Source: an optimization exercise on an open RTL-to-GDS flow (aim: small area). Production flows keep margins and buffers that such runs may drop. At most, simulation tests tie the RTL to the original design; equivalence was not proved. Not every run is shown, and edits may drop behaviour that the tests do not exercise. No functional check of the RTL was part of run 5. In run 10 the design's own scripts or RTL, not TritonCTS, make the clock network. The clock input has no modelled driver; a real chip could not lean on it and would need a root buffer or a full tree. With no activity given, the tool overestimates toggling in this design, so its power and IR-drop figures are unreliable.

[flow/run.sh]
#!/bin/bash
# synth_recipe.tcl (not shown) runs the flow's synth.tcl, then flattens the netlist and writes it again
# the make line also repeats each setting of config.mk as NAME=value (left out here)
make -C /OpenROAD-flow-scripts/flow DESIGN_CONFIG=/design/flow/config.mk WORK_HOME=/design/flow/orfs CLKGATE_MAP_FILE= SYNTH_SCRIPT=/design/flow/synth_recipe.tcl finish
[flow/config.mk]
export PLATFORM = sky130hd
export DESIGN_NAME = vlc_tx
export DESIGN_NICKNAME = vlc_tx
export VERILOG_FILES = /design/flow/design.v
export SDC_FILE = /design/flow/constraint.sdc
export NUM_CORES = 4
export LEC_CHECK = 0
export CAP_MARGIN = 20
export CORE_MARGIN = 2
export CORE_UTILIZATION = 40
export SLEW_MARGIN = 20
[flow/constraint.sdc]
create_clock -name core_clock -period 10.0 [get_ports {pclk}]
set_input_delay 2.0000 -clock core_clock [delete_from_list [all_inputs] [get_ports {pclk}]]
set_output_delay 2.0000 -clock core_clock [all_outputs]
set_load 0.01 [all_outputs]
[flow/design.v]
`timescale 1ns / 1ps
module shifternew(
    input rstn,
    input [31:0] in0,
    input pclk,
    input fifo_empty,
    output reg tx,
    output reg fifo_rd_en,
    output reg [1:0] curState,
    output reg [6:0] reqcounter,
    output reg reqcounter_trig,
    output reg trig_out,
    output reg [8:0] bitcounter
    );
    parameter IDLE = 2'b00;
    parameter SYNC = 2'b01;
    parameter SEND = 2'b10;
    parameter WAIT = 2'b11;
    reg [7:0] counter;
    reg [35:0] curData;
    reg [1:0] nxtState;
    reg requested;
    reg data_req;
    reg [3:0] parity_bits;
    always@(posedge pclk) begin
        if(rstn == 1'b0) begin
            trig_out <= 1'b0;
            counter <= 8'b0;
        end else begin
            if(counter == 8'd49) begin 
                trig_out <= 1'b1;
                counter <= 8'b0;
            end else begin 
                trig_out <= 1'b0;
                counter <= counter + 1;
            end
        end
    end
    always@(posedge pclk) begin
        if(rstn == 1'b0) begin 
            bitcounter <= 9'b0;
        end else begin 
            if((trig_out == 1'b1) && (curState != IDLE)) begin
                if(bitcounter == 9'd344) begin 
                    bitcounter <= 9'b0;
                end else begin 
                    bitcounter <= bitcounter + 1;
                end
            end
        end
    end
    always@(posedge pclk) begin
        if(rstn == 1'b0) begin 
            reqcounter <= 7'b0;
        end else begin 
            if(curState == IDLE)
                reqcounter <= 7'b0;
            if((trig_out == 1'b1) && (curState != IDLE)) begin
                if(reqcounter == 7'h2d) begin 
                    reqcounter <= 7'h0a;
                    reqcounter_trig <= 7'b1;
                end else begin 
                    reqcounter <= reqcounter + 1;
                    reqcounter_trig <= 1'b0;
                end
            end
        end
    end
    always@(posedge pclk) begin
        if(curState == SYNC) begin
            curData[35:28] <= in0[31:24];
            curData[27] <= parity_bits[3];
            curData[26:19] <= in0[23:16];
            curData[18] <= parity_bits[2];
            curData[17:10] <= in0[15:8];
            curData[9] <= parity_bits[1];
            curData[8:1] <= in0[7:0];
            curData[0] <= parity_bits[0];
        end else begin
            if(trig_out == 1'b1) begin
                if(reqcounter == 7'h2d) begin 
                    curData[35:28] <= in0[31:24];
                    curData[27] <= parity_bits[3];
                    curData[26:19] <= in0[23:16];
                    curData[18] <= parity_bits[2];
                    curData[17:10] <= in0[15:8];
                    curData[9] <= parity_bits[1];
                    curData[8:1] <= in0[7:0];
                    curData[0] <= parity_bits[0];
                end else begin
                    if(curState == SEND)
                        curData <= {curData[34:0], 1'b0};
                end
            end
        end
    end
    always@(posedge pclk) begin
        curState <= IDLE;
        if(rstn == 1'b0) begin
            curState <= IDLE;
        end else begin
            if(trig_out == 1'b1)
                curState <= nxtState;
            else
                curState <= curState;
        end
    end
    always@(posedge pclk) begin
        if(rstn == 1'b0) begin
            fifo_rd_en <= 1'b1;
            requested <= 1'b0;
        end else begin
            if(curState == IDLE) begin 
                if(fifo_empty == 1'b1)
                    fifo_rd_en <= 1'b1;
                else
                    fifo_rd_en <= 1'b0;
            end else begin
                if(data_req == 1'b1) begin
                    if(requested == 1'b0) begin
                        fifo_rd_en <= 1'b1;
                        requested <= 1'b1;
                    end else begin
                        fifo_rd_en <= 1'b0;
                        requested <= 1'b1;
                    end
                end else begin
                    fifo_rd_en <= 1'b0;
                    requested <= 1'b0;
                end
            end
        end
    end
    reg buffer;    
    always@(posedge pclk) begin
        data_req <= 1'b0;
        if(rstn == 1'b0) begin
            data_req <= 1'b0;
            tx <= 1'b0;
            buffer <= 1'b0;
        end else begin
            case(curState)
                IDLE: begin
                    data_req <= 1'b0;
                    if(fifo_empty == 1'b0)
                        buffer <= 1'b1;
                    if(trig_out == 1'b1)
                        tx <= ~tx;
                end
                SYNC: begin
                    buffer <= 1'b0;
                    if(bitcounter < 9'd5) begin
                        tx <= 1'b1;
                    end else begin
                        if(bitcounter < 9'd10)
                            tx <= 1'b0;
                    end
                end
                SEND: begin
                    tx <= curData[35];
                    if(reqcounter == 7'h2a)
                        data_req <= 1'b1;
                    else
                        data_req <= 1'b0;
                end
                WAIT: begin
                    tx <= 1'b0;
                    data_req <= 1'b0;
                end
                default: begin
                    tx <= 1'b0;
                    data_req <= 1'b0;
                end
            endcase
        end
    end       
    always@(*) begin
        nxtState <= curState;
        case(curState)
            IDLE: begin
                if(buffer == 1'b1)
                    nxtState <= SYNC;
            end
            SYNC: begin
                if(bitcounter == 9'd9)
                    nxtState <= SEND;
            end
            SEND: begin
                if((bitcounter[4:0] == 5'b00111) && (fifo_empty == 1'b1))
                    nxtState <= IDLE;
                if(bitcounter == 9'd334)
                    nxtState <= WAIT;
            end
            WAIT: begin
                if(bitcounter == 9'd344)
                    nxtState <= IDLE;
            end
            default: begin
                nxtState <= IDLE;
            end
        endcase
    end
    function [3:0] paritygen;
        input [31:0] in0;
        integer i;
        integer j;
        reg[3:0] parityreg;
        begin
            parityreg = 4'b1111;
            for(i=0;i<4;i=i+1) begin 
                for(j=0; j<8; j=j+1) begin
                    parityreg[i] = parityreg[i] ^ in0[i*8 + j];
                end
            end 
            paritygen = parityreg;
        end 
    endfunction
    always@(*) begin
        parity_bits = paritygen(in0);
    end
endmodule
`timescale 1ns / 1ps
module vppm_module(
    input pclk,
    input rstn,
    input [1:0] dim,
    input [1:0] state,
    input [1:0] state_buf,
    input tx_in,
    output reg tx_out,
    output reg led_check
    );
    parameter IDLE = 2'b00;
    parameter SYNC = 2'b01;
    parameter SEND = 2'b10;
    parameter LOW = 2'b00;
    parameter MID = 2'b01;
    parameter HIGH = 2'b10;
    reg [5:0] counter;
    reg [7:0] forevercounter;
    always@(posedge pclk) begin
        if(rstn == 1'b0) begin
            counter <= 6'b0;
        end else if(state == SEND) begin
            if(counter == 6'd49)
                counter <= 6'd0;
            else
                counter <= counter + 1;
        end else begin
            counter <= 6'b0;
        end
    end
    always@(posedge pclk) begin
        if(rstn == 1'b0) begin
            forevercounter <= 8'b0;
        end else if(state == IDLE) begin
            if(forevercounter == 8'd249)
                forevercounter <= 8'd50;
            else
                forevercounter <= forevercounter + 1;
        end else
            forevercounter <= 8'b0;
    end  
    always@(posedge pclk) begin
        led_check <= 1'b0;
        if(rstn == 1'b0) begin
            tx_out <= 1'b0;
        end else
        case(state)
            SEND: begin
                if((counter > 6'd20) && (counter < 6'd31)) begin
                    if(counter < 6'd26) begin    
                        if(dim == HIGH) begin
                            tx_out <= 1'b1;
                        end else begin
                            if(dim == LOW) begin
                                tx_out <= 1'b0;
                            end else begin
                                tx_out <= tx_in ^ 1'b1;
                            end
                        end
                    end else begin
                        if(dim == HIGH) begin
                            tx_out <= 1'b1;
                        end else begin
                            if(dim == LOW) begin
                                tx_out <= 1'b0;
                            end else begin
                                tx_out <= tx_in;
                            end
                        end
                    end
                end else begin
                    if(counter < 6'd21)
                       tx_out <= tx_in ^ 1'b1;
                    else begin
                          tx_out <= tx_in ^ 1'b0;
                    end
                end
            end
            IDLE: begin
                    if(dim == HIGH) begin
                        led_check <= 1'b0;
                        if(forevercounter < 8'd130)
                            tx_out <= 1'b0;
                        else
                            tx_out <= 1'b1;
                    end else begin
                        if(dim == MID) begin
                            led_check <= 1'b1;
                            if(forevercounter < 8'd150)
                                tx_out <= 1'b0;
                            else
                                tx_out <= 1'b1;
                        end
                        else begin
                            led_check <= 1'b0;
                            if(forevercounter < 8'd170)
                                tx_out <= 1'b0;
                            else
                                tx_out <= 1'b1;
                        end
                    end
                end
            SYNC: begin
                tx_out <= tx_in;
            end
            default: begin
                tx_out <= 1'b0;
            end
        endcase
    end                        
endmodule
`timescale 1ns / 1ps
module vlc_tx(
    input pclk,
    input resetn,
    input [31:0] fifo_data,
    input fifo_empty,
    input [1:0] dim,
    output fifo_rd_en,
    output tx_out,
    output led_check
);
    wire tx;
    wire [1:0] state;
    reg [1:0] state_buf;
    shifternew uut(
        .rstn(resetn),
        .in0(fifo_data),
        .pclk(pclk),
        .fifo_empty(fifo_empty),
        .tx(tx),
        .fifo_rd_en(fifo_rd_en),
        .curState(state)
        );
    vppm_module vppm0 (
        .pclk(pclk),
        .rstn(resetn),
        .dim(dim),
        .state(state_buf),
        .state_buf(state),
        .tx_in(tx),
        .tx_out(tx_out),
        .led_check(led_check)
        );
    always@(posedge pclk) begin
        if(resetn == 1'b0)
            state_buf <= 2'b00;
        else
            state_buf <= state;
    end
endmodule
### Selected gate families, run 1

(6 px per um)
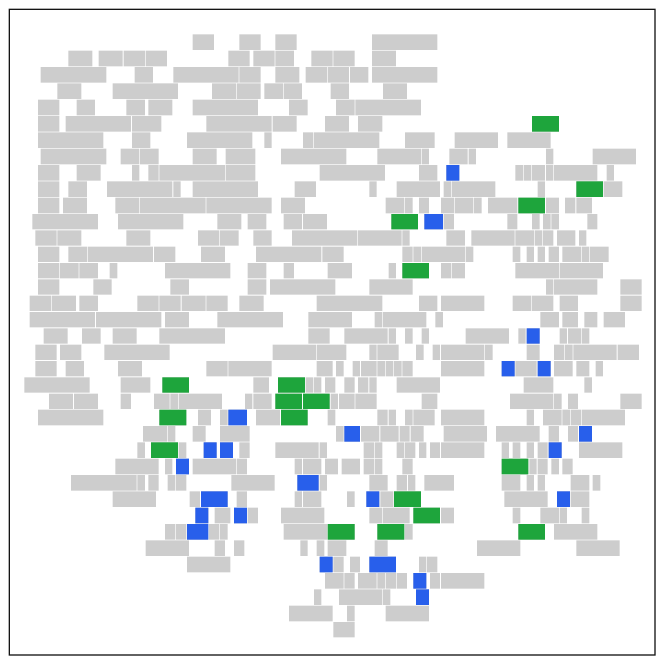
Green stands for fa/ha/maj cells, cells 18. Blue stands for and/or cells, cells 23.
multi-input combinational area share: 41.6%
commonest non-fill, non-tap cell in the layout: dfxtp_1

### Layout detail, run 1

Window x 71 to 91, y 71 to 91 um. Cells in grey, sequential cells in the stronger grey; small squares are vias.
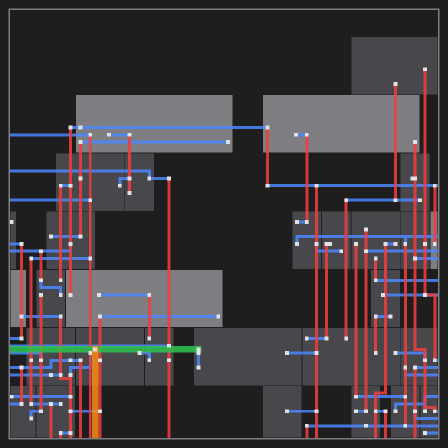
Green stands for M3. Orange stands for M4. Red stands for M2. Blue stands for M1.
Netlist names of flops here include uut.counter (2), vppm0.counter (1). 25 logic cells have their middle in the window. Sequential cells in the window: 3. Most frequent: nor2_1 (6), inv_1 (3), dfxtp_1 (3).

### Pin placement, run 1

(4 px per um) Pins as bars across the die edge, other pins in grey.
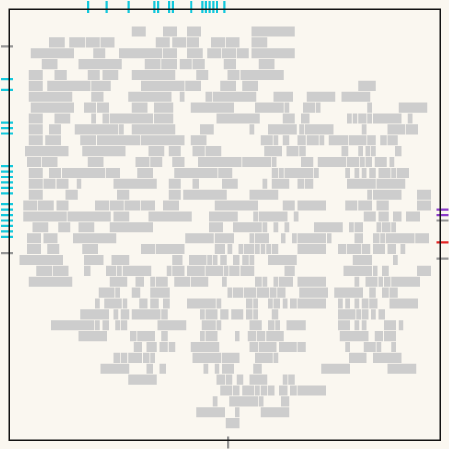
Cyan stands for fifo_data, pins 32, direction input, edge 18 left, 14 top. Red stands for fifo_rd_en, pins 1, direction output, edge right. Purple stands for dim, pins 2, direction input, edge right.

==> impl_metrics.toml, run 1 <==
[outcome]
status = "timing/DRC/antenna clean"

[logic_synthesis]
synth_edf_count = 36
synth.area.mux_share_pct = 9.40
synthTopCellsByArea = "edfxtp_1 25%, dfxtp_1 23%, mux2_2 8.7%"
synth_xor_area_share_pct = 10.2
synth_seq_cells = 86
ys_top_cells_by_count = "50 x dfxtp_1, 50 x nor2_1, 36 x edfxtp_1"
synth_cell_type_count = 52
synth_top_area_share_pct = 25.3
seq_area_frac_synth_pct = 48.7
synth_nets = 462
synth_top_family_by_area = "simple AND/OR/NAND/NOR gates"
ys_warn_count = 3
synth_top_area_cell = "edfxtp_1"
avgSynthCellArea_um2 = 10.5
ys_async_sr_fraction_pct = 0
synth-main-ff-cell = "dfxtp_1"
syn_area_um2 = 4270
synthCells = 407
synth_fa_ha_area_share_pct = 5.27

[clock_tree]
clock_latency_ps = 360
root_buffer = "clkbuf_8"
cts.sink_count = 86
cts_buffer_depth = 2
postCtsSetupRepairBufs = 0
cts-resized-gates = 0
cts_buffers = 9
clkTransAtPathRegs_ps = 80
postCtsHoldBufs = 0

[worst_setup_path]
path_max_fanout = 10
crit_slowest_cell = "clkdlybuf4s50_1"
critPathKind = "input port to flop"
crit_end = "vppm0.forevercounter[3]$_SDFF_PP0_"
max_stage_delay_ps = 690
cp-end-kind = "flop"
startpoint_type = "input port"
rr_startpoint = "uut.reqcounter[1]$_SDFFE_PN0P_"
reg2reg_to = "uut.curData[3]$_DFFE_PP_"
reg2reg_slack_ps = 7640
arrival_ps = 3740
setup.worst_path.start = "resetn"
worst-path-buf-inv = 2
crit_chain = "clkdlybuf4s50_1, inv_2, or3_1, or2_1, nor2_1"
path_delay_family = "simple AND/OR/NAND/NOR gates"
r2r_cells = 5
worst_ep_required_time_ps = 10300
path_depth = 5

[global_routing]
grt_overflow = 0
antenna_found_initial = 0
grt_max_degree = 40
met3_usage_pct = 6.05
use_met2_pct = 23.9
grt_pass1_wl_mm = 13.1
first_global_vias = 2892
use_met1_pct = 16.9

[final_layout]
drive_above_1_share_pct = 11.7
n_all_buffers = 40
sh_seq_area_pct = 42.1
antennaDiodeCount = 0
final_cell_mix = "50 x dfxtp_1, 49 x nor2_1, 39 x clkdlybuf4s50_1"
final_cells = 588
fillCellCount = 1013
ff_latch_area_um2 = 2080
clk_share_pct = 3.37
top_regs = "uut.curData x36, uut.bitcounter x9"
multi_input_comb_area_um2 = 2050
inverters = 19
synthToLayoutAreaGrowth_pct = 15.6
finalNetCount = 502
largest-register = "uut.curData"
layout.nonclk_buf_share_pct = 8.05
multi_input_cells = 291
largest_reg_flops = 36
layout.clock_buffers = 11

[timing]
layout_setup_ws_ps = 6570
min_period_over_period_pct = 34.3
fin_setup_tns_ps = 0
whs_ps = 485
setup_viol = 0
rsz0062_at_grt = "false"
skew_ps = 9.39
drv_slew = 0
hold_violations = 0
worst_slew_pin_slew_ps = 1000
period_minus_slack_ps = 3430

[floorplan]
nWellTaps = 136
fp.dieW_um = 107
ioPinCount = 40
initial_core_util_pct = 41.2
core-area_um2 = 10400
die_area_um2 = 11500
rows = 37
die_y_um = 107

[drt]
met3WireLength_um = 502
dr.max_layer_used = "met4"
viasPerCell = 4.96
detailroute.wirelength.met2_mm = 3.60
drt-pass1-iter-count = 4
vias = 2915
ant_nets = 0
drc = 0
wl_per_cell_um = 12.9
wirelength_mm = 7.61
drtIter0Drc = 171

[placement]
port_buffers = 39
preCtsSetupSlack_ps = 6190
placed_cell_area_um2 = 4780
dpl.hpwl_mm = 5.35
placed_cells = 572
routabilityCongestion = 0.884

[hold_path]
hp-class = "flop to flop"
hold_end = "uut.reqcounter[5]$_SDFFE_PN0P_"
hold_depth = 2
min_from = "uut.reqcounter[5]$_SDFFE_PN0P_"

[flow_run]
cap_violations = 0
==> run 2, diff against run 1 <==
==> flow/design.v (replaced) <==
`timescale 1ns / 1ps
module vlc_tx(
    input pclk,
    input resetn,
    input [31:0] fifo_data,
    input fifo_empty,
    input [1:0] dim,
    output reg fifo_rd_en,
    output reg tx_out,
    output reg led_check
);
    localparam IDLE = 2'b00;
    localparam SYNC = 2'b01;
    localparam SEND = 2'b10;
    localparam WAIT = 2'b11;
    reg [5:0] cnt;
    wire trig = (cnt == 6'd49);
    wire c_first = (cnt == 6'd0);        
    reg [1:0] state;
    reg idle_d;                          
    reg [8:0] bitcnt;
    reg [5:0] wpos;                      
    reg [5:0] n;                         
    reg txb;                             
    reg [2:0] look;                      
    reg par;                             
    reg buffer;
    wire [1:0] nbyte = n[5:4];
    wire [3:0] nbit = n[3:0];
    wire [4:0] sel = ~{nbyte, nbit[2:0]};
    wire fetched = nbit[3] ? par : fifo_data[sel];
    always @(posedge pclk) begin
        if (!resetn)
            cnt <= 6'd63;
        else if (trig)
            cnt <= 6'd0;
        else
            cnt <= cnt + 6'd1;
    end
    reg [1:0] nxt;
    always @(*) begin
        nxt = state;
        case (state)
            IDLE: if (buffer) nxt = SYNC;
            SYNC: if (bitcnt == 9'd9) nxt = SEND;
            SEND: begin
                if (bitcnt[4:0] == 5'd7 && fifo_empty) nxt = IDLE;
                if (bitcnt == 9'd334) nxt = WAIT;
            end
            WAIT: if (bitcnt == 9'd344) nxt = IDLE;
        endcase
    end
    always @(posedge pclk) begin
        if (!resetn) begin
            state <= IDLE;
            idle_d <= 1'b1;
            bitcnt <= 9'd0;
            buffer <= 1'b0;
        end else begin
            idle_d <= (state == IDLE);
            if (trig) begin
                state <= nxt;
                if (state != IDLE)
                    bitcnt <= (bitcnt == 9'd344) ? 9'd0 : bitcnt + 9'd1;
            end
            if (state == IDLE) begin
                if (!fifo_empty) buffer <= 1'b1;
            end else if (state == SYNC)
                buffer <= 1'b0;
        end
    end
    always @(posedge pclk) begin
        if (state == IDLE)
            wpos <= 6'd26;
        else if (trig)
            wpos <= (wpos == 6'd35) ? 6'd0 : wpos + 6'd1;
    end
    wire r = n[3];
    wire [2:0] q = n[2:0];
    wire q_step = r ? (cnt == 6'd48) : c_first;
    wire [2:0] q_next = q_step ? ((q == 3'd4) ? 3'd1 : q + 3'd1) : q;
    wire load = (state == SYNC) || (state == SEND && trig && wpos == 6'd35);
    always @(posedge pclk) begin
        if (!resetn) begin
            n <= 6'b001000;
        end else if (load) begin
            n <= 6'd3;
            look <= {fifo_data[29], fifo_data[30], fifo_data[31]};
            par <= ~(fifo_data[31] ^ fifo_data[30] ^ fifo_data[29]);
        end else if (state == SEND) begin
            if (c_first) begin
                look <= {fetched, look[2:1]};
                par <= nbit[3] ? 1'b1 : par ^ fetched;
                n <= nbit[3] ? {nbyte + 2'd1, 4'd0} : n + 6'd1;
            end
        end else if (state == IDLE) begin
            n <= idle_d ? {2'b00, r, q_next} : 6'd0;
        end
    end
    always @(posedge pclk) begin
        case (state)
            IDLE: if (trig) txb <= ~txb;
            SYNC: begin
                if (bitcnt < 9'd5) txb <= 1'b1;
                else if (bitcnt < 9'd10) txb <= 1'b0;
            end
            SEND: if (c_first) txb <= look[0];
            WAIT: txb <= 1'b0;
        endcase
    end
    always @(posedge pclk) begin
        if (!resetn)
            fifo_rd_en <= 1'b1;
        else
            fifo_rd_en <= (state == IDLE) ? fifo_empty :
                          (state == SEND && wpos == 6'd32 && cnt == 6'd1);
    end
    wire f30 = r ? (cnt >= 6'd29 && cnt <= 6'd48) : (cnt >= 6'd31 && cnt <= 6'd49) || c_first;
    wire f20 = r ? (cnt >= 6'd19 && cnt <= 6'd48) : (cnt >= 6'd21 && cnt <= 6'd49) || c_first;
    reg pattern;
    always @(*) begin
        case (dim)
            2'd2: pattern = (q >= 3'd3) || (q == 3'd2 && f30);
            2'd1: pattern = (q >= 3'd3);
            default: pattern = (q == 3'd4) || (q == 3'd3 && f20);
        endcase
    end
    reg shaped;
    always @(*) begin
        shaped = txb;
        if (state == SEND) begin
            if (cnt >= 6'd1 && cnt <= 6'd21)
                shaped = ~txb;
            else if (cnt >= 6'd22 && cnt <= 6'd31) begin
                if (dim == 2'd2) shaped = 1'b1;
                else if (dim == 2'd0) shaped = 1'b0;
                else if (cnt <= 6'd26) shaped = ~txb;
            end
        end
    end
    always @(posedge pclk) begin
        if (!resetn) begin
            tx_out <= 1'b0;
            led_check <= 1'b0;
        end else begin
            tx_out <= idle_d ? pattern : shaped;
            led_check <= idle_d && (dim == 2'd1);
        end
    end
endmodule
--- a/flow/config.mk
+++ b/flow/config.mk
@@ -9,3 +9,5 @@
 export CORE_MARGIN = 2
 export CORE_UTILIZATION = 40
+export CTS_BUF_LIST = sky130_fd_sc_hd__clkbuf_4
+export CTS_CLUSTER_SIZE = 40
 export SLEW_MARGIN = 20
### Selected gate families, run 2

(8 px per um)
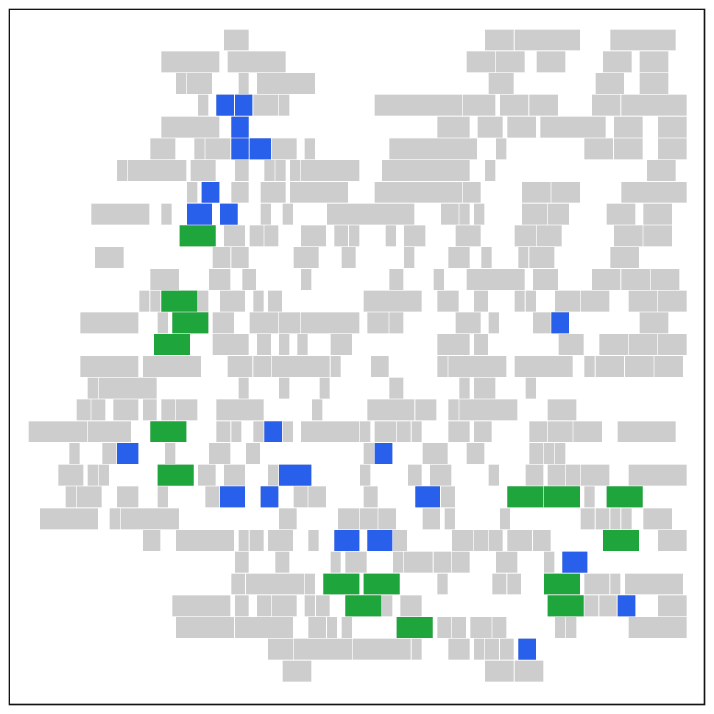
Green stands for fa/ha/maj cells, cells 16. Blue stands for and/or cells, cells 21.
commonest non-fill, non-tap cell in the layout: clkdlybuf4s50_1
multi-input combinational area share: 55.2%
Layout Cells excl Fill: 436

### Pin placement, run 2

(6 px per um) Pins as bars across the die edge, other pins in grey.
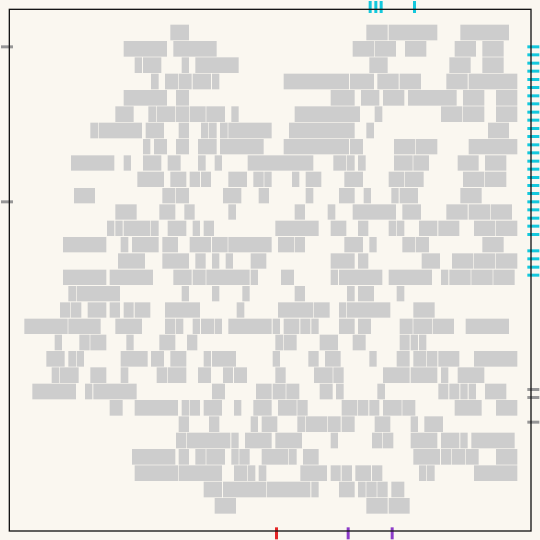
Cyan stands for fifo_data, pins 32, direction input, edge 28 right, 4 top. Red stands for fifo_rd_en, pins 1, direction output, edge bottom. Purple stands for dim, pins 2, direction input, edge bottom.

### IR drop map, run 2

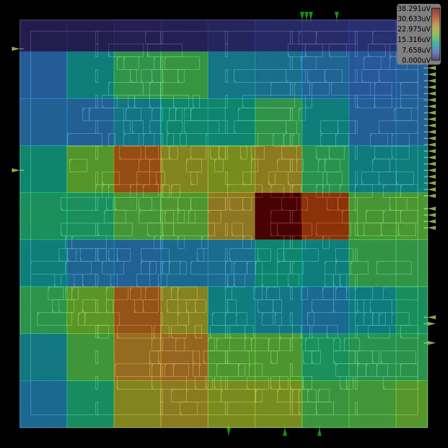

### Layout detail, run 2

Window x 55 to 75, y 55 to 75 um. Cells in grey, sequential cells in the stronger grey; small squares are vias.
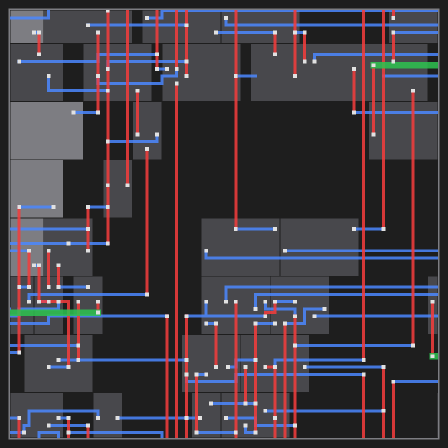
Red stands for M2. Blue stands for M1. Green stands for M3.
25 logic cells have their middle in the window. Sequential cells in the window: 0. Most frequent: clkdlybuf4s50_1 (6), nand2_1 (3).

==> impl_metrics.toml, run 2 <==
[final_layout]
synthToLayoutAreaGrowth_pct = 17.0
multi_input_cells = 253
clk_share_pct = 1.45
layout.nonclk_buf_share_pct = 12.2
ff_latch_area_um2 = 831
inverters = 18
largest_reg_flops = 9
sh_seq_area_pct = 26.0
layout.clock_buffers = 5
multi_input_comb_area_um2 = 1770
finalNetCount = 409
largest-register = "bitcnt"
fillCellCount = 657
antennaDiodeCount = 0
final_cell_mix = "39 x clkdlybuf4s50_1, 37 x nor2_1, 34 x dfxtp_1"
drive_above_1_share_pct = 6.46
n_all_buffers = 39

[global_routing]
grt_max_degree = 21
use_met1_pct = 23.4
met3_usage_pct = 4.00
first_global_vias = 2284
antenna_found_initial = 0
grt_pass1_wl_mm = 10.8

[worst_setup_path]
path_depth = 7
worst_ep_required_time_ps = 10040
crit_end = "par$_DFFE_PP_"
rr_startpoint = "cnt[1]$_SDFF_PN1_"
arrival_ps = 3580
max_stage_delay_ps = 480
setup.worst_path.start = "fifo_data[10]"
reg2reg_to = "look[0]$_DFFE_PP_"
path_max_fanout = 2
startpoint_type = "input port"
worst-path-buf-inv = 1
r2r_cells = 6
crit_slowest_cell = "mux4_2"
crit_chain = "clkdlybuf4s50_1, mux4_2, o21a_1, a32oi_1, a22oi_1, xnor2_1, a31oi_1"
reg2reg_slack_ps = 7290

[timing]
rsz0062_at_grt = "false"
skew_ps = 18.9
whs_ps = 500
drv_slew = 0
period_minus_slack_ps = 3540
worst_slew_pin_slew_ps = 909
layout_setup_ws_ps = 6460
setup_viol = 0
fin_setup_tns_ps = 0
min_period_over_period_pct = 35.4

[clock_tree]
clkTransAtPathRegs_ps = 100
clock_latency_ps = 340
postCtsSetupRepairBufs = 0
cts-resized-gates = 0
postCtsHoldBufs = 0
root_buffer = "clkbuf_4"
cts.sink_count = 39

[floorplan]
ioPinCount = 40
die_area_um2 = 7520
core-area_um2 = 6720
initial_core_util_pct = 40.7
fp.dieW_um = 86.7
nWellTaps = 80
rows = 30

[drt]
viasPerCell = 5.52
dr.max_layer_used = "met4"
wl_per_cell_um = 14.9
detailroute.wirelength.met2_mm = 2.92
wirelength_mm = 6.51
ant_nets = 0
vias = 2407
met3WireLength_um = 404

[hold_path]
hp-class = "flop to flop"
min_from = "n[5]$_SDFFE_PP0P_"
hold_depth = 2

[logic_synthesis]
synth.area.mux_share_pct = 8.64
synth_cell_type_count = 57
ys_async_sr_fraction_pct = 0
seq_area_frac_synth_pct = 30.4
synthCells = 325
ys_top_cells_by_count = "37 x nor2_1, 34 x dfxtp_1, 29 x nand2_1"
synth_seq_cells = 39
synth_top_area_share_pct = 24.9
synth_top_family_by_area = "simple AND/OR/NAND/NOR gates"
synthTopCellsByArea = "dfxtp_1 25%, ha_1 7.3%, edfxtp_1 5.5%"
avgSynthCellArea_um2 = 8.42
synth-main-ff-cell = "dfxtp_1"
synth_top_area_cell = "dfxtp_1"
synth_xor_area_share_pct = 5.12
syn_area_um2 = 2740
synth_fa_ha_area_share_pct = 7.32

[placement]
preCtsSetupSlack_ps = 6130
placed_cell_area_um2 = 3150
placed_cells = 429
port_buffers = 39
dpl.hpwl_mm = 4.90
routabilityCongestion = 0.786

[flow_run]
cap_violations = 0

[outcome]
status = "timing/DRC/antenna clean"
==> run 3, diff against run 2 <==
--- a/flow/config.mk
+++ b/flow/config.mk
@@ -9,5 +9,3 @@
 export CORE_MARGIN = 2
 export CORE_UTILIZATION = 40
-export CTS_BUF_LIST = sky130_fd_sc_hd__clkbuf_4
-export CTS_CLUSTER_SIZE = 40
 export SLEW_MARGIN = 20
### Selected gate families, run 3

(8 px per um)
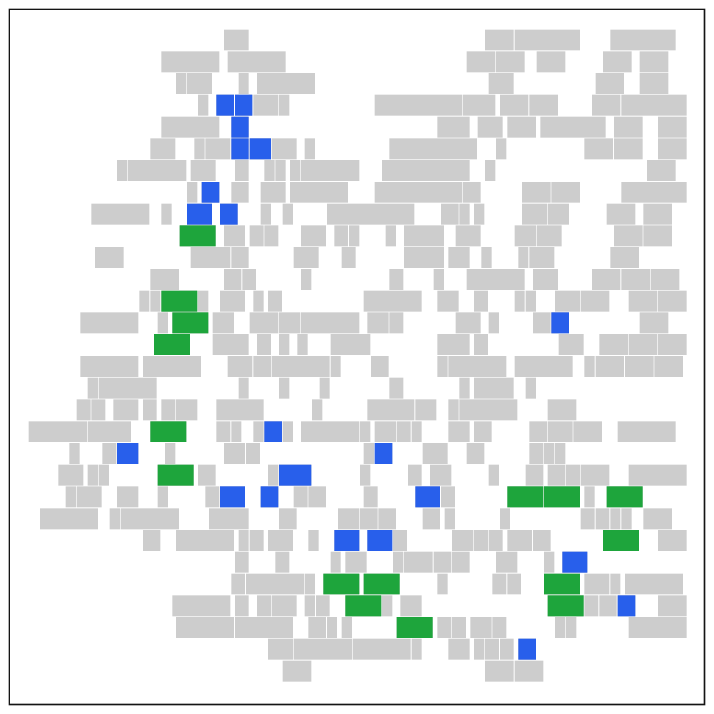
Blue stands for and/or cells, cells 21. Green stands for fa/ha/maj cells, cells 16.

### Layout detail, run 3

Window x 55 to 75, y 55 to 75 um. Cells in grey, sequential cells in the stronger grey; small squares are vias.
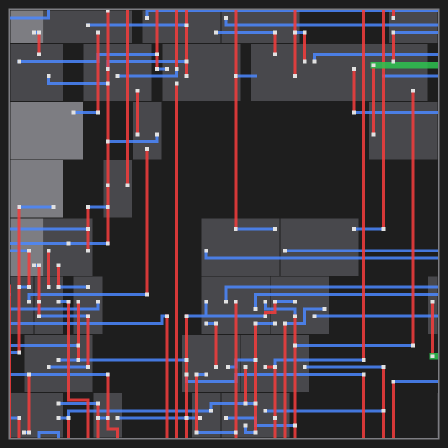
Green stands for M3. Red stands for M2. Blue stands for M1.
Most frequent: clkdlybuf4s50_1 (6), nand2_1 (3). 25 logic cells have their middle in the window. Sequential cells in the window: 0.

### Routed metal, one colour a layer, run 3

(10 px per um)
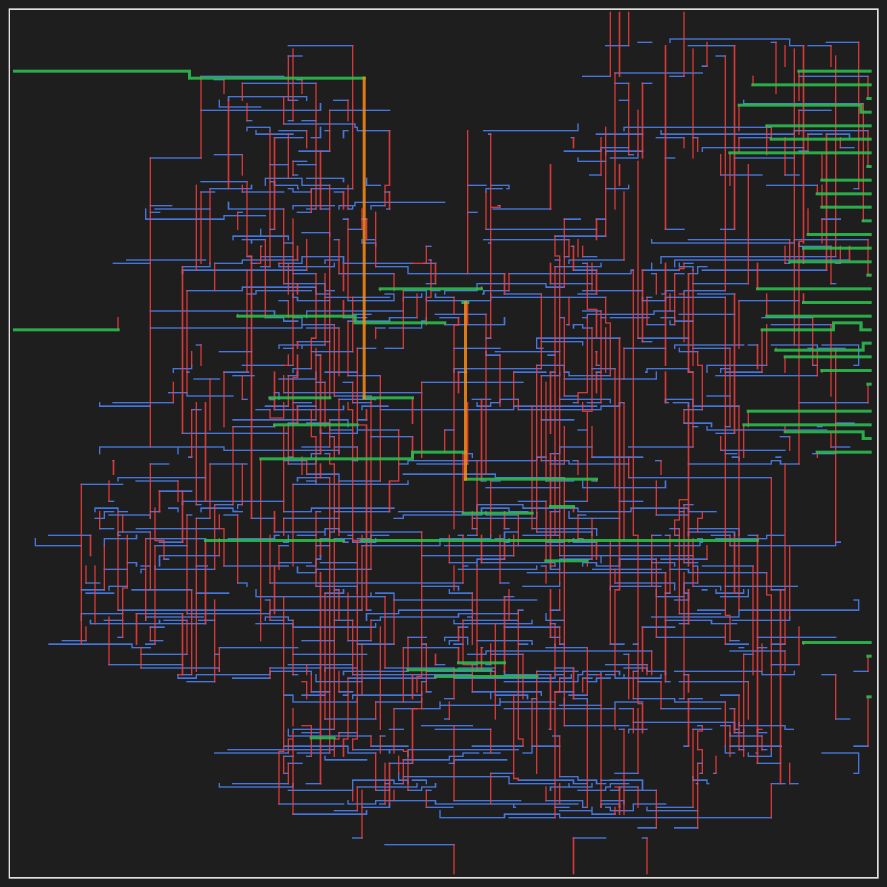
Red stands for M2, wire length 2920 um. Blue stands for M1, wire length 3160 um. Orange stands for M4, wire length 49.6 um. Green stands for M3, wire length 438 um.
Post-Route WL: 6.56 mm
gr usage total: 17.9%
average routed wire per standard cell: 15.1 um

### Pin placement, run 3

(6 px per um) Pins as bars across the die edge, other pins in grey.
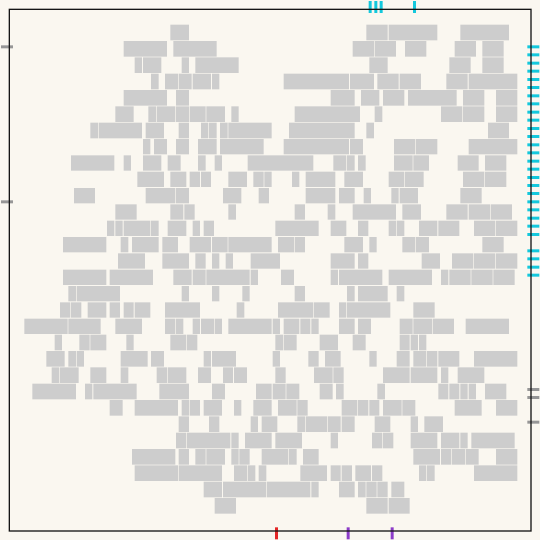
Cyan stands for fifo_data, pins 32, direction input, edge 28 right, 4 top. Purple stands for dim, pins 2, direction input, edge bottom. Red stands for fifo_rd_en, pins 1, direction output, edge bottom.
PortBufs: 39
chip height: 86.7 um

==> impl_metrics.toml, run 3 <==
[global_routing]
first_global_vias = 2263
grt_pass1_wl_mm = 10.8
grt_overflow = 0
antenna_found_initial = 0
met3_usage_pct = 5.14
grt_max_degree = 21

[floorplan]
core-area_um2 = 6720
die_area_um2 = 7520
fp.dieW_um = 86.7
initial_core_util_pct = 40.7
ioPinCount = 40

[worst_setup_path]
critPathKind = "input port to flop"
worst-path-buf-inv = 1
rr_startpoint = "cnt[1]$_SDFF_PN1_"
arrival_ps = 3580
path_max_fanout = 2
path_depth = 7
crit_chain = "clkdlybuf4s50_1, mux4_2, o21a_1, a32oi_1, a22oi_1, xnor2_1, a31oi_1"
setup.worst_path.start = "fifo_data[10]"
crit_slowest_cell = "mux4_2"
crit_end = "par$_DFFE_PP_"
max_stage_delay_ps = 480

[drt]
met3WireLength_um = 437
viasPerCell = 5.56
dr.max_layer_used = "met4"
vias = 2425

[outcome]
status = "timing/DRC/antenna clean"

[final_layout]
antennaDiodeCount = 0
n_all_buffers = 39
largest_reg_flops = 9
drive_above_1_share_pct = 6.74
final_common_cell = "clkdlybuf4s50_1"
multi_input_cells = 253
multi_input_area_share_pct = 54.5
synthToLayoutAreaGrowth_pct = 18.5
finalNetCount = 409
clk_share_pct = 2.70
sh_seq_area_pct = 25.6

[placement]
preCtsSetupSlack_ps = 6130
routabilityCongestion = 0.786
dpl.hpwl_mm = 4.90

[logic_synthesis]
synth_cell_type_count = 57
synth_nets = 378
synth_fa_ha_area_share_pct = 7.32
synth.area.mux_share_pct = 8.64
synthTopCellsByArea = "dfxtp_1 25%, ha_1 7.3%, edfxtp_1 5.5%"
synth_seq_cells = 39
syn_area_um2 = 2740
avgSynthCellArea_um2 = 8.42
synthCells = 325

[hold_path]
min_from = "n[5]$_SDFFE_PP0P_"
hold_depth = 2

[clock_tree]
postCtsHoldBufs = 0
cts-resized-gates = 0
clock_latency_ps = 300

[timing]
setup_viol = 0
layout_setup_ws_ps = 6420
hold_violations = 0
period_minus_slack_ps = 3580
==> run 4, diff against run 3 <==
==> flow/flow/run.sh (new file) <==
#!/bin/bash
set -euo pipefail
WORK=$(pwd)
rm -rf "$WORK/scripts_own"
cp -r "$FLOW_HOME/scripts" "$WORK/scripts_own"
cp "$WORK/flow/abc_area.script" "$WORK/scripts_own/abc_speed.script"
bash "$WORK/standard.sh" \
  SCRIPTS_DIR="$WORK/scripts_own" \
  BUFFER_PORTS_ARGS="-buffer_cell sky130_fd_sc_hd__buf_1" \
  finish > "$WORK/flow_make.log" 2>&1
==> flow/flow/abc_area.script (new file) <==
strash
&get -n
&fraig -x
&put
scorr
dc2
dretime
strash
&get -n
&dch -f
&nf -a -p
&put
==> flow/standard.sh (new file) <==
#!/bin/bash
# synth_recipe.tcl (not shown) runs the flow's synth.tcl, then flattens the netlist and writes it again
# the make line also repeats each setting of config.mk as NAME=value (left out here)
make -C /OpenROAD-flow-scripts/flow DESIGN_CONFIG=/design/flow/config.mk WORK_HOME=/design/flow/orfs CLKGATE_MAP_FILE= SYNTH_SCRIPT=/design/flow/synth_recipe.tcl "${@:-finish}"
removed: flow/run.sh
### Selected gate families, run 4

(8 px per um)
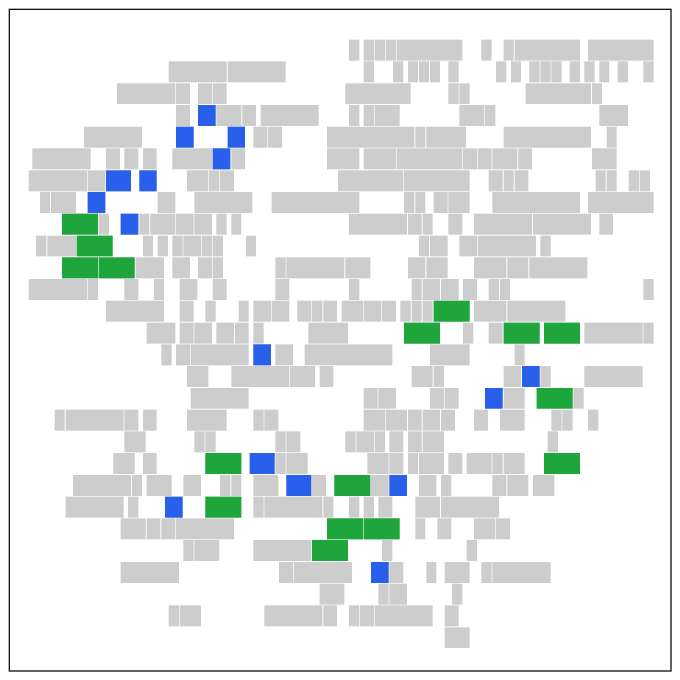
Blue stands for and/or cells, cells 16. Green stands for fa/ha/maj cells, cells 16.

### Pin placement, run 4

(6 px per um) Pins as bars across the die edge, other pins in grey.
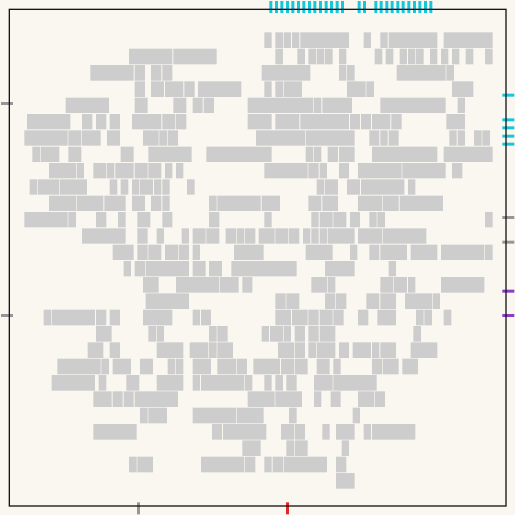
Cyan stands for fifo_data, pins 32, direction input, edge 27 top, 5 right. Red stands for fifo_rd_en, pins 1, direction output, edge bottom. Purple stands for dim, pins 2, direction input, edge right.
All pins by edge: 27 top, 9 right, 2 left, 2 bottom.
die width: 82.5 um
chip height: 82.5 um

### IR drop map, run 4

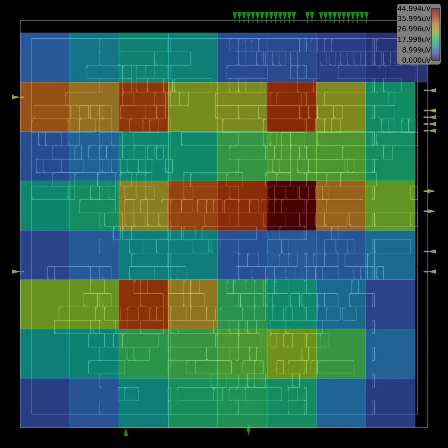

### Layout detail, run 4

Window x 52 to 72, y 52 to 72 um. Cells in grey, sequential cells in the stronger grey; small squares are vias.
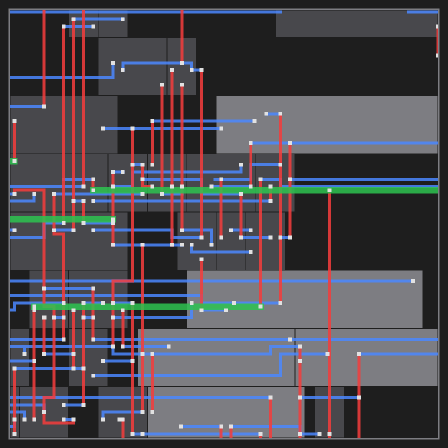
Red stands for M2. Blue stands for M1. Green stands for M3.
Netlist names of flops here include n (3). Most frequent: a21oi_1 (3), dfxtp_1 (3). 24 logic cells have their middle in the window. Sequential cells in the window: 5.

==> impl_metrics.toml, run 4 <==
[logic_synthesis]
synth.area.mux_share_pct = 9.94
ys_warn_count = 1
synth_xor_area_share_pct = 3.55
synth_nets = 335
synthCells = 282
synth_top_area_cell = "dfxtp_1"
seq_area_frac_synth_pct = 33.7
synthTopCellsByArea = "dfxtp_1 28%, mux4_2 8.2%, ha_1 8.1%"
synth_top_area_share_pct = 27.6
syn_area_um2 = 2470
synth_seq_cells = 39
synth_fa_ha_area_share_pct = 8.11
avgSynthCellArea_um2 = 8.75
synth_cell_type_count = 47
synth_edf_count = 5
synth_top_family_by_area = "simple AND/OR/NAND/NOR gates"
synth_compound_area_share_pct = 20.4
synthMostInstantiatedCell = "dfxtp_1"
ys_top_cells_by_count = "34 x dfxtp_1, 29 x nand2_1, 27 x nor2_1"
ys_async_sr_fraction_pct = 0
synth-main-ff-cell = "dfxtp_1"
synthSimpleGateAreaFrac_pct = 22.5

[final_layout]
synthToLayoutAreaGrowth_pct = 13.3
inverters = 12
multi_input_cells = 231
fin_area_um2 = 2800
largest-register = "bitcnt"
drive_above_1_share_pct = 4.85
largest_reg_flops = 9
final_common_cell = "buf_1"
n_all_buffers = 40
layout.nonclk_buf_share_pct = 5.50
multi_input_area_share_pct = 56.9
antennaDiodeCount = 0
layout.clock_buffers = 7
fillCellCount = 581
final_cell_mix = "39 x buf_1, 34 x dfxtp_1, 29 x nand2_1"
sh_seq_area_pct = 29.7
final_core_util_pct = 47.0
seq_cells = 39
ff_latch_area_um2 = 831
multi_input_comb_area_um2 = 1590
final_cells = 405
finalNetCount = 382
largest_cell_class = "multi-input gates"
clk_share_pct = 2.91

[global_routing]
first_global_vias = 2029
top_usage_layer = "met2"
use_met1_pct = 25.5
grt_max_degree = 20
met3_usage_pct = 4.67
grt_overflow = 0
antenna_found_initial = 0
grt_usage_pct = 18.1
use_met2_pct = 27.3
grt_pass1_wl_mm = 9.45

[worst_setup_path]
crit_slowest_cell = "mux4_2"
cp_common_cell = "mux4_2"
rr_startpoint = "cnt[1]$_SDFF_PN1_"
reg2reg_slack_ps = 7060
crit_chain = "buf_1, mux4_2, mux4_2, o21ai_0, xnor2_1, nor3_1, a21oi_1"
worst-path-buf-inv = 1
cp-end-kind = "flop"
critPathKind = "input port to flop"
max_stage_delay_ps = 460
r2r_cells = 9
arrival_ps = 3590
setup.worst_path.start = "fifo_data[29]"
startpoint_type = "input port"
crit_end = "par$_DFFE_PP_"
path_delay_family = "multiplexers"
reg2reg_to = "bitcnt[8]$_SDFFE_PN0P_"
worst_ep_required_time_ps = 10000
path_depth = 7
path_max_fanout = 3

[flow_run]
cap_violations = 0

[timing]
rsz0062_at_grt = "false"
min_period_over_period_pct = 35.9
hold_violations = 0
fin_setup_tns_ps = 0
worst_slew_pin_slew_ps = 981
skew_ps = 6.09
fmax_ghz = 0.279
drv_slew = 0
slew_headroom_pct = 33.9
setup_viol = 0
whs_ps = 500
period_minus_slack_ps = 3590
layout_setup_ws_ps = 6410

[floorplan]
rows = 28
nWellTaps = 75
ioPinCount = 40
initial_core_util_pct = 41.4
die_area_um2 = 6810
core-area_um2 = 5960

[hold_path]
hold_depth = 1
hold_end = "buffer$_SDFFE_PN0P_"
min_from = "buffer$_SDFFE_PN0P_"
hp-class = "flop to flop"

[clock_tree]
postCtsHoldBufs = 0
cts.sink_count = 39
clock_latency_ps = 290
cts_buffer_depth = 2
cts_tree = "done"
cts-resized-gates = 0
postCtsSetupRepairBufs = 0
clkTransAtPathRegs_ps = 70
htreeDepth = 2
cts_buffers = 5
root_buffer = "clkbuf_8"

[drt]
detailroute.wirelength.met2_mm = 2.60
drc = 0
drtIter0Drc = 189
wirelength_mm = 5.70
vias = 2262
dr.max_layer_used = "met4"
wl_per_cell_um = 14.1
met3WireLength_um = 246
viasPerCell = 5.59
wl_met1_mm = 2.80
drt-pass1-iter-count = 4
ant_nets = 0

[placement]
routabilityCongestion = 0.814
placed_cells = 397
port_buffers = 39
preCtsSetupSlack_ps = 6120
placed_cell_area_um2 = 2720
dpl.hpwl_mm = 4.27

[outcome]
status = "timing/DRC/antenna clean"
## Run 5: files that changed since run 4, shown whole
==> flow/design.v <==
`timescale 1ns / 1ps
module vlc_tx(
    input pclk,
    input resetn,
    input [31:0] fifo_data,
    input fifo_empty,
    input [1:0] dim,
    output reg fifo_rd_en,
    output reg tx_out,
    output reg led_check
);
    localparam IDLE = 2'b00;
    localparam SYNC = 2'b01;
    localparam SEND = 2'b10;
    localparam WAIT = 2'b11;
    reg [5:0] cnt;
    wire trig = cnt[5] & cnt[4] & ~cnt[1] & cnt[0];           
    wire c_first = (cnt == 6'd0);
    reg [1:0] state;
    reg idle_d;                          
    reg [8:0] bitcnt;                    
    reg [1:0] wbyte;                     
    reg [3:0] wbit;
    reg [1:0] nbyte;                     
    reg [3:0] nbit;                      
    reg txb;                             
    reg [2:0] look;                      
    reg par;                             
    wire in_idle = (state == IDLE);
    wire in_sync = (state == SYNC);
    wire in_send = (state == SEND);
    reg [7:0] bytesel;
    integer k;
    always @(*) begin
        for (k = 0; k < 8; k = k + 1) begin
            case (nbyte)
                2'b00: bytesel[k] = fifo_data[31 - k];
                2'b01: bytesel[k] = fifo_data[23 - k];
                2'b11: bytesel[k] = fifo_data[15 - k];
                default: bytesel[k] = fifo_data[7 - k];
            endcase
        end
    end
    wire fetched = nbit[3] ? par : bytesel[nbit[2:0]];
    always @(posedge pclk) begin
        if (!resetn)
            cnt <= 6'd63;
        else if (trig)
            cnt <= 6'd0;
        else
            cnt <= cnt + 6'd1;
    end
    wire bc_344 = bitcnt[8] & bitcnt[6] & bitcnt[4] & bitcnt[3];
    wire bc_lo = (bitcnt[8:4] == 5'd0);
    wire bc_9 = bc_lo & (bitcnt[3:0] == 4'd9);
    wire bc_0 = bc_lo & (bitcnt[3:0] == 4'd0);
    wire bc_5 = bc_lo & (bitcnt[3:0] == 4'd5);
    wire bc_334 = bitcnt[8] & bitcnt[6] & bitcnt[3] & bitcnt[2] & bitcnt[1];
    wire bc_m7 = (bitcnt[4:0] == 5'd7);
    reg [1:0] nxt;
    always @(*) begin
        nxt = state;
        case (state)
            IDLE: if (par) nxt = SYNC;
            SYNC: if (bc_9) nxt = SEND;
            SEND: begin
                if (bc_m7 && fifo_empty) nxt = IDLE;
                if (bc_334) nxt = WAIT;
            end
            WAIT: if (bc_344) nxt = IDLE;
        endcase
    end
    always @(posedge pclk) begin
        if (!resetn) begin
            state <= IDLE;
            idle_d <= 1'b1;
            bitcnt <= 9'd0;
        end else begin
            idle_d <= in_idle;
            if (trig) begin
                state <= nxt;
                if (!in_idle)
                    bitcnt <= bc_344 ? 9'd0 : bitcnt + 9'd1;
            end
        end
    end
    wire w_32 = (wbyte == 2'b10) & (wbit == 4'd5);
    wire w_35 = (wbyte == 2'b10) & wbit[3];
    always @(posedge pclk) begin
        if (in_idle) begin
            wbyte <= 2'b11;
            wbit <= 4'd8;
        end else if (trig) begin
            if (wbit[3]) begin
                wbit <= 4'd0;
                wbyte <= {wbyte[0], ~wbyte[1]};
            end else
                wbit <= wbit + 4'd1;
        end
    end
    wire r = nbit[3];
    wire [2:0] q = nbit[2:0];
    wire q_step = r ? (cnt[5] & cnt[4] & ~cnt[1] & ~cnt[0]) : c_first;    
    wire load = in_sync || (in_send && trig && w_35);
    always @(posedge pclk) begin
        if (!resetn) begin
            nbyte <= 2'b00;
            nbit <= 4'b1000;
            par <= 1'b0;
        end else if (load) begin
            nbyte <= 2'b00;
            nbit <= 4'd3;
            look <= {fifo_data[29], fifo_data[30], fifo_data[31]};
            par <= ~(fifo_data[31] ^ fifo_data[30] ^ fifo_data[29]);
        end else if (in_send) begin
            if (c_first) begin
                look <= {fetched, look[2:1]};
                par <= nbit[3] ? 1'b1 : par ^ fetched;
                if (nbit[3]) begin
                    nbit <= 4'd0;
                    nbyte <= {nbyte[0], ~nbyte[1]};
                end else
                    nbit <= nbit + 4'd1;
            end
        end else if (in_idle) begin
            par <= ~fifo_empty | (idle_d & par);
            if (!idle_d)
                nbit <= 4'd0;
            else if (q_step)
                nbit <= {r, q[1], q[0], ~q[1]};
        end
    end
    always @(posedge pclk) begin
        case (state)
            IDLE: if (trig) txb <= ~txb;
            SYNC: begin
                if (bc_0) txb <= 1'b1;
                else if (bc_5) txb <= 1'b0;
            end
            SEND: if (c_first) txb <= look[0];
            WAIT: txb <= 1'b0;
        endcase
    end
    always @(posedge pclk) begin
        if (!resetn)
            fifo_rd_en <= 1'b1;
        else
            fifo_rd_en <= in_idle ? fifo_empty : (in_send && w_32 && cnt == 6'd1);
    end
    wire f30 = r ? (cnt >= 6'd29 && cnt <= 6'd48) : (cnt >= 6'd31 || c_first);
    wire f20 = r ? (cnt >= 6'd19 && cnt <= 6'd48) : (cnt >= 6'd21 || c_first);
    reg pattern;
    always @(*) begin
        case (dim)
            2'd2: pattern = q[2] | (q[1] & f30);
            2'd1: pattern = q[2];
            default: pattern = q[2] & (~q[1] | f20);
        endcase
    end
    reg shaped;
    always @(*) begin
        shaped = txb;
        if (in_send) begin
            if (cnt >= 6'd1 && cnt <= 6'd21)
                shaped = ~txb;
            else if (cnt >= 6'd22 && cnt <= 6'd31) begin
                if (dim == 2'd2) shaped = 1'b1;
                else if (dim == 2'd0) shaped = 1'b0;
                else if (cnt <= 6'd26) shaped = ~txb;
            end
        end
    end
    always @(posedge pclk) begin
        if (!resetn) begin
            tx_out <= 1'b0;
            led_check <= 1'b0;
        end else begin
            tx_out <= idle_d ? pattern : shaped;
            led_check <= idle_d && (dim == 2'd1);
        end
    end
endmodule
### IR drop map, run 5

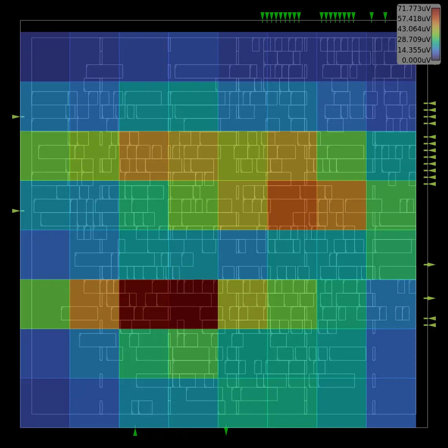

### Layout detail, run 5

Window x 52 to 72, y 52 to 72 um. Cells in grey, sequential cells in the stronger grey; small squares are vias.
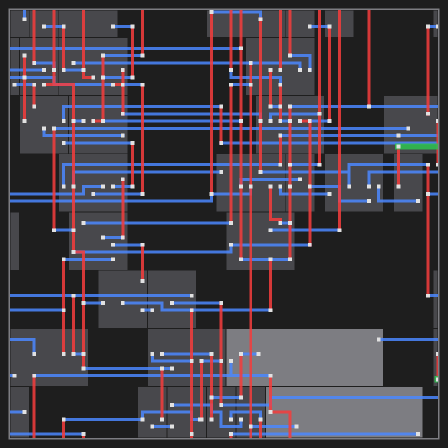
Blue stands for M1. Green stands for M3. Red stands for M2.
Sequential cells in the window: 2. Netlist names of flops here include nbyte (2). Most frequent: nor2_1 (4). 24 logic cells have their middle in the window.

### Pin placement, run 5

(6 px per um) Pins as bars across the die edge, other pins in grey.
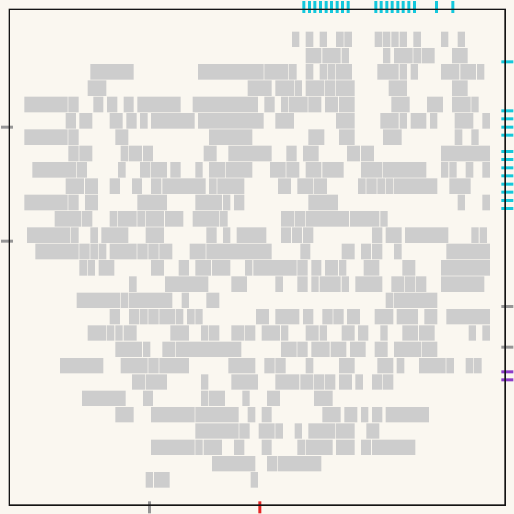
Red stands for fifo_rd_en, pins 1, direction output, edge bottom. Cyan stands for fifo_data, pins 32, direction input, edge 19 top, 13 right. Purple stands for dim, pins 2, direction input, edge right.
All pins by edge: 19 top, 17 right, 2 left, 2 bottom.
chip height: 82.4 um
die width: 82.4 um

### Routed metal, one colour a layer, run 5

(10 px per um)
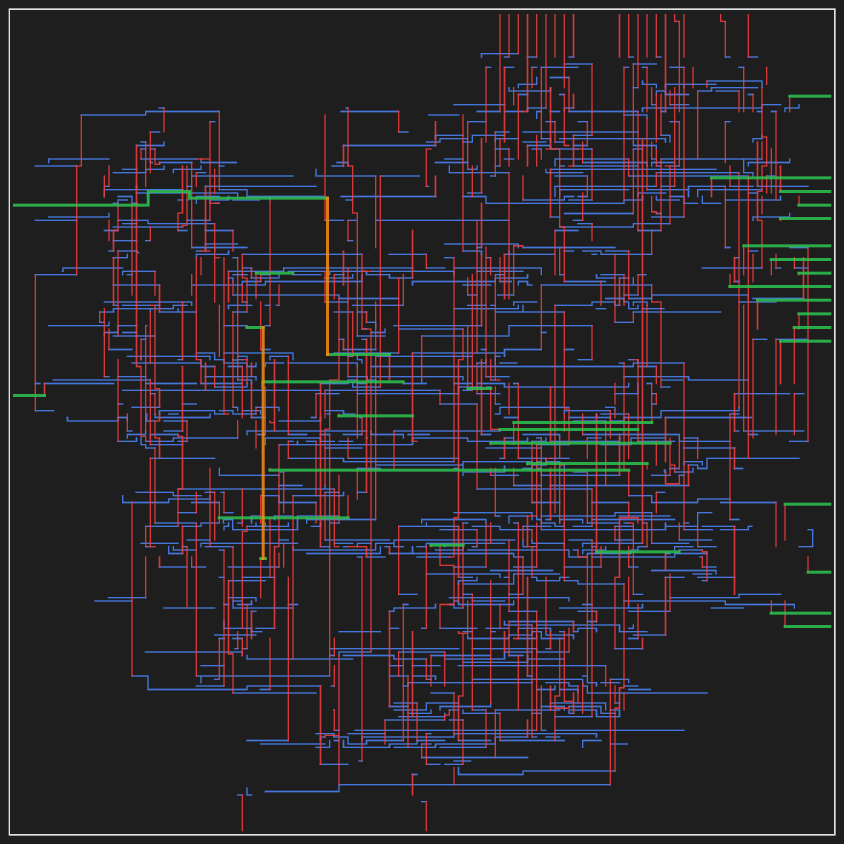
Green stands for M3, wire length 282 um. Orange stands for M4, wire length 38.8 um. Red stands for M2, wire length 2570 um. Blue stands for M1, wire length 2930 um.

==> impl_metrics.toml, run 5 <==
[clock_tree]
clkTransAtPathRegs_ps = 90
postCtsSetupRepairBufs = 0
postCtsHoldBufs = 0
cts-resized-gates = 0
cts_buffer_depth = 2
cts_buffers = 5
root_buffer = "clkbuf_8"

[final_layout]
drive_above_1_share_pct = 3.80
final_core_util_pct = 47.9
layout.nonclk_buf_share_pct = 5.96
seq_cells = 38
top_regs = "bitcnt x9, cnt x6"
fillCellCount = 597
synthToLayoutAreaGrowth_pct = 15.3
largest-register = "bitcnt"
layout.clock_buffers = 5
final_cells = 417
largest_reg_flops = 9
fin_area_um2 = 2840
sh_seq_area_pct = 28.2
clk_share_pct = 4.02
multi_input_cells = 242
final_cell_mix = "39 x buf_1, 34 x dfxtp_1, 29 x a21oi_1"

[logic_synthesis]
ys_warn_count = 1
synth_top_family_by_area = "compound AO/OA/AOI/OAI gates"
synth_xor_area_share_pct = 1.42
synthTopCellsByArea = "dfxtp_1 28%, ha_1 8.1%, a21oi_1 5.9%"
synthMostInstantiatedCell = "dfxtp_1"
ys_top_cells_by_count = "34 x dfxtp_1, 29 x a21oi_1, 25 x nand2_1"
synthSimpleGateAreaFrac_pct = 25.5
synth_fa_ha_area_share_pct = 8.14
synth_edf_count = 4
synth_cell_type_count = 50
avgSynthCellArea_um2 = 8.42
synth_top_area_cell = "dfxtp_1"
synth_compound_area_share_pct = 27.0

[drt]
wl_per_cell_um = 14.0
viasPerCell = 5.66
ant_nets = 0
met3WireLength_um = 281
drc = 0
wirelength_mm = 5.83

[worst_setup_path]
crit_end = "par$_SDFFE_PN0P_"
r2r_cells = 6
startpoint_type = "input port"
critPathKind = "input port to flop"
rr_startpoint = "cnt[0]$_SDFF_PN1_"
path_depth = 9
setup.worst_path.start = "fifo_data[31]"
worst_ep_required_time_ps = 10190
path_delay_family = "compound AO/OA/AOI/OAI gates"
cp-end-kind = "flop"
arrival_ps = 3780
reg2reg_to = "bitcnt[1]$_SDFFE_PN0P_"

[placement]
routabilityCongestion = 0.812
placed_cell_area_um2 = 2720
preCtsSetupSlack_ps = 6130
dpl.hpwl_mm = 4.19

[outcome]
status = "timing/DRC/antenna clean"

[timing]
whs_ps = 488
setup_viol = 0
rsz0062_at_grt = "false"
min_period_over_period_pct = 35.9
drv_slew = 0
fin_setup_tns_ps = 0

[hold_path]
hold_depth = 1
hold_end = "wbyte[0]$_SDFFE_PP1P_"
min_from = "wbyte[1]$_SDFFE_PP1P_"

[global_routing]
top_usage_layer = "met2"
grt_overflow = 0
use_met1_pct = 25.8
antenna_found_initial = 0

[floorplan]
die_area_um2 = 6790
initial_core_util_pct = 41.5
rows = 28
==> run 6, diff against run 5 <==
--- a/flow/design.v
+++ b/flow/design.v
@@ -27,4 +27,5 @@
     reg [2:0] look;                      
     reg par;                             
+    reg buffer;
     wire in_idle = (state == IDLE);
     wire in_sync = (state == SYNC);
@@ -62,5 +63,5 @@
         nxt = state;
         case (state)
-            IDLE: if (par) nxt = SYNC;
+            IDLE: if (buffer) nxt = SYNC;
             SYNC: if (bc_9) nxt = SEND;
             SEND: begin
@@ -76,4 +77,5 @@
             idle_d <= 1'b1;
             bitcnt <= 9'd0;
+            buffer <= 1'b0;
         end else begin
             idle_d <= in_idle;
@@ -83,4 +85,8 @@
                     bitcnt <= bc_344 ? 9'd0 : bitcnt + 9'd1;
             end
+            if (in_idle) begin
+                if (!fifo_empty) buffer <= 1'b1;
+            end else if (in_sync)
+                buffer <= 1'b0;
         end
     end
@@ -107,5 +113,4 @@
             nbyte <= 2'b00;
             nbit <= 4'b1000;
-            par <= 1'b0;
         end else if (load) begin
             nbyte <= 2'b00;
@@ -124,5 +129,4 @@
             end
         end else if (in_idle) begin
-            par <= ~fifo_empty | (idle_d & par);
             if (!idle_d)
                 nbit <= 4'd0;
### Layout detail, run 6

Window x 51 to 71, y 51 to 71 um. Cells in grey, sequential cells in the stronger grey; small squares are vias.
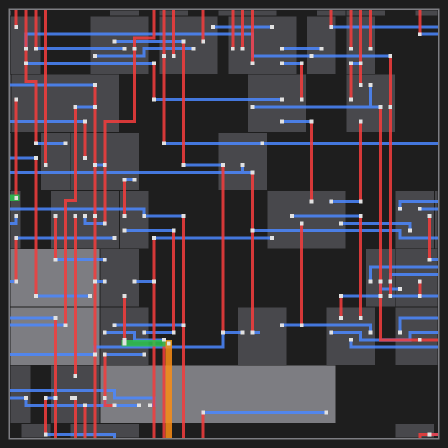
Red stands for M2. Blue stands for M1. Green stands for M3. Orange stands for M4.
Netlist names of flops here include nbyte (1), par (1). Sequential cells in the window: 2. 26 logic cells have their middle in the window.

### Selected gate families, run 6

(8 px per um)
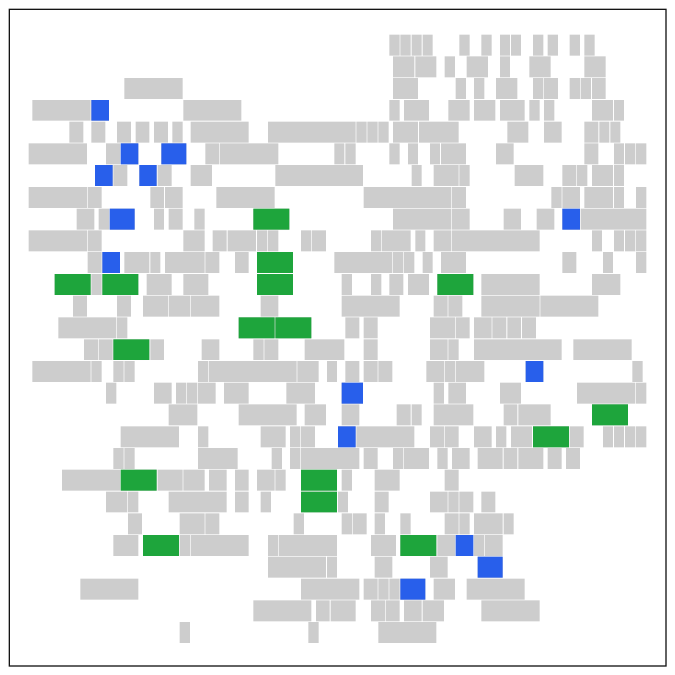
Blue stands for and/or cells, cells 14, where widely spread. Green stands for fa/ha/maj cells, cells 16.
commonest non-fill, non-tap cell in the layout: buf_1
Layout Cells excl Fill: 418
multi-input combinational area share: 55.5%

### IR drop map, run 6

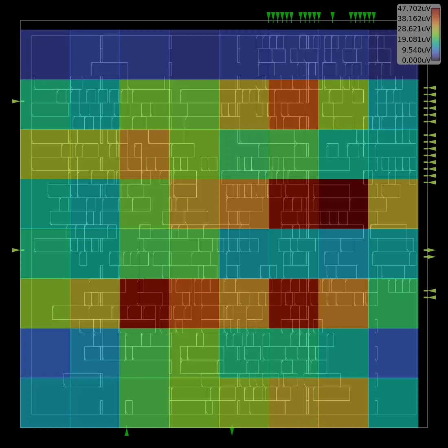

### Routed metal, one colour a layer, run 6

(10 px per um)
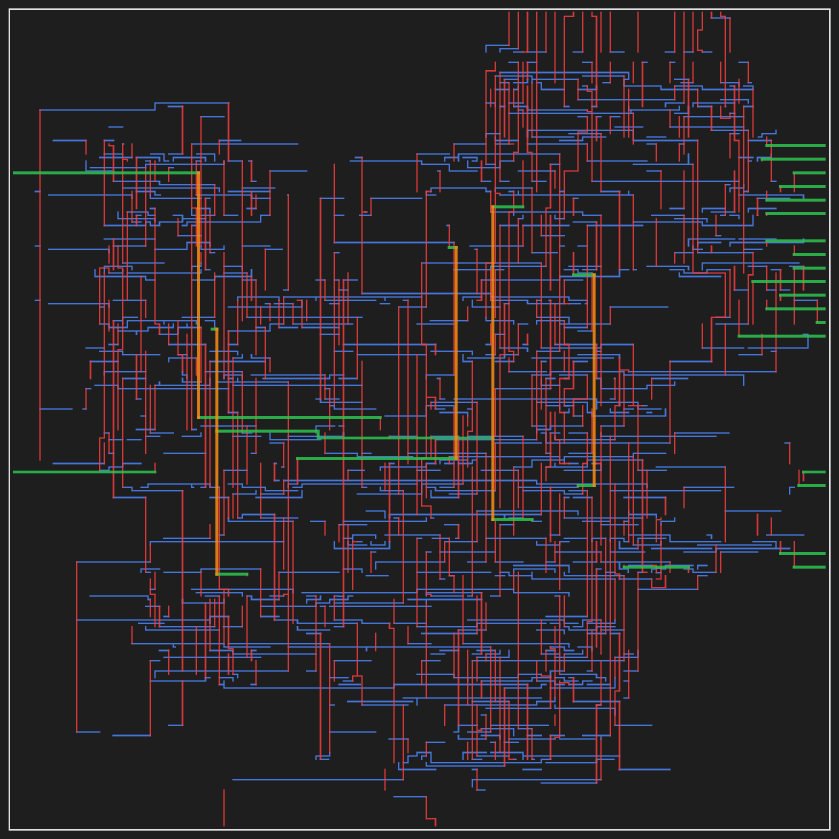
Blue stands for M1, wire length 2750 um. Green stands for M3, wire length 197 um. Red stands for M2, wire length 2580 um. Orange stands for M4, wire length 122 um.

==> impl_metrics.toml, run 6 <==
[outcome]
status = "timing/DRC/antenna clean"

[clock_tree]
htreeDepth = 2
cts_tree = "done"
cts-resized-gates = 0
clkTransAtPathRegs_ps = 80
postCtsHoldBufs = 0
cts.sink_count = 39
root_buffer = "clkbuf_8"
cts_buffers = 5
postCtsSetupRepairBufs = 0
cts_buffer_depth = 2
clock_latency_ps = 300

[timing]
setup_viol = 0
whs_ps = 460
layout_setup_ws_ps = 6720
rsz0062_at_grt = "false"
fin_setup_tns_ps = 0
period_minus_slack_ps = 3280
hold_violations = 0
fmax_ghz = 0.305
slew_headroom_pct = 31.0
skew_ps = 11.7
drv_slew = 0
min_period_over_period_pct = 32.8
worst_slew_pin_slew_ps = 1030

[logic_synthesis]
ys_async_sr_fraction_pct = 0
synth_top_area_share_pct = 28.0
synth_edf_count = 5
synth_top_family_by_area = "compound AO/OA/AOI/OAI gates"
synth_seq_cells = 39
synth_nets = 349
synth_compound_area_share_pct = 25.5
synth_fa_ha_area_share_pct = 8.25
syn_area_um2 = 2430
synth_cell_type_count = 49
avgSynthCellArea_um2 = 8.20
synthSimpleGateAreaFrac_pct = 24.6
synth.area.mux_share_pct = 2.58
ys_top_cells_by_count = "34 x dfxtp_1, 34 x nand2_1, 28 x a21oi_1"
seq_area_frac_synth_pct = 34.2
synth-main-ff-cell = "dfxtp_1"
synth_top_area_cell = "dfxtp_1"
synth_xor_area_share_pct = 2.53
ys_warn_count = 1
synthTopCellsByArea = "dfxtp_1 28%, ha_1 8.2%, edfxtp_1 6.2%"
synthCells = 296

[final_layout]
top_regs = "bitcnt x9, cnt x6"
inverters = 15
sh_seq_area_pct = 30.0
drive_above_1_share_pct = 2.04
layout.nonclk_buf_share_pct = 5.28
multi_input_cells = 242
layout.clock_buffers = 7
multi_input_comb_area_um2 = 1540
largest_reg_flops = 9
largest-register = "bitcnt"
seq_cells = 39
n_all_buffers = 39
ff_latch_area_um2 = 831
synthToLayoutAreaGrowth_pct = 14.3
fin_area_um2 = 2770
clk_share_pct = 3.83
antennaDiodeCount = 0
fillCellCount = 617
final_core_util_pct = 47.1
finalNetCount = 395
largest_cell_class = "multi-input gates"
final_cell_mix = "39 x buf_1, 34 x nand2_1, 34 x dfxtp_1"

[global_routing]
grt_pass1_wl_mm = 9.56
met3_usage_pct = 3.96
grt_overflow = 0
first_global_vias = 2152
grt_usage_pct = 18.1
antenna_found_initial = 0
use_met1_pct = 23.1
use_met2_pct = 29.3
grt_max_degree = 20
top_usage_layer = "met2"

[drt]
drt-pass1-iter-count = 4
wirelength_mm = 5.65
drtIter0Drc = 108
detailroute.wirelength.met2_mm = 2.58
viasPerCell = 5.59
met3WireLength_um = 196
vias = 2338
ant_nets = 0
wl_per_cell_um = 13.5
drc = 0
wl_met1_mm = 2.75
dr.max_layer_used = "met4"

[worst_setup_path]
reg2reg_to = "nbit[3]$_SDFFE_PN1P_"
r2r_cells = 7
path_depth = 7
critPathKind = "input port to flop"
path_max_fanout = 2
max_stage_delay_ps = 450
setup.worst_path.start = "fifo_data[4]"
crit_chain = "buf_1, mux4_2, or2_0, a31oi_1, a41o_1, a21oi_1, a22o_1"
arrival_ps = 3330
crit_end = "look[2]$_DFFE_PP_"
crit_slowest_cell = "mux4_2"
worst_ep_required_time_ps = 10050
reg2reg_slack_ps = 7040
path_delay_family = "compound AO/OA/AOI/OAI gates"
worst-path-buf-inv = 1
rr_startpoint = "cnt[0]$_SDFF_PN1_"
cp-end-kind = "flop"
startpoint_type = "input port"

[placement]
dpl.hpwl_mm = 4.02
port_buffers = 39
placed_cell_area_um2 = 2670
routabilityCongestion = 0.773
preCtsSetupSlack_ps = 6430
placed_cells = 410

[floorplan]
core-area_um2 = 5890
die_area_um2 = 6710
rows = 28
ioPinCount = 40
fp.dieW_um = 81.9
initial_core_util_pct = 41.2
nWellTaps = 75
die_y_um = 81.9

[hold_path]
min_from = "wbyte[0]$_SDFFE_PP1P_"
hold_depth = 2
hp-class = "flop to flop"
hold_end = "wbyte[1]$_SDFFE_PP1P_"

[flow_run]
cap_violations = 0
==> run 7, diff against run 6 <==
--- a/flow/design.v
+++ b/flow/design.v
@@ -19,5 +19,6 @@
     reg [1:0] state;
     reg idle_d;                          
-    reg [8:0] bitcnt;                    
+    reg [4:0] blo;                       
+    reg [3:0] bhi;                       
     reg [1:0] wbyte;                     
     reg [3:0] wbit;
@@ -27,8 +28,15 @@
     reg [2:0] look;                      
     reg par;                             
-    reg buffer;
     wire in_idle = (state == IDLE);
     wire in_sync = (state == SYNC);
     wire in_send = (state == SEND);
+    function [3:0] bit_step;
+        input [3:0] s;
+        bit_step = {s[2:0], s[0] ^ s[2] ^ ~(s[0] | s[3])};
+    endfunction
+    function bit_par;                    
+        input [3:0] s;
+        bit_par = ~s[3] & ~s[2] & ~s[0];
+    endfunction
     reg [7:0] bytesel;
     integer k;
@@ -43,5 +51,8 @@
         end
     end
-    wire fetched = nbit[3] ? par : bytesel[nbit[2:0]];
+    wire [7:0] bitsel = {bytesel[2], bytesel[3], bytesel[4], bytesel[6],
+                         bytesel[1], bytesel[5], bytesel[0], bytesel[7]};
+    wire n_par = bit_par(nbit);
+    wire fetched = n_par ? par : bitsel[nbit[2:0]];
     always @(posedge pclk) begin
         if (!resetn)
@@ -52,16 +63,18 @@
             cnt <= cnt + 6'd1;
     end
-    wire bc_344 = bitcnt[8] & bitcnt[6] & bitcnt[4] & bitcnt[3];
-    wire bc_lo = (bitcnt[8:4] == 5'd0);
-    wire bc_9 = bc_lo & (bitcnt[3:0] == 4'd9);
-    wire bc_0 = bc_lo & (bitcnt[3:0] == 4'd0);
-    wire bc_5 = bc_lo & (bitcnt[3:0] == 4'd5);
-    wire bc_334 = bitcnt[8] & bitcnt[6] & bitcnt[3] & bitcnt[2] & bitcnt[1];
-    wire bc_m7 = (bitcnt[4:0] == 5'd7);
+    wire hi_0 = ~bhi[2] & ~bhi[1] & ~bhi[0];
+    wire hi_10 = bhi[3] & bhi[1] & bhi[0];
+    wire lo_carry = (blo == 5'd16);
+    wire bc_344 = hi_10 & (blo == 5'd14);
+    wire bc_334 = hi_10 & (blo == 5'd31);
+    wire bc_9 = hi_0 & (blo == 5'd12);
+    wire bc_0 = hi_0 & (blo == 5'd0);
+    wire bc_5 = hi_0 & (blo == 5'd18);
+    wire bc_m7 = (blo == 5'd11);
     reg [1:0] nxt;
     always @(*) begin
         nxt = state;
         case (state)
-            IDLE: if (buffer) nxt = SYNC;
+            IDLE: if (par) nxt = SYNC;
             SYNC: if (bc_9) nxt = SEND;
             SEND: begin
@@ -76,31 +89,33 @@
             state <= IDLE;
             idle_d <= 1'b1;
-            bitcnt <= 9'd0;
-            buffer <= 1'b0;
+            blo <= 5'd0;
+            bhi <= 4'd0;
         end else begin
             idle_d <= in_idle;
             if (trig) begin
                 state <= nxt;
-                if (!in_idle)
-                    bitcnt <= bc_344 ? 9'd0 : bitcnt + 9'd1;
-            end
-            if (in_idle) begin
-                if (!fifo_empty) buffer <= 1'b1;
-            end else if (in_sync)
-                buffer <= 1'b0;
-        end
-    end
-    wire w_32 = (wbyte == 2'b10) & (wbit == 4'd5);
-    wire w_35 = (wbyte == 2'b10) & wbit[3];
+                if (!in_idle) begin
+                    if (bc_344) begin
+                        blo <= 5'd0;
+                        bhi <= 4'd0;
+                    end else begin
+                        blo <= {blo[3:0], blo[4] ^ blo[2] ^ (blo[3:0] == 4'd0)};
+                        if (lo_carry)
+                            bhi <= {bhi[2:0], ~(bhi[0] ^ bhi[3])};
+                    end
+                end
+            end
+        end
+    end
+    wire w_32 = (wbyte == 2'b10) & wbit[3] & ~wbit[2] & wbit[1];    
+    wire w_35 = (wbyte == 2'b10) & bit_par(wbit);
     always @(posedge pclk) begin
         if (in_idle) begin
             wbyte <= 2'b11;
-            wbit <= 4'd8;
+            wbit <= 4'd0;
         end else if (trig) begin
-            if (wbit[3]) begin
-                wbit <= 4'd0;
+            wbit <= bit_step(wbit);
+            if (bit_par(wbit))
                 wbyte <= {wbyte[0], ~wbyte[1]};
-            end else
-                wbit <= wbit + 4'd1;
         end
     end
@@ -113,7 +128,8 @@
             nbyte <= 2'b00;
             nbit <= 4'b1000;
+            par <= 1'b0;
         end else if (load) begin
             nbyte <= 2'b00;
-            nbit <= 4'd3;
+            nbit <= 4'd14;               
             look <= {fifo_data[29], fifo_data[30], fifo_data[31]};
             par <= ~(fifo_data[31] ^ fifo_data[30] ^ fifo_data[29]);
@@ -121,12 +137,11 @@
             if (c_first) begin
                 look <= {fetched, look[2:1]};
-                par <= nbit[3] ? 1'b1 : par ^ fetched;
-                if (nbit[3]) begin
-                    nbit <= 4'd0;
+                par <= n_par ? 1'b1 : par ^ fetched;
+                nbit <= bit_step(nbit);
+                if (n_par)
                     nbyte <= {nbyte[0], ~nbyte[1]};
-                end else
-                    nbit <= nbit + 4'd1;
             end
         end else if (in_idle) begin
+            par <= ~fifo_empty | (idle_d & par);
             if (!idle_d)
                 nbit <= 4'd0;
### Layout detail, run 7

Window x 51 to 71, y 51 to 71 um. Cells in grey, sequential cells in the stronger grey; small squares are vias.
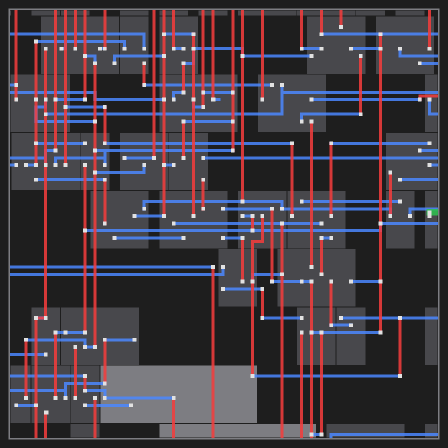
Red stands for M2. Blue stands for M1. Green stands for M3.
Netlist names of flops here include nbyte (1). 28 logic cells have their middle in the window. Sequential cells in the window: 1. Most frequent: nor2_1 (3), a21oi_1 (3), a211oi_1 (3).

### Routed metal, one colour a layer, run 7

(10 px per um)
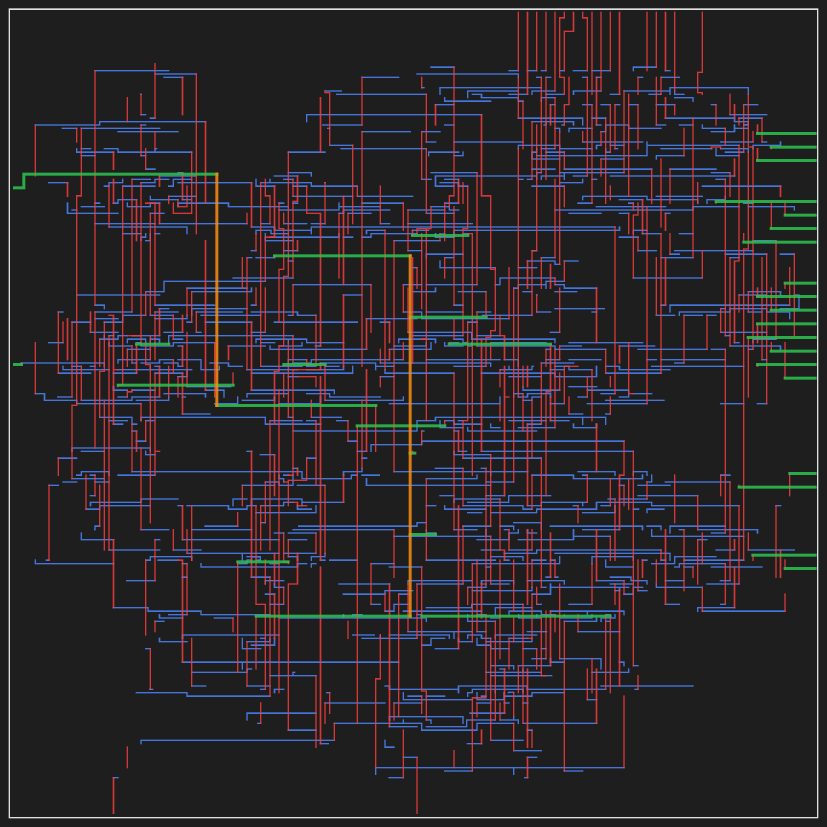
Blue stands for M1, wire length 2840 um. Green stands for M3, wire length 243 um. Red stands for M2, wire length 2770 um. Orange stands for M4, wire length 59.2 um.

### IR drop map, run 7

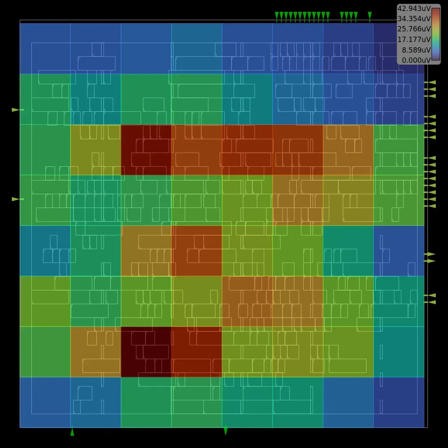

### Selected gate families, run 7

(8 px per um)
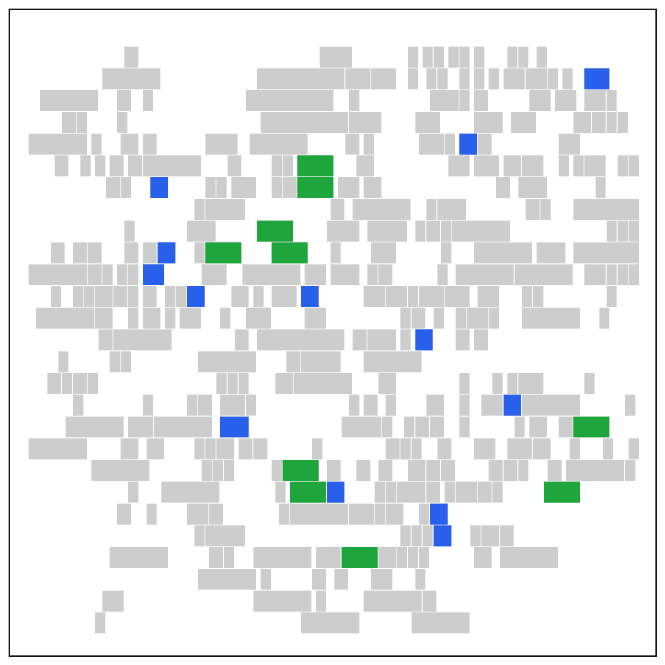
Green stands for fa/ha/maj cells, cells 10. Blue stands for and/or cells, cells 13.
multi-input combinational area share: 55.6%
Layout Cells excl Fill: 422
commonest non-fill, non-tap cell in the layout: nand2_1

==> impl_metrics.toml, run 7 <==
[logic_synthesis]
synth_top_family_by_area = "simple AND/OR/NAND/NOR gates"
synth_top_area_cell = "dfxtp_1"
avgSynthCellArea_um2 = 7.79
synth_compound_area_share_pct = 24.9
syn_area_um2 = 2350
synth_cell_type_count = 50
synthTopCellsByArea = "dfxtp_1 29%, nand2_1 7.0%, nor2_1 6.7%"
ys_top_cells_by_count = "44 x nand2_1, 42 x nor2_1, 34 x dfxtp_1"
synth_xor_area_share_pct = 1.12
synth_top_area_share_pct = 28.9
synth-main-ff-cell = "dfxtp_1"
ys_warn_count = 1
synth.area.mux_share_pct = 4.15
synthSimpleGateAreaFrac_pct = 27.9
synth_edf_count = 4
synth_seq_cells = 38
ys_async_sr_fraction_pct = 0
synthMostInstantiatedCell = "nand2_1"
seq_area_frac_synth_pct = 34.0
synth_fa_ha_area_share_pct = 5.32
synth_nets = 349

[worst_setup_path]
crit_end = "par$_SDFFE_PN0P_"
rr_startpoint = "cnt[0]$_SDFF_PN1_"
worst_ep_required_time_ps = 10190
crit_chain = "buf_1, nor3b_1, a211oi_1, a311oi_1, o32a_1, a21oi_1, nor2b_1, a21oi_1, o221a_1"
arrival_ps = 3580
worst-path-buf-inv = 1
reg2reg_to = "nbit[1]$_SDFFE_PN0P_"
path_delay_family = "compound AO/OA/AOI/OAI gates"
path_max_fanout = 2
critPathKind = "input port to flop"
r2r_cells = 7
reg2reg_slack_ps = 7160
cp_common_cell = "a21oi_1"
max_stage_delay_ps = 350
cp-end-kind = "flop"
startpoint_type = "input port"
setup.worst_path.start = "fifo_data[24]"
crit_slowest_cell = "o32a_1"

[floorplan]
fp.dieW_um = 80.7
core-area_um2 = 5610
nWellTaps = 72
die_area_um2 = 6510
ioPinCount = 40
die_y_um = 80.7
initial_core_util_pct = 41.9
rows = 27

[final_layout]
fillCellCount = 566
finalNetCount = 396
final_cell_mix = "44 x nand2_1, 42 x nor2_1, 39 x buf_1"
largest-register = "cnt"
n_all_buffers = 40
largest_cell_class = "multi-input gates"
top_regs = "cnt x6, blo x5"
final_core_util_pct = 47.8
layout.nonclk_buf_share_pct = 5.74
drive_above_1_share_pct = 2.86
layout.clock_buffers = 5
synthToLayoutAreaGrowth_pct = 14.0
clk_share_pct = 3.17
fin_area_um2 = 2680
antennaDiodeCount = 0
seq_cells = 38
multi_input_cells = 248
multi_input_comb_area_um2 = 1490
sh_seq_area_pct = 29.9
largest_reg_flops = 6
inverters = 16
ff_latch_area_um2 = 801

[hold_path]
min_from = "wbit[1]$_SDFFE_PP0N_"
hold_depth = 2
hp-class = "flop to flop"
hold_end = "wbit[2]$_SDFFE_PP0N_"

[clock_tree]
clock_latency_ps = 300
htreeDepth = 2
clkTransAtPathRegs_ps = 80
postCtsSetupRepairBufs = 0
cts_buffers = 5
postCtsHoldBufs = 0
cts-resized-gates = 0
cts_buffer_depth = 2
cts.sink_count = 38
root_buffer = "clkbuf_8"

[drt]
drt-pass1-iter-count = 4
vias = 2356
wl_met1_mm = 2.84
viasPerCell = 5.58
wl_per_cell_um = 14.0
wirelength_mm = 5.91
met3WireLength_um = 242
ant_nets = 0
dr.max_layer_used = "met4"
drc = 0
drtIter0Drc = 164
detailroute.wirelength.met2_mm = 2.77

[timing]
layout_setup_ws_ps = 6600
rsz0062_at_grt = "false"
worst_slew_pin_slew_ps = 1010
hold_violations = 0
whs_ps = 454
drv_slew = 0
setup_viol = 0
fmax_ghz = 0.295
min_period_over_period_pct = 34.0
fin_setup_tns_ps = 0
slew_headroom_pct = 32.6
period_minus_slack_ps = 3400
skew_ps = 11.1

[global_routing]
antenna_found_initial = 0
top_usage_layer = "met2"
grt_max_degree = 21
use_met1_pct = 23.9
grt_usage_pct = 19.3
met3_usage_pct = 3.93
grt_overflow = 0
grt_pass1_wl_mm = 9.91
first_global_vias = 2191
use_met2_pct = 33.3

[outcome]
status = "timing/DRC/antenna clean"

[placement]
placed_cells = 414
port_buffers = 39
dpl.hpwl_mm = 4.28
routabilityCongestion = 0.858
placed_cell_area_um2 = 2600
preCtsSetupSlack_ps = 6320

[flow_run]
cap_violations = 0
==> run 8, diff against run 7 <==
--- a/flow/design.v
+++ b/flow/design.v
@@ -109,5 +109,4 @@
     end
     wire w_32 = (wbyte == 2'b10) & wbit[3] & ~wbit[2] & wbit[1];    
-    wire w_35 = (wbyte == 2'b10) & bit_par(wbit);
     always @(posedge pclk) begin
         if (in_idle) begin
@@ -123,5 +122,6 @@
     wire [2:0] q = nbit[2:0];
     wire q_step = r ? (cnt[5] & cnt[4] & ~cnt[1] & ~cnt[0]) : c_first;    
-    wire load = in_sync || (in_send && trig && w_35);
+    wire bc_789 = hi_0 & (blo == 5'd11 || blo == 5'd22 || blo == 5'd12);
+    wire restart = w_32 || (in_sync && !bc_789);
     always @(posedge pclk) begin
         if (!resetn) begin
@@ -129,16 +129,17 @@
             nbit <= 4'b1000;
             par <= 1'b0;
-        end else if (load) begin
-            nbyte <= 2'b00;
-            nbit <= 4'd14;               
-            look <= {fifo_data[29], fifo_data[30], fifo_data[31]};
-            par <= ~(fifo_data[31] ^ fifo_data[30] ^ fifo_data[29]);
-        end else if (in_send) begin
+        end else if (in_sync || in_send) begin
             if (c_first) begin
                 look <= {fetched, look[2:1]};
-                par <= n_par ? 1'b1 : par ^ fetched;
-                nbit <= bit_step(nbit);
-                if (n_par)
-                    nbyte <= {nbyte[0], ~nbyte[1]};
+                if (restart) begin
+                    nbyte <= 2'b00;
+                    nbit <= 4'd1;        
+                    par <= 1'b1;
+                end else begin
+                    par <= n_par ? 1'b1 : par ^ fetched;
+                    nbit <= bit_step(nbit);
+                    if (n_par)
+                        nbyte <= {nbyte[0], ~nbyte[1]};
+                end
             end
         end else if (in_idle) begin
--- a/flow/config.mk
+++ b/flow/config.mk
@@ -6,6 +6,8 @@
 export NUM_CORES = 4
 export LEC_CHECK = 0
-export CAP_MARGIN = 20
+export CAP_MARGIN = 0
 export CORE_MARGIN = 2
 export CORE_UTILIZATION = 40
-export SLEW_MARGIN = 20
+export CTS_BUF_LIST = sky130_fd_sc_hd__clkbuf_4
+export CTS_CLUSTER_SIZE = 10
+export SLEW_MARGIN = 0
### Selected gate families, run 8

(8 px per um)
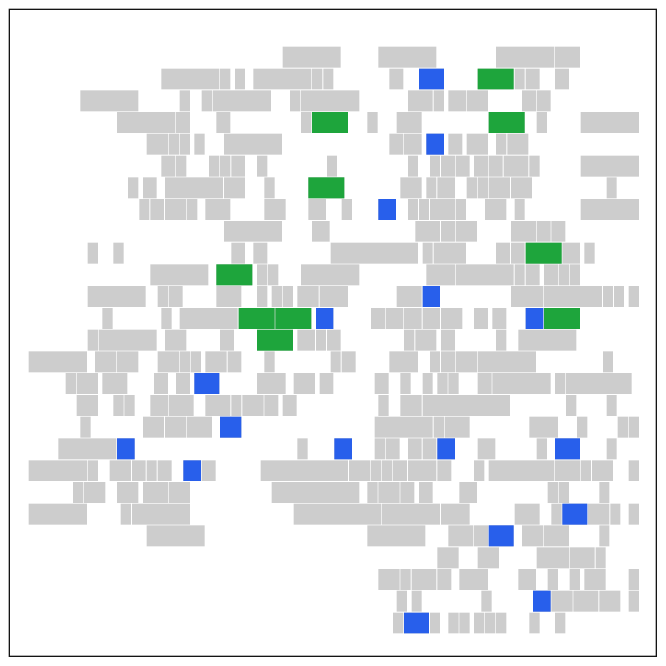
Green stands for fa/ha/maj cells, cells 10. Blue stands for and/or cells, cells 17.
multi-input combinational area share: 55.9%
Layout Cells excl Fill: 407
commonest non-fill, non-tap cell in the layout: buf_1

### Pin placement, run 8

(6 px per um) Pins as bars across the die edge, other pins in grey.
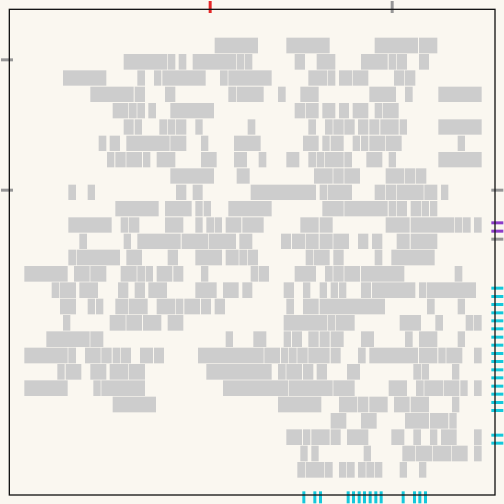
Purple stands for dim, pins 2, direction input, edge right. Cyan stands for fifo_data, pins 32, direction input, edge 18 right, 14 bottom. Red stands for fifo_rd_en, pins 1, direction output, edge top.

### IR drop map, run 8

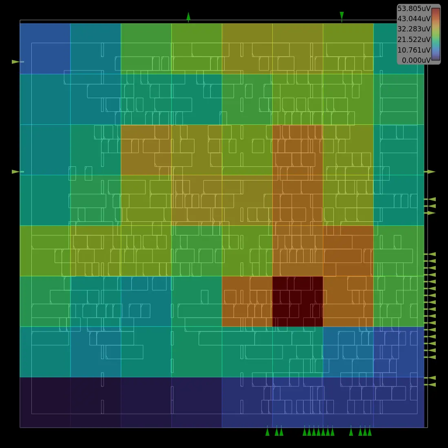

### Layout detail, run 8

Window x 51 to 71, y 51 to 71 um. Cells in grey, sequential cells in the stronger grey; small squares are vias.
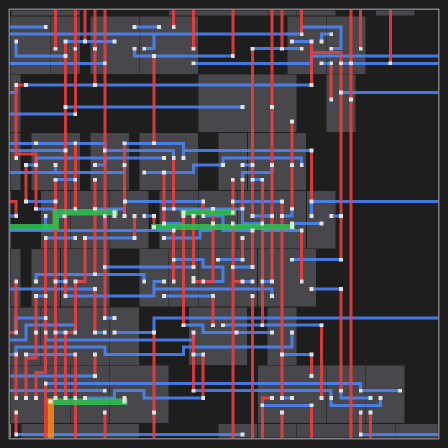
Red stands for M2. Orange stands for M4. Green stands for M3. Blue stands for M1.
Sequential cells in the window: 0. Most frequent: nand2_1 (8), a21oi_1 (4), o21ai_0 (4). 37 logic cells have their middle in the window.

==> impl_metrics.toml, run 8 <==
[floorplan]
nWellTaps = 72
ioPinCount = 40
die_area_um2 = 6510
initial_core_util_pct = 42.0
rows = 27
core-area_um2 = 5610
die_y_um = 80.7
fp.dieW_um = 80.7

[placement]
preCtsSetupSlack_ps = 6240
dpl.hpwl_mm = 4.14
placed_cells = 399
routabilityCongestion = 0.823
port_buffers = 39
placed_cell_area_um2 = 2590

[logic_synthesis]
synth_top_area_share_pct = 28.9
synth.area.mux_share_pct = 3.24
seq_area_frac_synth_pct = 34.0
ys_warn_count = 1
syn_area_um2 = 2350
ys_top_cells_by_count = "34 x dfxtp_1, 33 x nor2_1, 32 x nand2_1"
synthSimpleGateAreaFrac_pct = 26.3
synth-main-ff-cell = "dfxtp_1"
synth_fa_ha_area_share_pct = 5.32
synth_compound_area_share_pct = 26.7
synth_top_area_cell = "dfxtp_1"
synth_seq_cells = 38
avgSynthCellArea_um2 = 8.17
synth_nets = 335
ys_async_sr_fraction_pct = 0
synthMostInstantiatedCell = "dfxtp_1"
synth_xor_area_share_pct = 1.86
synth_edf_count = 4
synthCells = 288
synth_top_family_by_area = "compound AO/OA/AOI/OAI gates"
synthTopCellsByArea = "dfxtp_1 29%, ha_1 5.3%, nor2_1 5.3%"

[timing]
fin_setup_tns_ps = 0
hold_violations = 0
skew_ps = 15.0
whs_ps = 431
drv_slew = 0
period_minus_slack_ps = 3370
rsz0062_at_grt = "false"
setup_viol = 0
layout_setup_ws_ps = 6630
slew_headroom_pct = 39.8
min_period_over_period_pct = 33.7
worst_slew_pin_slew_ps = 895

[final_layout]
synthToLayoutAreaGrowth_pct = 13.4
finalNetCount = 381
final_cell_mix = "39 x buf_1, 34 x dfxtp_1, 33 x nor2_1"
multi_input_cells = 234
fin_area_um2 = 2670
layout.nonclk_buf_share_pct = 5.49
largest_reg_flops = 6
multi_input_comb_area_um2 = 1490
top_regs = "cnt x6, blo x5"
fillCellCount = 574
n_all_buffers = 39
largest_cell_class = "multi-input gates"
seq_cells = 38
layout.clock_buffers = 6
sh_seq_area_pct = 30.0
final_core_util_pct = 47.6
inverters = 16
antennaDiodeCount = 0
largest-register = "cnt"
drive_above_1_share_pct = 2.69
ff_latch_area_um2 = 801
clk_share_pct = 2.95

[drt]
drt-pass1-iter-count = 4
viasPerCell = 5.68
drc = 0
vias = 2310
met3WireLength_um = 302
drtIter0Drc = 133
dr.max_layer_used = "met4"
wirelength_mm = 5.68
ant_nets = 0
wl_met1_mm = 2.85
wl_per_cell_um = 13.9
detailroute.wirelength.met2_mm = 2.47

[worst_setup_path]
crit_chain = "buf_1, clkinv_1, nor2_1"
arrival_ps = 3400
rr_startpoint = "nbyte[1]$_SDFFE_PN0P_"
max_stage_delay_ps = 570
worst-path-buf-inv = 2
path_delay_family = "buffers and inverters"
reg2reg_slack_ps = 7620
setup.worst_path.start = "resetn"
critPathKind = "input port to flop"
worst_ep_required_time_ps = 10040
startpoint_type = "input port"
path_depth = 3
path_max_fanout = 16
reg2reg_to = "par$_SDFFE_PN0P_"
cp-end-kind = "flop"
crit_end = "look[2]$_DFFE_PP_"
r2r_cells = 7
crit_slowest_cell = "clkinv_1"

[clock_tree]
postCtsSetupRepairBufs = 0
postCtsHoldBufs = 0
clkTransAtPathRegs_ps = 120
cts.sink_count = 38
cts_buffer_depth = 2
cts-resized-gates = 0
root_buffer = "clkbuf_4"
htreeDepth = 2
clock_latency_ps = 350
cts_tree = "done"
cts_buffers = 5

[hold_path]
hp-class = "flop to flop"
min_from = "look[1]$_DFFE_PP_"
hold_end = "look[0]$_DFFE_PP_"
hold_depth = 0

[global_routing]
grt_overflow = 0
first_global_vias = 2111
use_met2_pct = 28.8
use_met1_pct = 25.1
grt_pass1_wl_mm = 9.45
met3_usage_pct = 4.38
grt_usage_pct = 18.3
grt_max_degree = 25
antenna_found_initial = 0
top_usage_layer = "met2"

[flow_run]
cap_violations = 0

[outcome]
status = "timing/DRC/antenna clean"
==> run 9, diff against run 8 <==
==> flow/config.mk (replaced) <==
export PLATFORM = sky130hd
export DESIGN_NAME = vlc_tx
export DESIGN_NICKNAME = vlc_tx
export VERILOG_FILES = /design/flow/design.v
export SDC_FILE = /design/flow/constraint.sdc
export NUM_CORES = 4
export LEC_CHECK = 0
export CAP_MARGIN = 20
export CORE_MARGIN = 2
export CORE_UTILIZATION = 40
export SLEW_MARGIN = 20
### Selected gate families, run 9

(8 px per um)
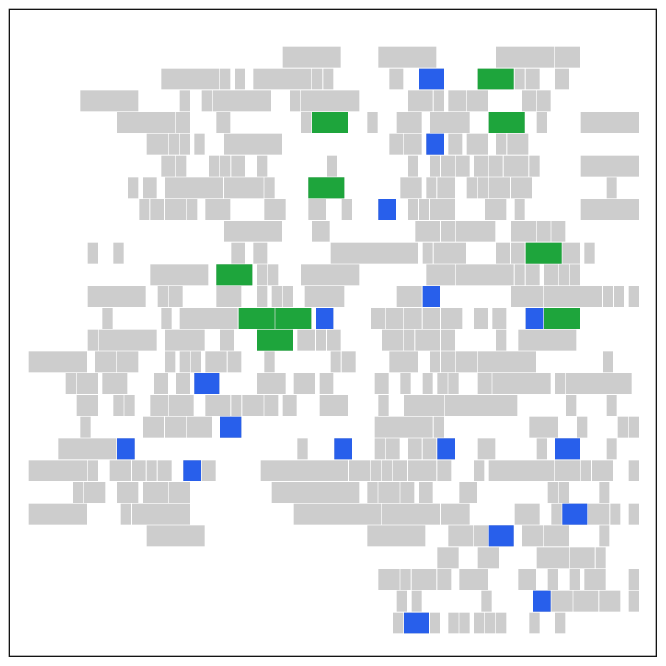
Green stands for fa/ha/maj cells, cells 10. Blue stands for and/or cells, cells 17.

### Pin placement, run 9

(6 px per um) Pins as bars across the die edge, other pins in grey.
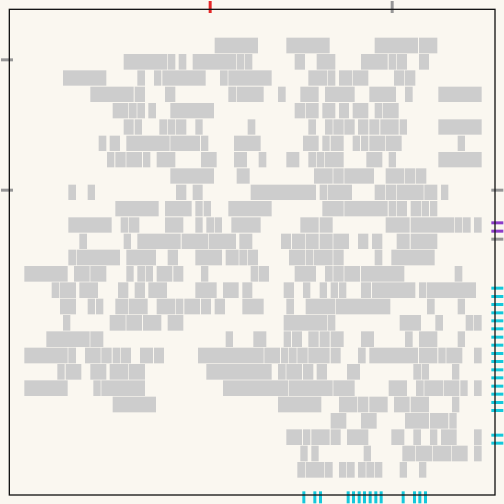
Purple stands for dim, pins 2, direction input, edge right. Red stands for fifo_rd_en, pins 1, direction output, edge top. Cyan stands for fifo_data, pins 32, direction input, edge 18 right, 14 bottom.
All pins by edge: 22 right, 14 bottom, 2 left, 2 top.

### Routed metal, one colour a layer, run 9

(10 px per um)
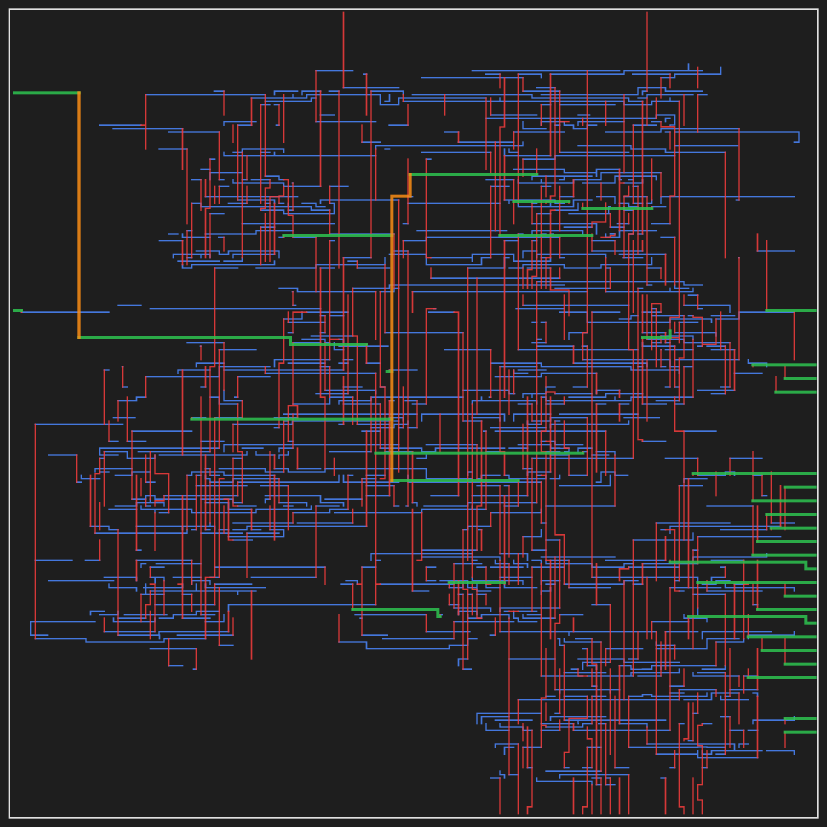
Blue stands for M1, wire length 2870 um. Red stands for M2, wire length 2460 um. Green stands for M3, wire length 291 um. Orange stands for M4, wire length 56.9 um.
vias post-DR: 2289
gr usage total: 18.6%
average routed wire per standard cell: 13.9 um
Post-Route WL: 5.67 mm

### Layout detail, run 9

Window x 51 to 71, y 51 to 71 um. Cells in grey, sequential cells in the stronger grey; small squares are vias.
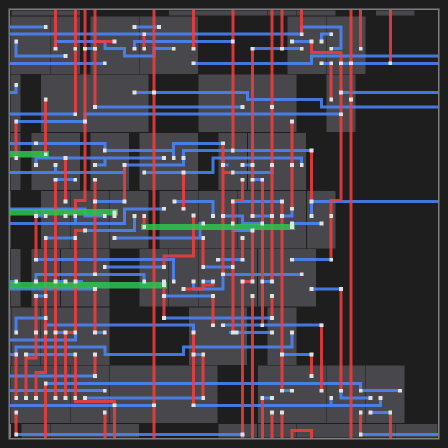
Green stands for M3. Blue stands for M1. Red stands for M2.
Most frequent: nand2_1 (8), a21oi_1 (4), o21ai_0 (4). Sequential cells in the window: 0. 37 logic cells have their middle in the window.

==> impl_metrics.toml, run 9 <==
[outcome]
status = "timing/DRC/antenna clean"

[final_layout]
final_cells = 407
antennaDiodeCount = 0
n_all_buffers = 39
inverters = 16
drive_above_1_share_pct = 2.69
multi_input_cells = 234
largest_cell_class = "multi-input gates"
multi_input_comb_area_um2 = 1490
final_cell_mix = "39 x buf_1, 34 x dfxtp_1, 33 x nor2_1"
largest-register = "cnt"
seq_cells = 38
fin_area_um2 = 2700
layout.clock_buffers = 8
top_regs = "cnt x6, blo x5"
largest_reg_flops = 6
ff_latch_area_um2 = 801
synthToLayoutAreaGrowth_pct = 14.8
final_core_util_pct = 48.2
fillCellCount = 572
finalNetCount = 381
clk_share_pct = 4.12
multi_input_area_share_pct = 55.3
final_common_cell = "buf_1"

[logic_synthesis]
synth-main-ff-cell = "dfxtp_1"
synth_top_area_share_pct = 28.9
ys_warn_count = 1
seq_area_frac_synth_pct = 34.0
synth_top_family_by_area = "compound AO/OA/AOI/OAI gates"
synth_fa_ha_area_share_pct = 5.32
ys_top_cells_by_count = "34 x dfxtp_1, 33 x nor2_1, 32 x nand2_1"
ys_async_sr_fraction_pct = 0
synth_compound_area_share_pct = 26.7
synthSimpleGateAreaFrac_pct = 26.3
syn_area_um2 = 2350
synth_nets = 335
synthCells = 288
synth_top_area_cell = "dfxtp_1"
avgSynthCellArea_um2 = 8.17
synth_edf_count = 4
synthMostInstantiatedCell = "dfxtp_1"
synth_seq_cells = 38
synth_cell_type_count = 52
synth_xor_area_share_pct = 1.86

[timing]
worst_slew_pin_slew_ps = 935
drv_slew = 0
fmax_ghz = 0.291
hold_violations = 0
whs_ps = 426
fin_setup_tns_ps = 0
rsz0062_at_grt = "false"
period_minus_slack_ps = 3440
layout_setup_ws_ps = 6560
min_period_over_period_pct = 34.4
skew_ps = 11.8
setup_viol = 0

[worst_setup_path]
reg2reg_slack_ps = 7610
setup.worst_path.start = "resetn"
worst_ep_required_time_ps = 9970
arrival_ps = 3420
rr_startpoint = "nbyte[1]$_SDFFE_PN0P_"
r2r_cells = 7
worst-path-buf-inv = 2
reg2reg_to = "par$_SDFFE_PN0P_"
path_depth = 3
cp-end-kind = "flop"
startpoint_type = "input port"
max_stage_delay_ps = 570
path_delay_family = "buffers and inverters"
critPathKind = "input port to flop"
crit_end = "look[2]$_DFFE_PP_"
crit_chain = "buf_1, clkinv_1, nor2_1"
path_max_fanout = 16
crit_slowest_cell = "clkinv_1"

[clock_tree]
root_buffer = "clkbuf_8"
cts.sink_count = 38
postCtsHoldBufs = 0
cts_tree = "done"
cts_buffers = 5
clock_latency_ps = 300
cts-resized-gates = 0
postCtsSetupRepairBufs = 0
clkTransAtPathRegs_ps = 80
cts_buffer_depth = 2
htreeDepth = 2

[floorplan]
fp.dieW_um = 80.7
nWellTaps = 72
initial_core_util_pct = 42.0
die_y_um = 80.7
rows = 27
core-area_um2 = 5610
die_area_um2 = 6510
ioPinCount = 40

[global_routing]
use_met1_pct = 24.9
use_met2_pct = 29.4
first_global_vias = 2107
grt_max_degree = 25
grt_overflow = 0
top_usage_layer = "met2"
antenna_found_initial = 0
met3_usage_pct = 5.39
grt_pass1_wl_mm = 9.50

[drt]
viasPerCell = 5.62
ant_nets = 0
drtIter0Drc = 95
wl_met1_mm = 2.87
met3WireLength_um = 290
drt-pass1-iter-count = 4
drc = 0

[hold_path]
hold_depth = 0
hp-class = "flop to flop"
hold_end = "look[0]$_DFFE_PP_"
min_from = "look[1]$_DFFE_PP_"

[placement]
dpl.hpwl_mm = 4.14
placed_cells = 399
preCtsSetupSlack_ps = 6240
routabilityCongestion = 0.823
port_buffers = 39
placed_cell_area_um2 = 2590

[flow_run]
cap_violations = 0
==> run 10, diff against run 9 <==
--- a/flow/flow/run.sh
+++ b/flow/flow/run.sh
@@ -1,3 +1,10 @@
 #!/bin/bash
+# Own layout flow: the standard ORFS flow (standard.sh) with these changes to how
+# the layout is made:
+#  - ABC maps the logic with an area-oriented script (flow/abc_area.script) instead
+#    of ORFS's delay-oriented one; synthesis is otherwise ORFS's and the standard flow's own;
+#  - port buffers are sky130_fd_sc_hd__buf_1 instead of the larger cell buffer_ports picks;
+#  - if flow/clock.txt exists ("CELL N"), the clock is buffered by flow/clock_buffer.tcl
+#    with N buffers of type CELL driven by the clock port, instead of clock_tree_synthesis;
 set -euo pipefail
 WORK=$(pwd)
@@ -5,4 +12,10 @@
 cp -r "$FLOW_HOME/scripts" "$WORK/scripts_own"
 cp "$WORK/flow/abc_area.script" "$WORK/scripts_own/abc_speed.script"
+if [[ -f "$WORK/flow/clock.txt" ]]; then
+  read -r OWN_CLK_BUF OWN_CLK_NBUF < "$WORK/flow/clock.txt"
+  export OWN_CLK_BUF OWN_CLK_NBUF
+  grep -q '^log_cmd clock_tree_synthesis {\*}$cts_args$' "$WORK/scripts_own/cts.tcl"
+  sed -i "s|^log_cmd clock_tree_synthesis {\*}\$cts_args\$|source $WORK/flow/clock_buffer.tcl|" "$WORK/scripts_own/cts.tcl"
+fi
 bash "$WORK/standard.sh" \
   SCRIPTS_DIR="$WORK/scripts_own" \
==> flow/flow/clock.txt (new file) <==
sky130_fd_sc_hd__clkbuf_8 2
==> flow/flow/clock_buffer.tcl (new file) <==
# Clock buffering in place of clock_tree_synthesis (sourced by cts.tcl).
# The clock port drives OWN_CLK_NBUF buffers of type OWN_CLK_BUF; the clock
# pins are split between them by position (sorted by x, then y in each half),
# each buffer placed at the centre of its sinks. All registers get the same
# buffer type and the same kind of wiring, so no register's clock is made
# early or late on purpose.
set block [ord::get_db_block]
set db [ord::get_db]
set master [$db findMaster $::env(OWN_CLK_BUF)]
set nbuf $::env(OWN_CLK_NBUF)
set clk_port_name [get_full_name [lindex [get_property [lindex [all_clocks] 0] sources] 0]]
set clk_net [[$block findBTerm $clk_port_name] getNet]
set clk_net_name [$clk_net getName]
set sinks {}
foreach it [$clk_net getITerms] {
  set inst [$it getInst]
  set loc [$inst getLocation]
  lappend sinks [list $it [lindex $loc 0] [lindex $loc 1]]
}
set sinks [lsort -integer -index 1 $sinks]
set n [llength $sinks]
puts "own clock buffering: $n sinks on $clk_net_name, $nbuf x $::env(OWN_CLK_BUF)"
# split into groups of nearly equal size: columns by x, and for 4 groups also rows by y
proc split_groups {lst k idx} {
  set out {}
  set n [llength $lst]
  for {set g 0} {$g < $k} {incr g} {
    set a [expr {($g * $n) / $k}]
    set b [expr {(($g + 1) * $n) / $k - 1}]
    lappend out [lrange $lst $a $b]
  }
  return $out
}
if {$nbuf == 4} {
  set groups {}
  foreach half [split_groups $sinks 2 1] {
    set half [lsort -integer -index 2 $half]
    foreach q [split_groups $half 2 2] { lappend groups $q }
  }
} else {
  set groups [split_groups $sinks $nbuf 1]
}
set i 0
foreach grp $groups {
  set sx 0; set sy 0
  foreach s $grp { incr sx [lindex $s 1]; incr sy [lindex $s 2] }
  set cx [expr {$sx / [llength $grp]}]
  set cy [expr {$sy / [llength $grp]}]
  set inst [odb::dbInst_create $block $master "clkbuf_own_$i"]
  set net [odb::dbNet_create $block "clknet_own_$i"]
  $net setSigType CLOCK
  foreach s $grp {
    set it [lindex $s 0]
    $it disconnect
    $it connect $net
  }
  [$inst findITerm A] connect $clk_net
  [$inst findITerm X] connect $net
  $inst setLocation $cx $cy
  $inst setPlacementStatus PLACED
  puts "  clkbuf_own_$i: [llength $grp] sinks at ($cx, $cy)"
  incr i
}
set_propagated_clock [all_clocks]
### Pin placement, run 10

(6 px per um) Pins as bars across the die edge, other pins in grey.
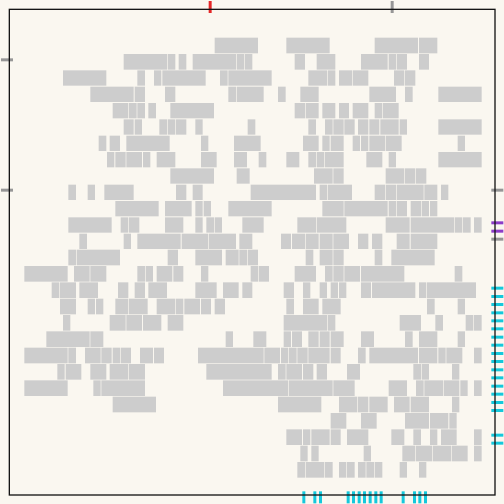
Purple stands for dim, pins 2, direction input, edge right. Cyan stands for fifo_data, pins 32, direction input, edge 18 right, 14 bottom. Red stands for fifo_rd_en, pins 1, direction output, edge top.

### IR drop map, run 10

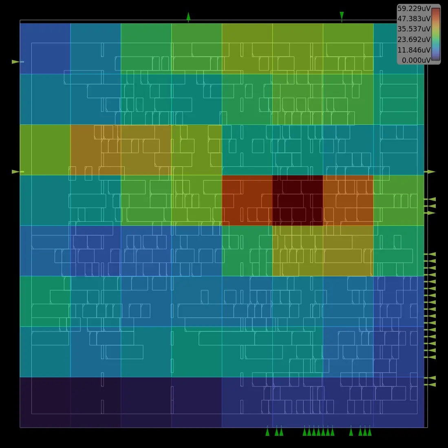

### Routed metal, one colour a layer, run 10

(10 px per um)
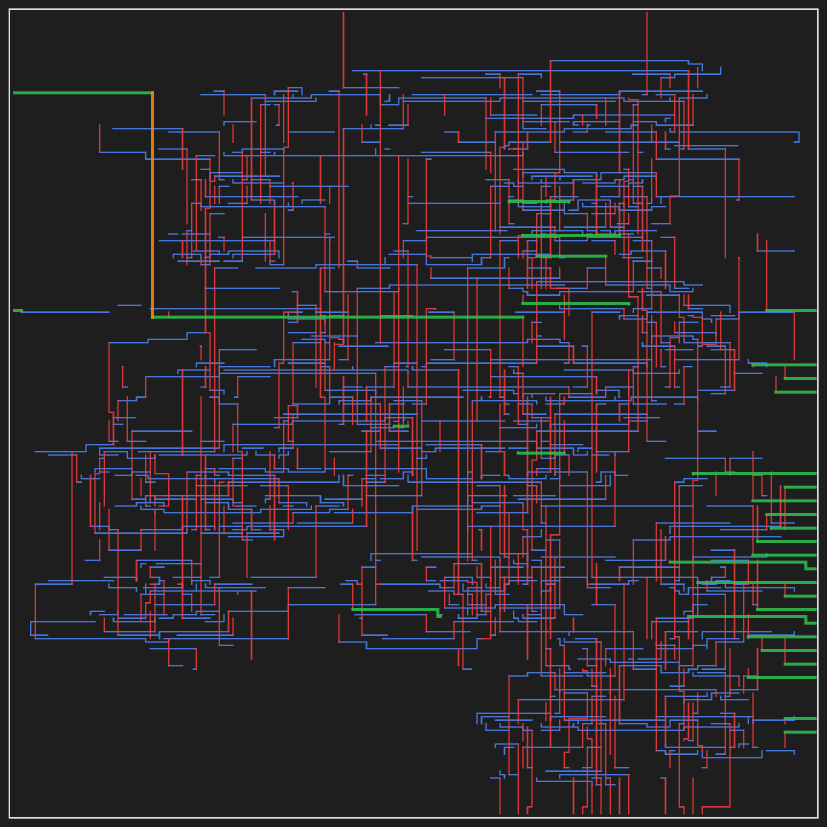
Orange stands for M4, wire length 22.4 um. Green stands for M3, wire length 237 um. Blue stands for M1, wire length 2900 um. Red stands for M2, wire length 2390 um.
gr usage total: 17.1%
Post-Route WL: 5.56 mm

### Layout detail, run 10

Window x 51 to 71, y 51 to 71 um. Cells in grey, sequential cells in the stronger grey; small squares are vias.
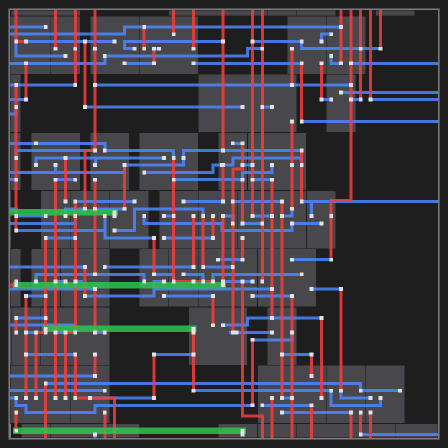
Blue stands for M1. Red stands for M2. Green stands for M3.
Most frequent: nand2_1 (8), a21oi_1 (4), o21ai_0 (4). 35 logic cells have their middle in the window. Sequential cells in the window: 0.

==> impl_metrics.toml, run 10 <==
[drt]
vias = 2255
viasPerCell = 5.62
wl_per_cell_um = 13.9
drtIter0Drc = 115
ant_nets = 0
detailroute.wirelength.met2_mm = 2.39
met3WireLength_um = 237
dr.max_layer_used = "met4"
wl_met1_mm = 2.90
drc = 0
drt-pass1-iter-count = 4

[worst_setup_path]
critPathKind = "input port to flop"
r2r_cells = 7
crit_slowest_cell = "clkinv_1"
worst_ep_required_time_ps = 9870
crit_chain = "buf_1, clkinv_1, nor2_1"
crit_end = "look[0]$_DFFE_PP_"
path_delay_family = "buffers and inverters"
rr_startpoint = "nbyte[1]$_SDFFE_PN0P_"
path_max_fanout = 16
arrival_ps = 3450
reg2reg_slack_ps = 7610
path_depth = 3
max_stage_delay_ps = 590
setup.worst_path.start = "resetn"
worst-path-buf-inv = 2
cp-end-kind = "flop"

[logic_synthesis]
ys_warn_count = 1
avgSynthCellArea_um2 = 8.17
synth_top_area_share_pct = 28.9
ys_top_cells_by_count = "34 x dfxtp_1, 33 x nor2_1, 32 x nand2_1"
synthTopCellsByArea = "dfxtp_1 29%, ha_1 5.3%, nor2_1 5.3%"
synth.area.mux_share_pct = 3.24
synth_cell_type_count = 52
synth_seq_cells = 38
synth_xor_area_share_pct = 1.86
synth_fa_ha_area_share_pct = 5.32
synth_top_area_cell = "dfxtp_1"
synth_nets = 335
synthSimpleGateAreaFrac_pct = 26.3

[placement]
placed_cells = 399
placed_cell_area_um2 = 2590
dpl.hpwl_mm = 4.14
routabilityCongestion = 0.823
preCtsSetupSlack_ps = 6240

[global_routing]
antenna_found_initial = 0
grt_overflow = 0
grt_pass1_wl_mm = 9.31
grt_max_degree = 25
met3_usage_pct = 1.46
top_usage_layer = "met2"
use_met1_pct = 25.1
use_met2_pct = 28.8

[floorplan]
initial_core_util_pct = 42.0
core-area_um2 = 5610
ioPinCount = 40
die_y_um = 80.7
fp.dieW_um = 80.7
die_area_um2 = 6510

[final_layout]
inverters = 16
top_regs = "cnt x6, blo x5"
sh_seq_area_pct = 30.6
fillCellCount = 587
antennaDiodeCount = 0
largest-register = "cnt"
multi_input_comb_area_um2 = 1490
final_cells = 401
multi_input_area_share_pct = 57.0
seq_cells = 38
finalNetCount = 378
fin_area_um2 = 2620
final_common_cell = "buf_1"
multi_input_cells = 234
largest_reg_flops = 6
synthToLayoutAreaGrowth_pct = 11.2
final_cell_mix = "39 x buf_1, 34 x dfxtp_1, 33 x nor2_1"
largest_cell_class = "multi-input gates"
ff_latch_area_um2 = 801
drive_above_1_share_pct = 1.22

[timing]
setup_viol = 0
skew_ps = 5.08
worst_slew_pin_slew_ps = 931
period_minus_slack_ps = 3580
slew_headroom_pct = 37.5
min_period_over_period_pct = 35.8
drv_slew = 0
rsz0062_at_grt = "false"
whs_ps = 448
layout_setup_ws_ps = 6420
fmax_ghz = 0.279
fin_setup_tns_ps = 0

[hold_path]
min_from = "look[2]$_DFFE_PP_"
hold_end = "look[1]$_DFFE_PP_"
hold_depth = 0
hp-class = "flop to flop"

[clock_tree]
cts-resized-gates = 0
postCtsSetupRepairBufs = 0
clock_latency_ps = 170

[flow_run]
cap_violations = 0

[outcome]
status = "timing/DRC/antenna clean"

==> gallery <==
Routed metal, one colour a layer.
image #1
(10 px per um)
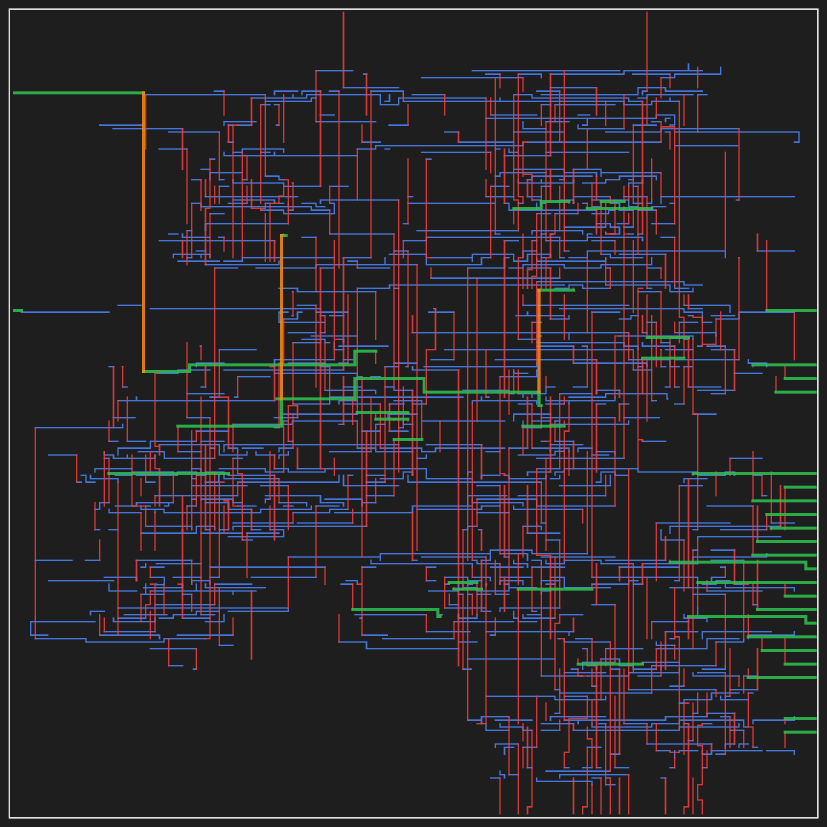
image #2
(10 px per um)
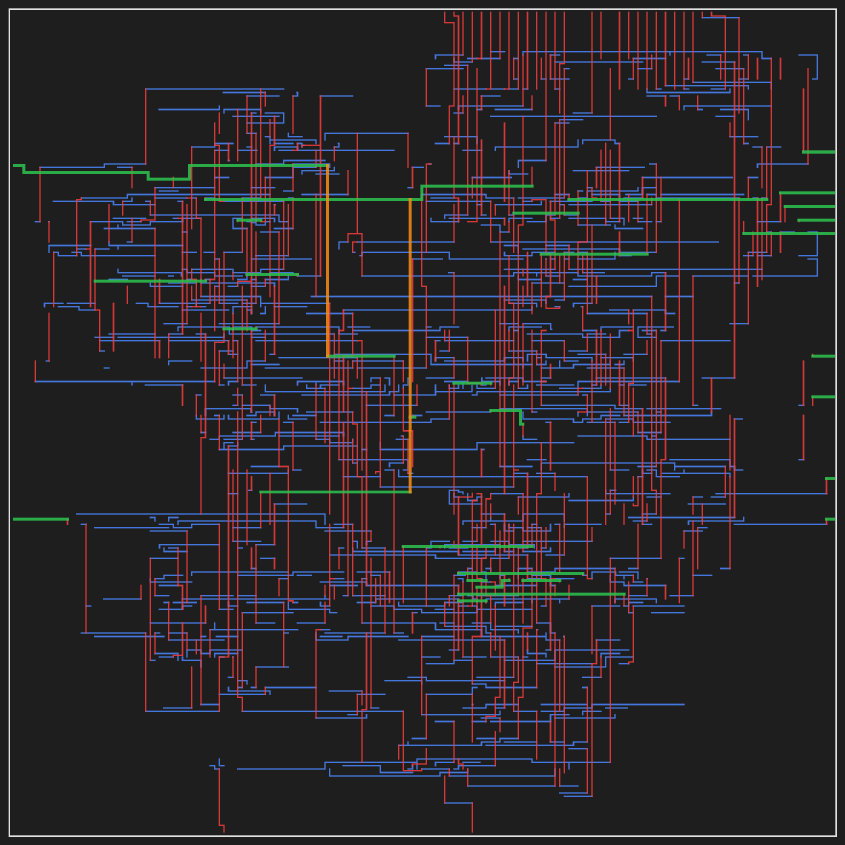
image #3
(8 px per um)
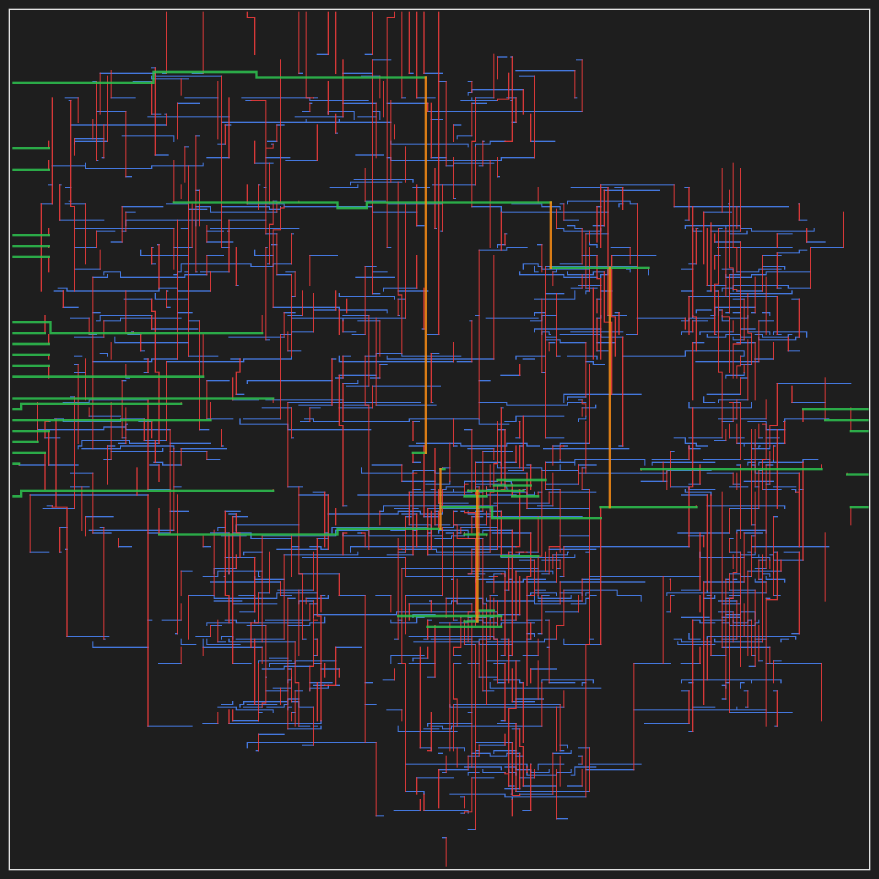
image #4
(10 px per um)
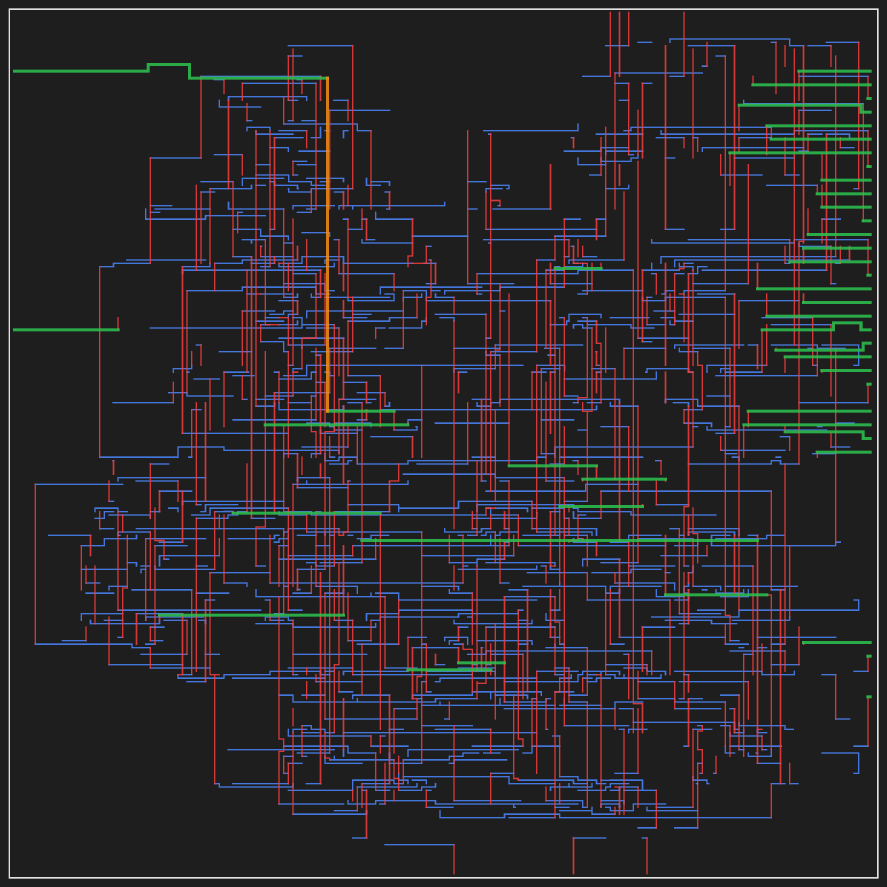
Of these, largest die: image #3
Of these, most wire: image #3
| picture | from |
|---|---|
| image #3 | run 1 |
| image #4 | run 2 |
| image #2 | run 4 |
| image #1 | run 8 |

Key to image #3:
Orange stands for M4, wire length 109 um. Blue stands for M1, wire length 3400 um. Red stands for M2, wire length 3600 um. Green stands for M3, wire length 503 um.


==> layout pictures side by side <==
IR drop map.
panel A
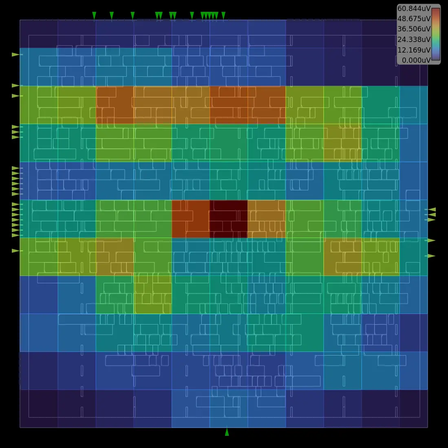
panel B
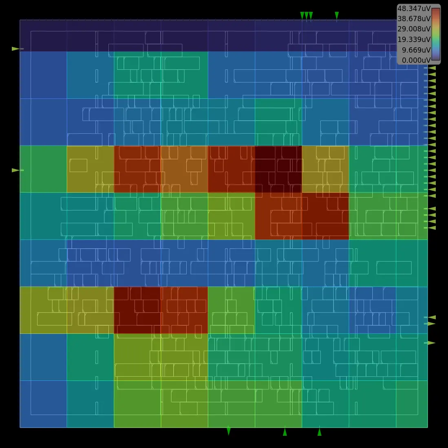
panel C
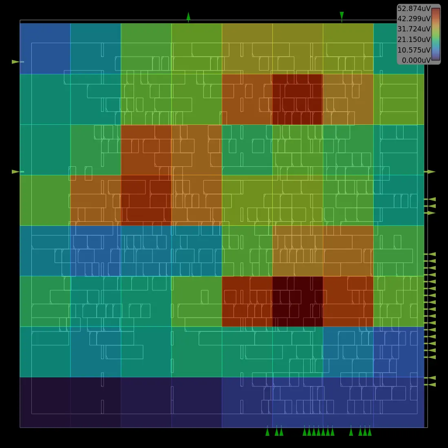
run 1: panel A
run 9: panel C
run 3: panel B

==> afterwards: timing with drivers on the ports <==
How much do the figures lean on ideal ports? The routed layouts below were timed once more, with nothing changed but the port constraints. Step 1 assumes that a clkbuf_16 drives the clock port and a buf_2 every other input. Step 2, shift: input delay + t, output delay - t, t = (earliest + latest rising clock arrival at the registers) / 2. This alone moves slack from input paths to output paths. Slacks: ideal / step 1 / step 2; pairs: ideal / step 1.
| run | shift t [ns] | slack for setup (ns) | latest minus earliest clock arrival (ns) | slew at the worst register clock pin (ns) |
|---|---|---|---|---|
| run 1 | 0.394 | 6.567 / 6.558 / 6.164 | 0.010 / 0.010 | 0.09 / 0.09 |
| run 2 | 0.359 | 6.460 / 6.462 / 6.102 | 0.019 / 0.019 | 0.12 / 0.12 |
| run 3 | 0.322 | 6.417 / 6.419 / 6.098 | 0.011 / 0.011 | 0.08 / 0.08 |
| run 4 | 0.320 | 6.415 / 6.416 / 6.096 | 0.006 / 0.006 | 0.08 / 0.08 |
| run 5 | 0.318 | 6.407 / 6.412 / 6.095 | 0.013 / 0.013 | 0.09 / 0.09 |
| run 6 | 0.323 | 6.724 / 6.731 / 6.408 | 0.011 / 0.012 | 0.08 / 0.08 |
| run 7 | 0.324 | 6.605 / 6.611 / 6.287 | 0.011 / 0.011 | 0.09 / 0.09 |
| run 8 | 0.369 | 6.635 / 6.633 / 6.263 | 0.015 / 0.015 | 0.12 / 0.12 |
| run 9 | 0.317 | 6.558 / 6.557 / 6.240 | 0.012 / 0.012 | 0.08 / 0.08 |
| run 10 | 0.201 | 6.416 / 6.423 / 6.223 | 0.005 / 0.005 | 0.11 / 0.11 |
After both steps every run listed still meets setup and hold. The setup slack of run 1, which loses most, moves by -0.009 ns with the drivers and by -0.403 ns with both steps.
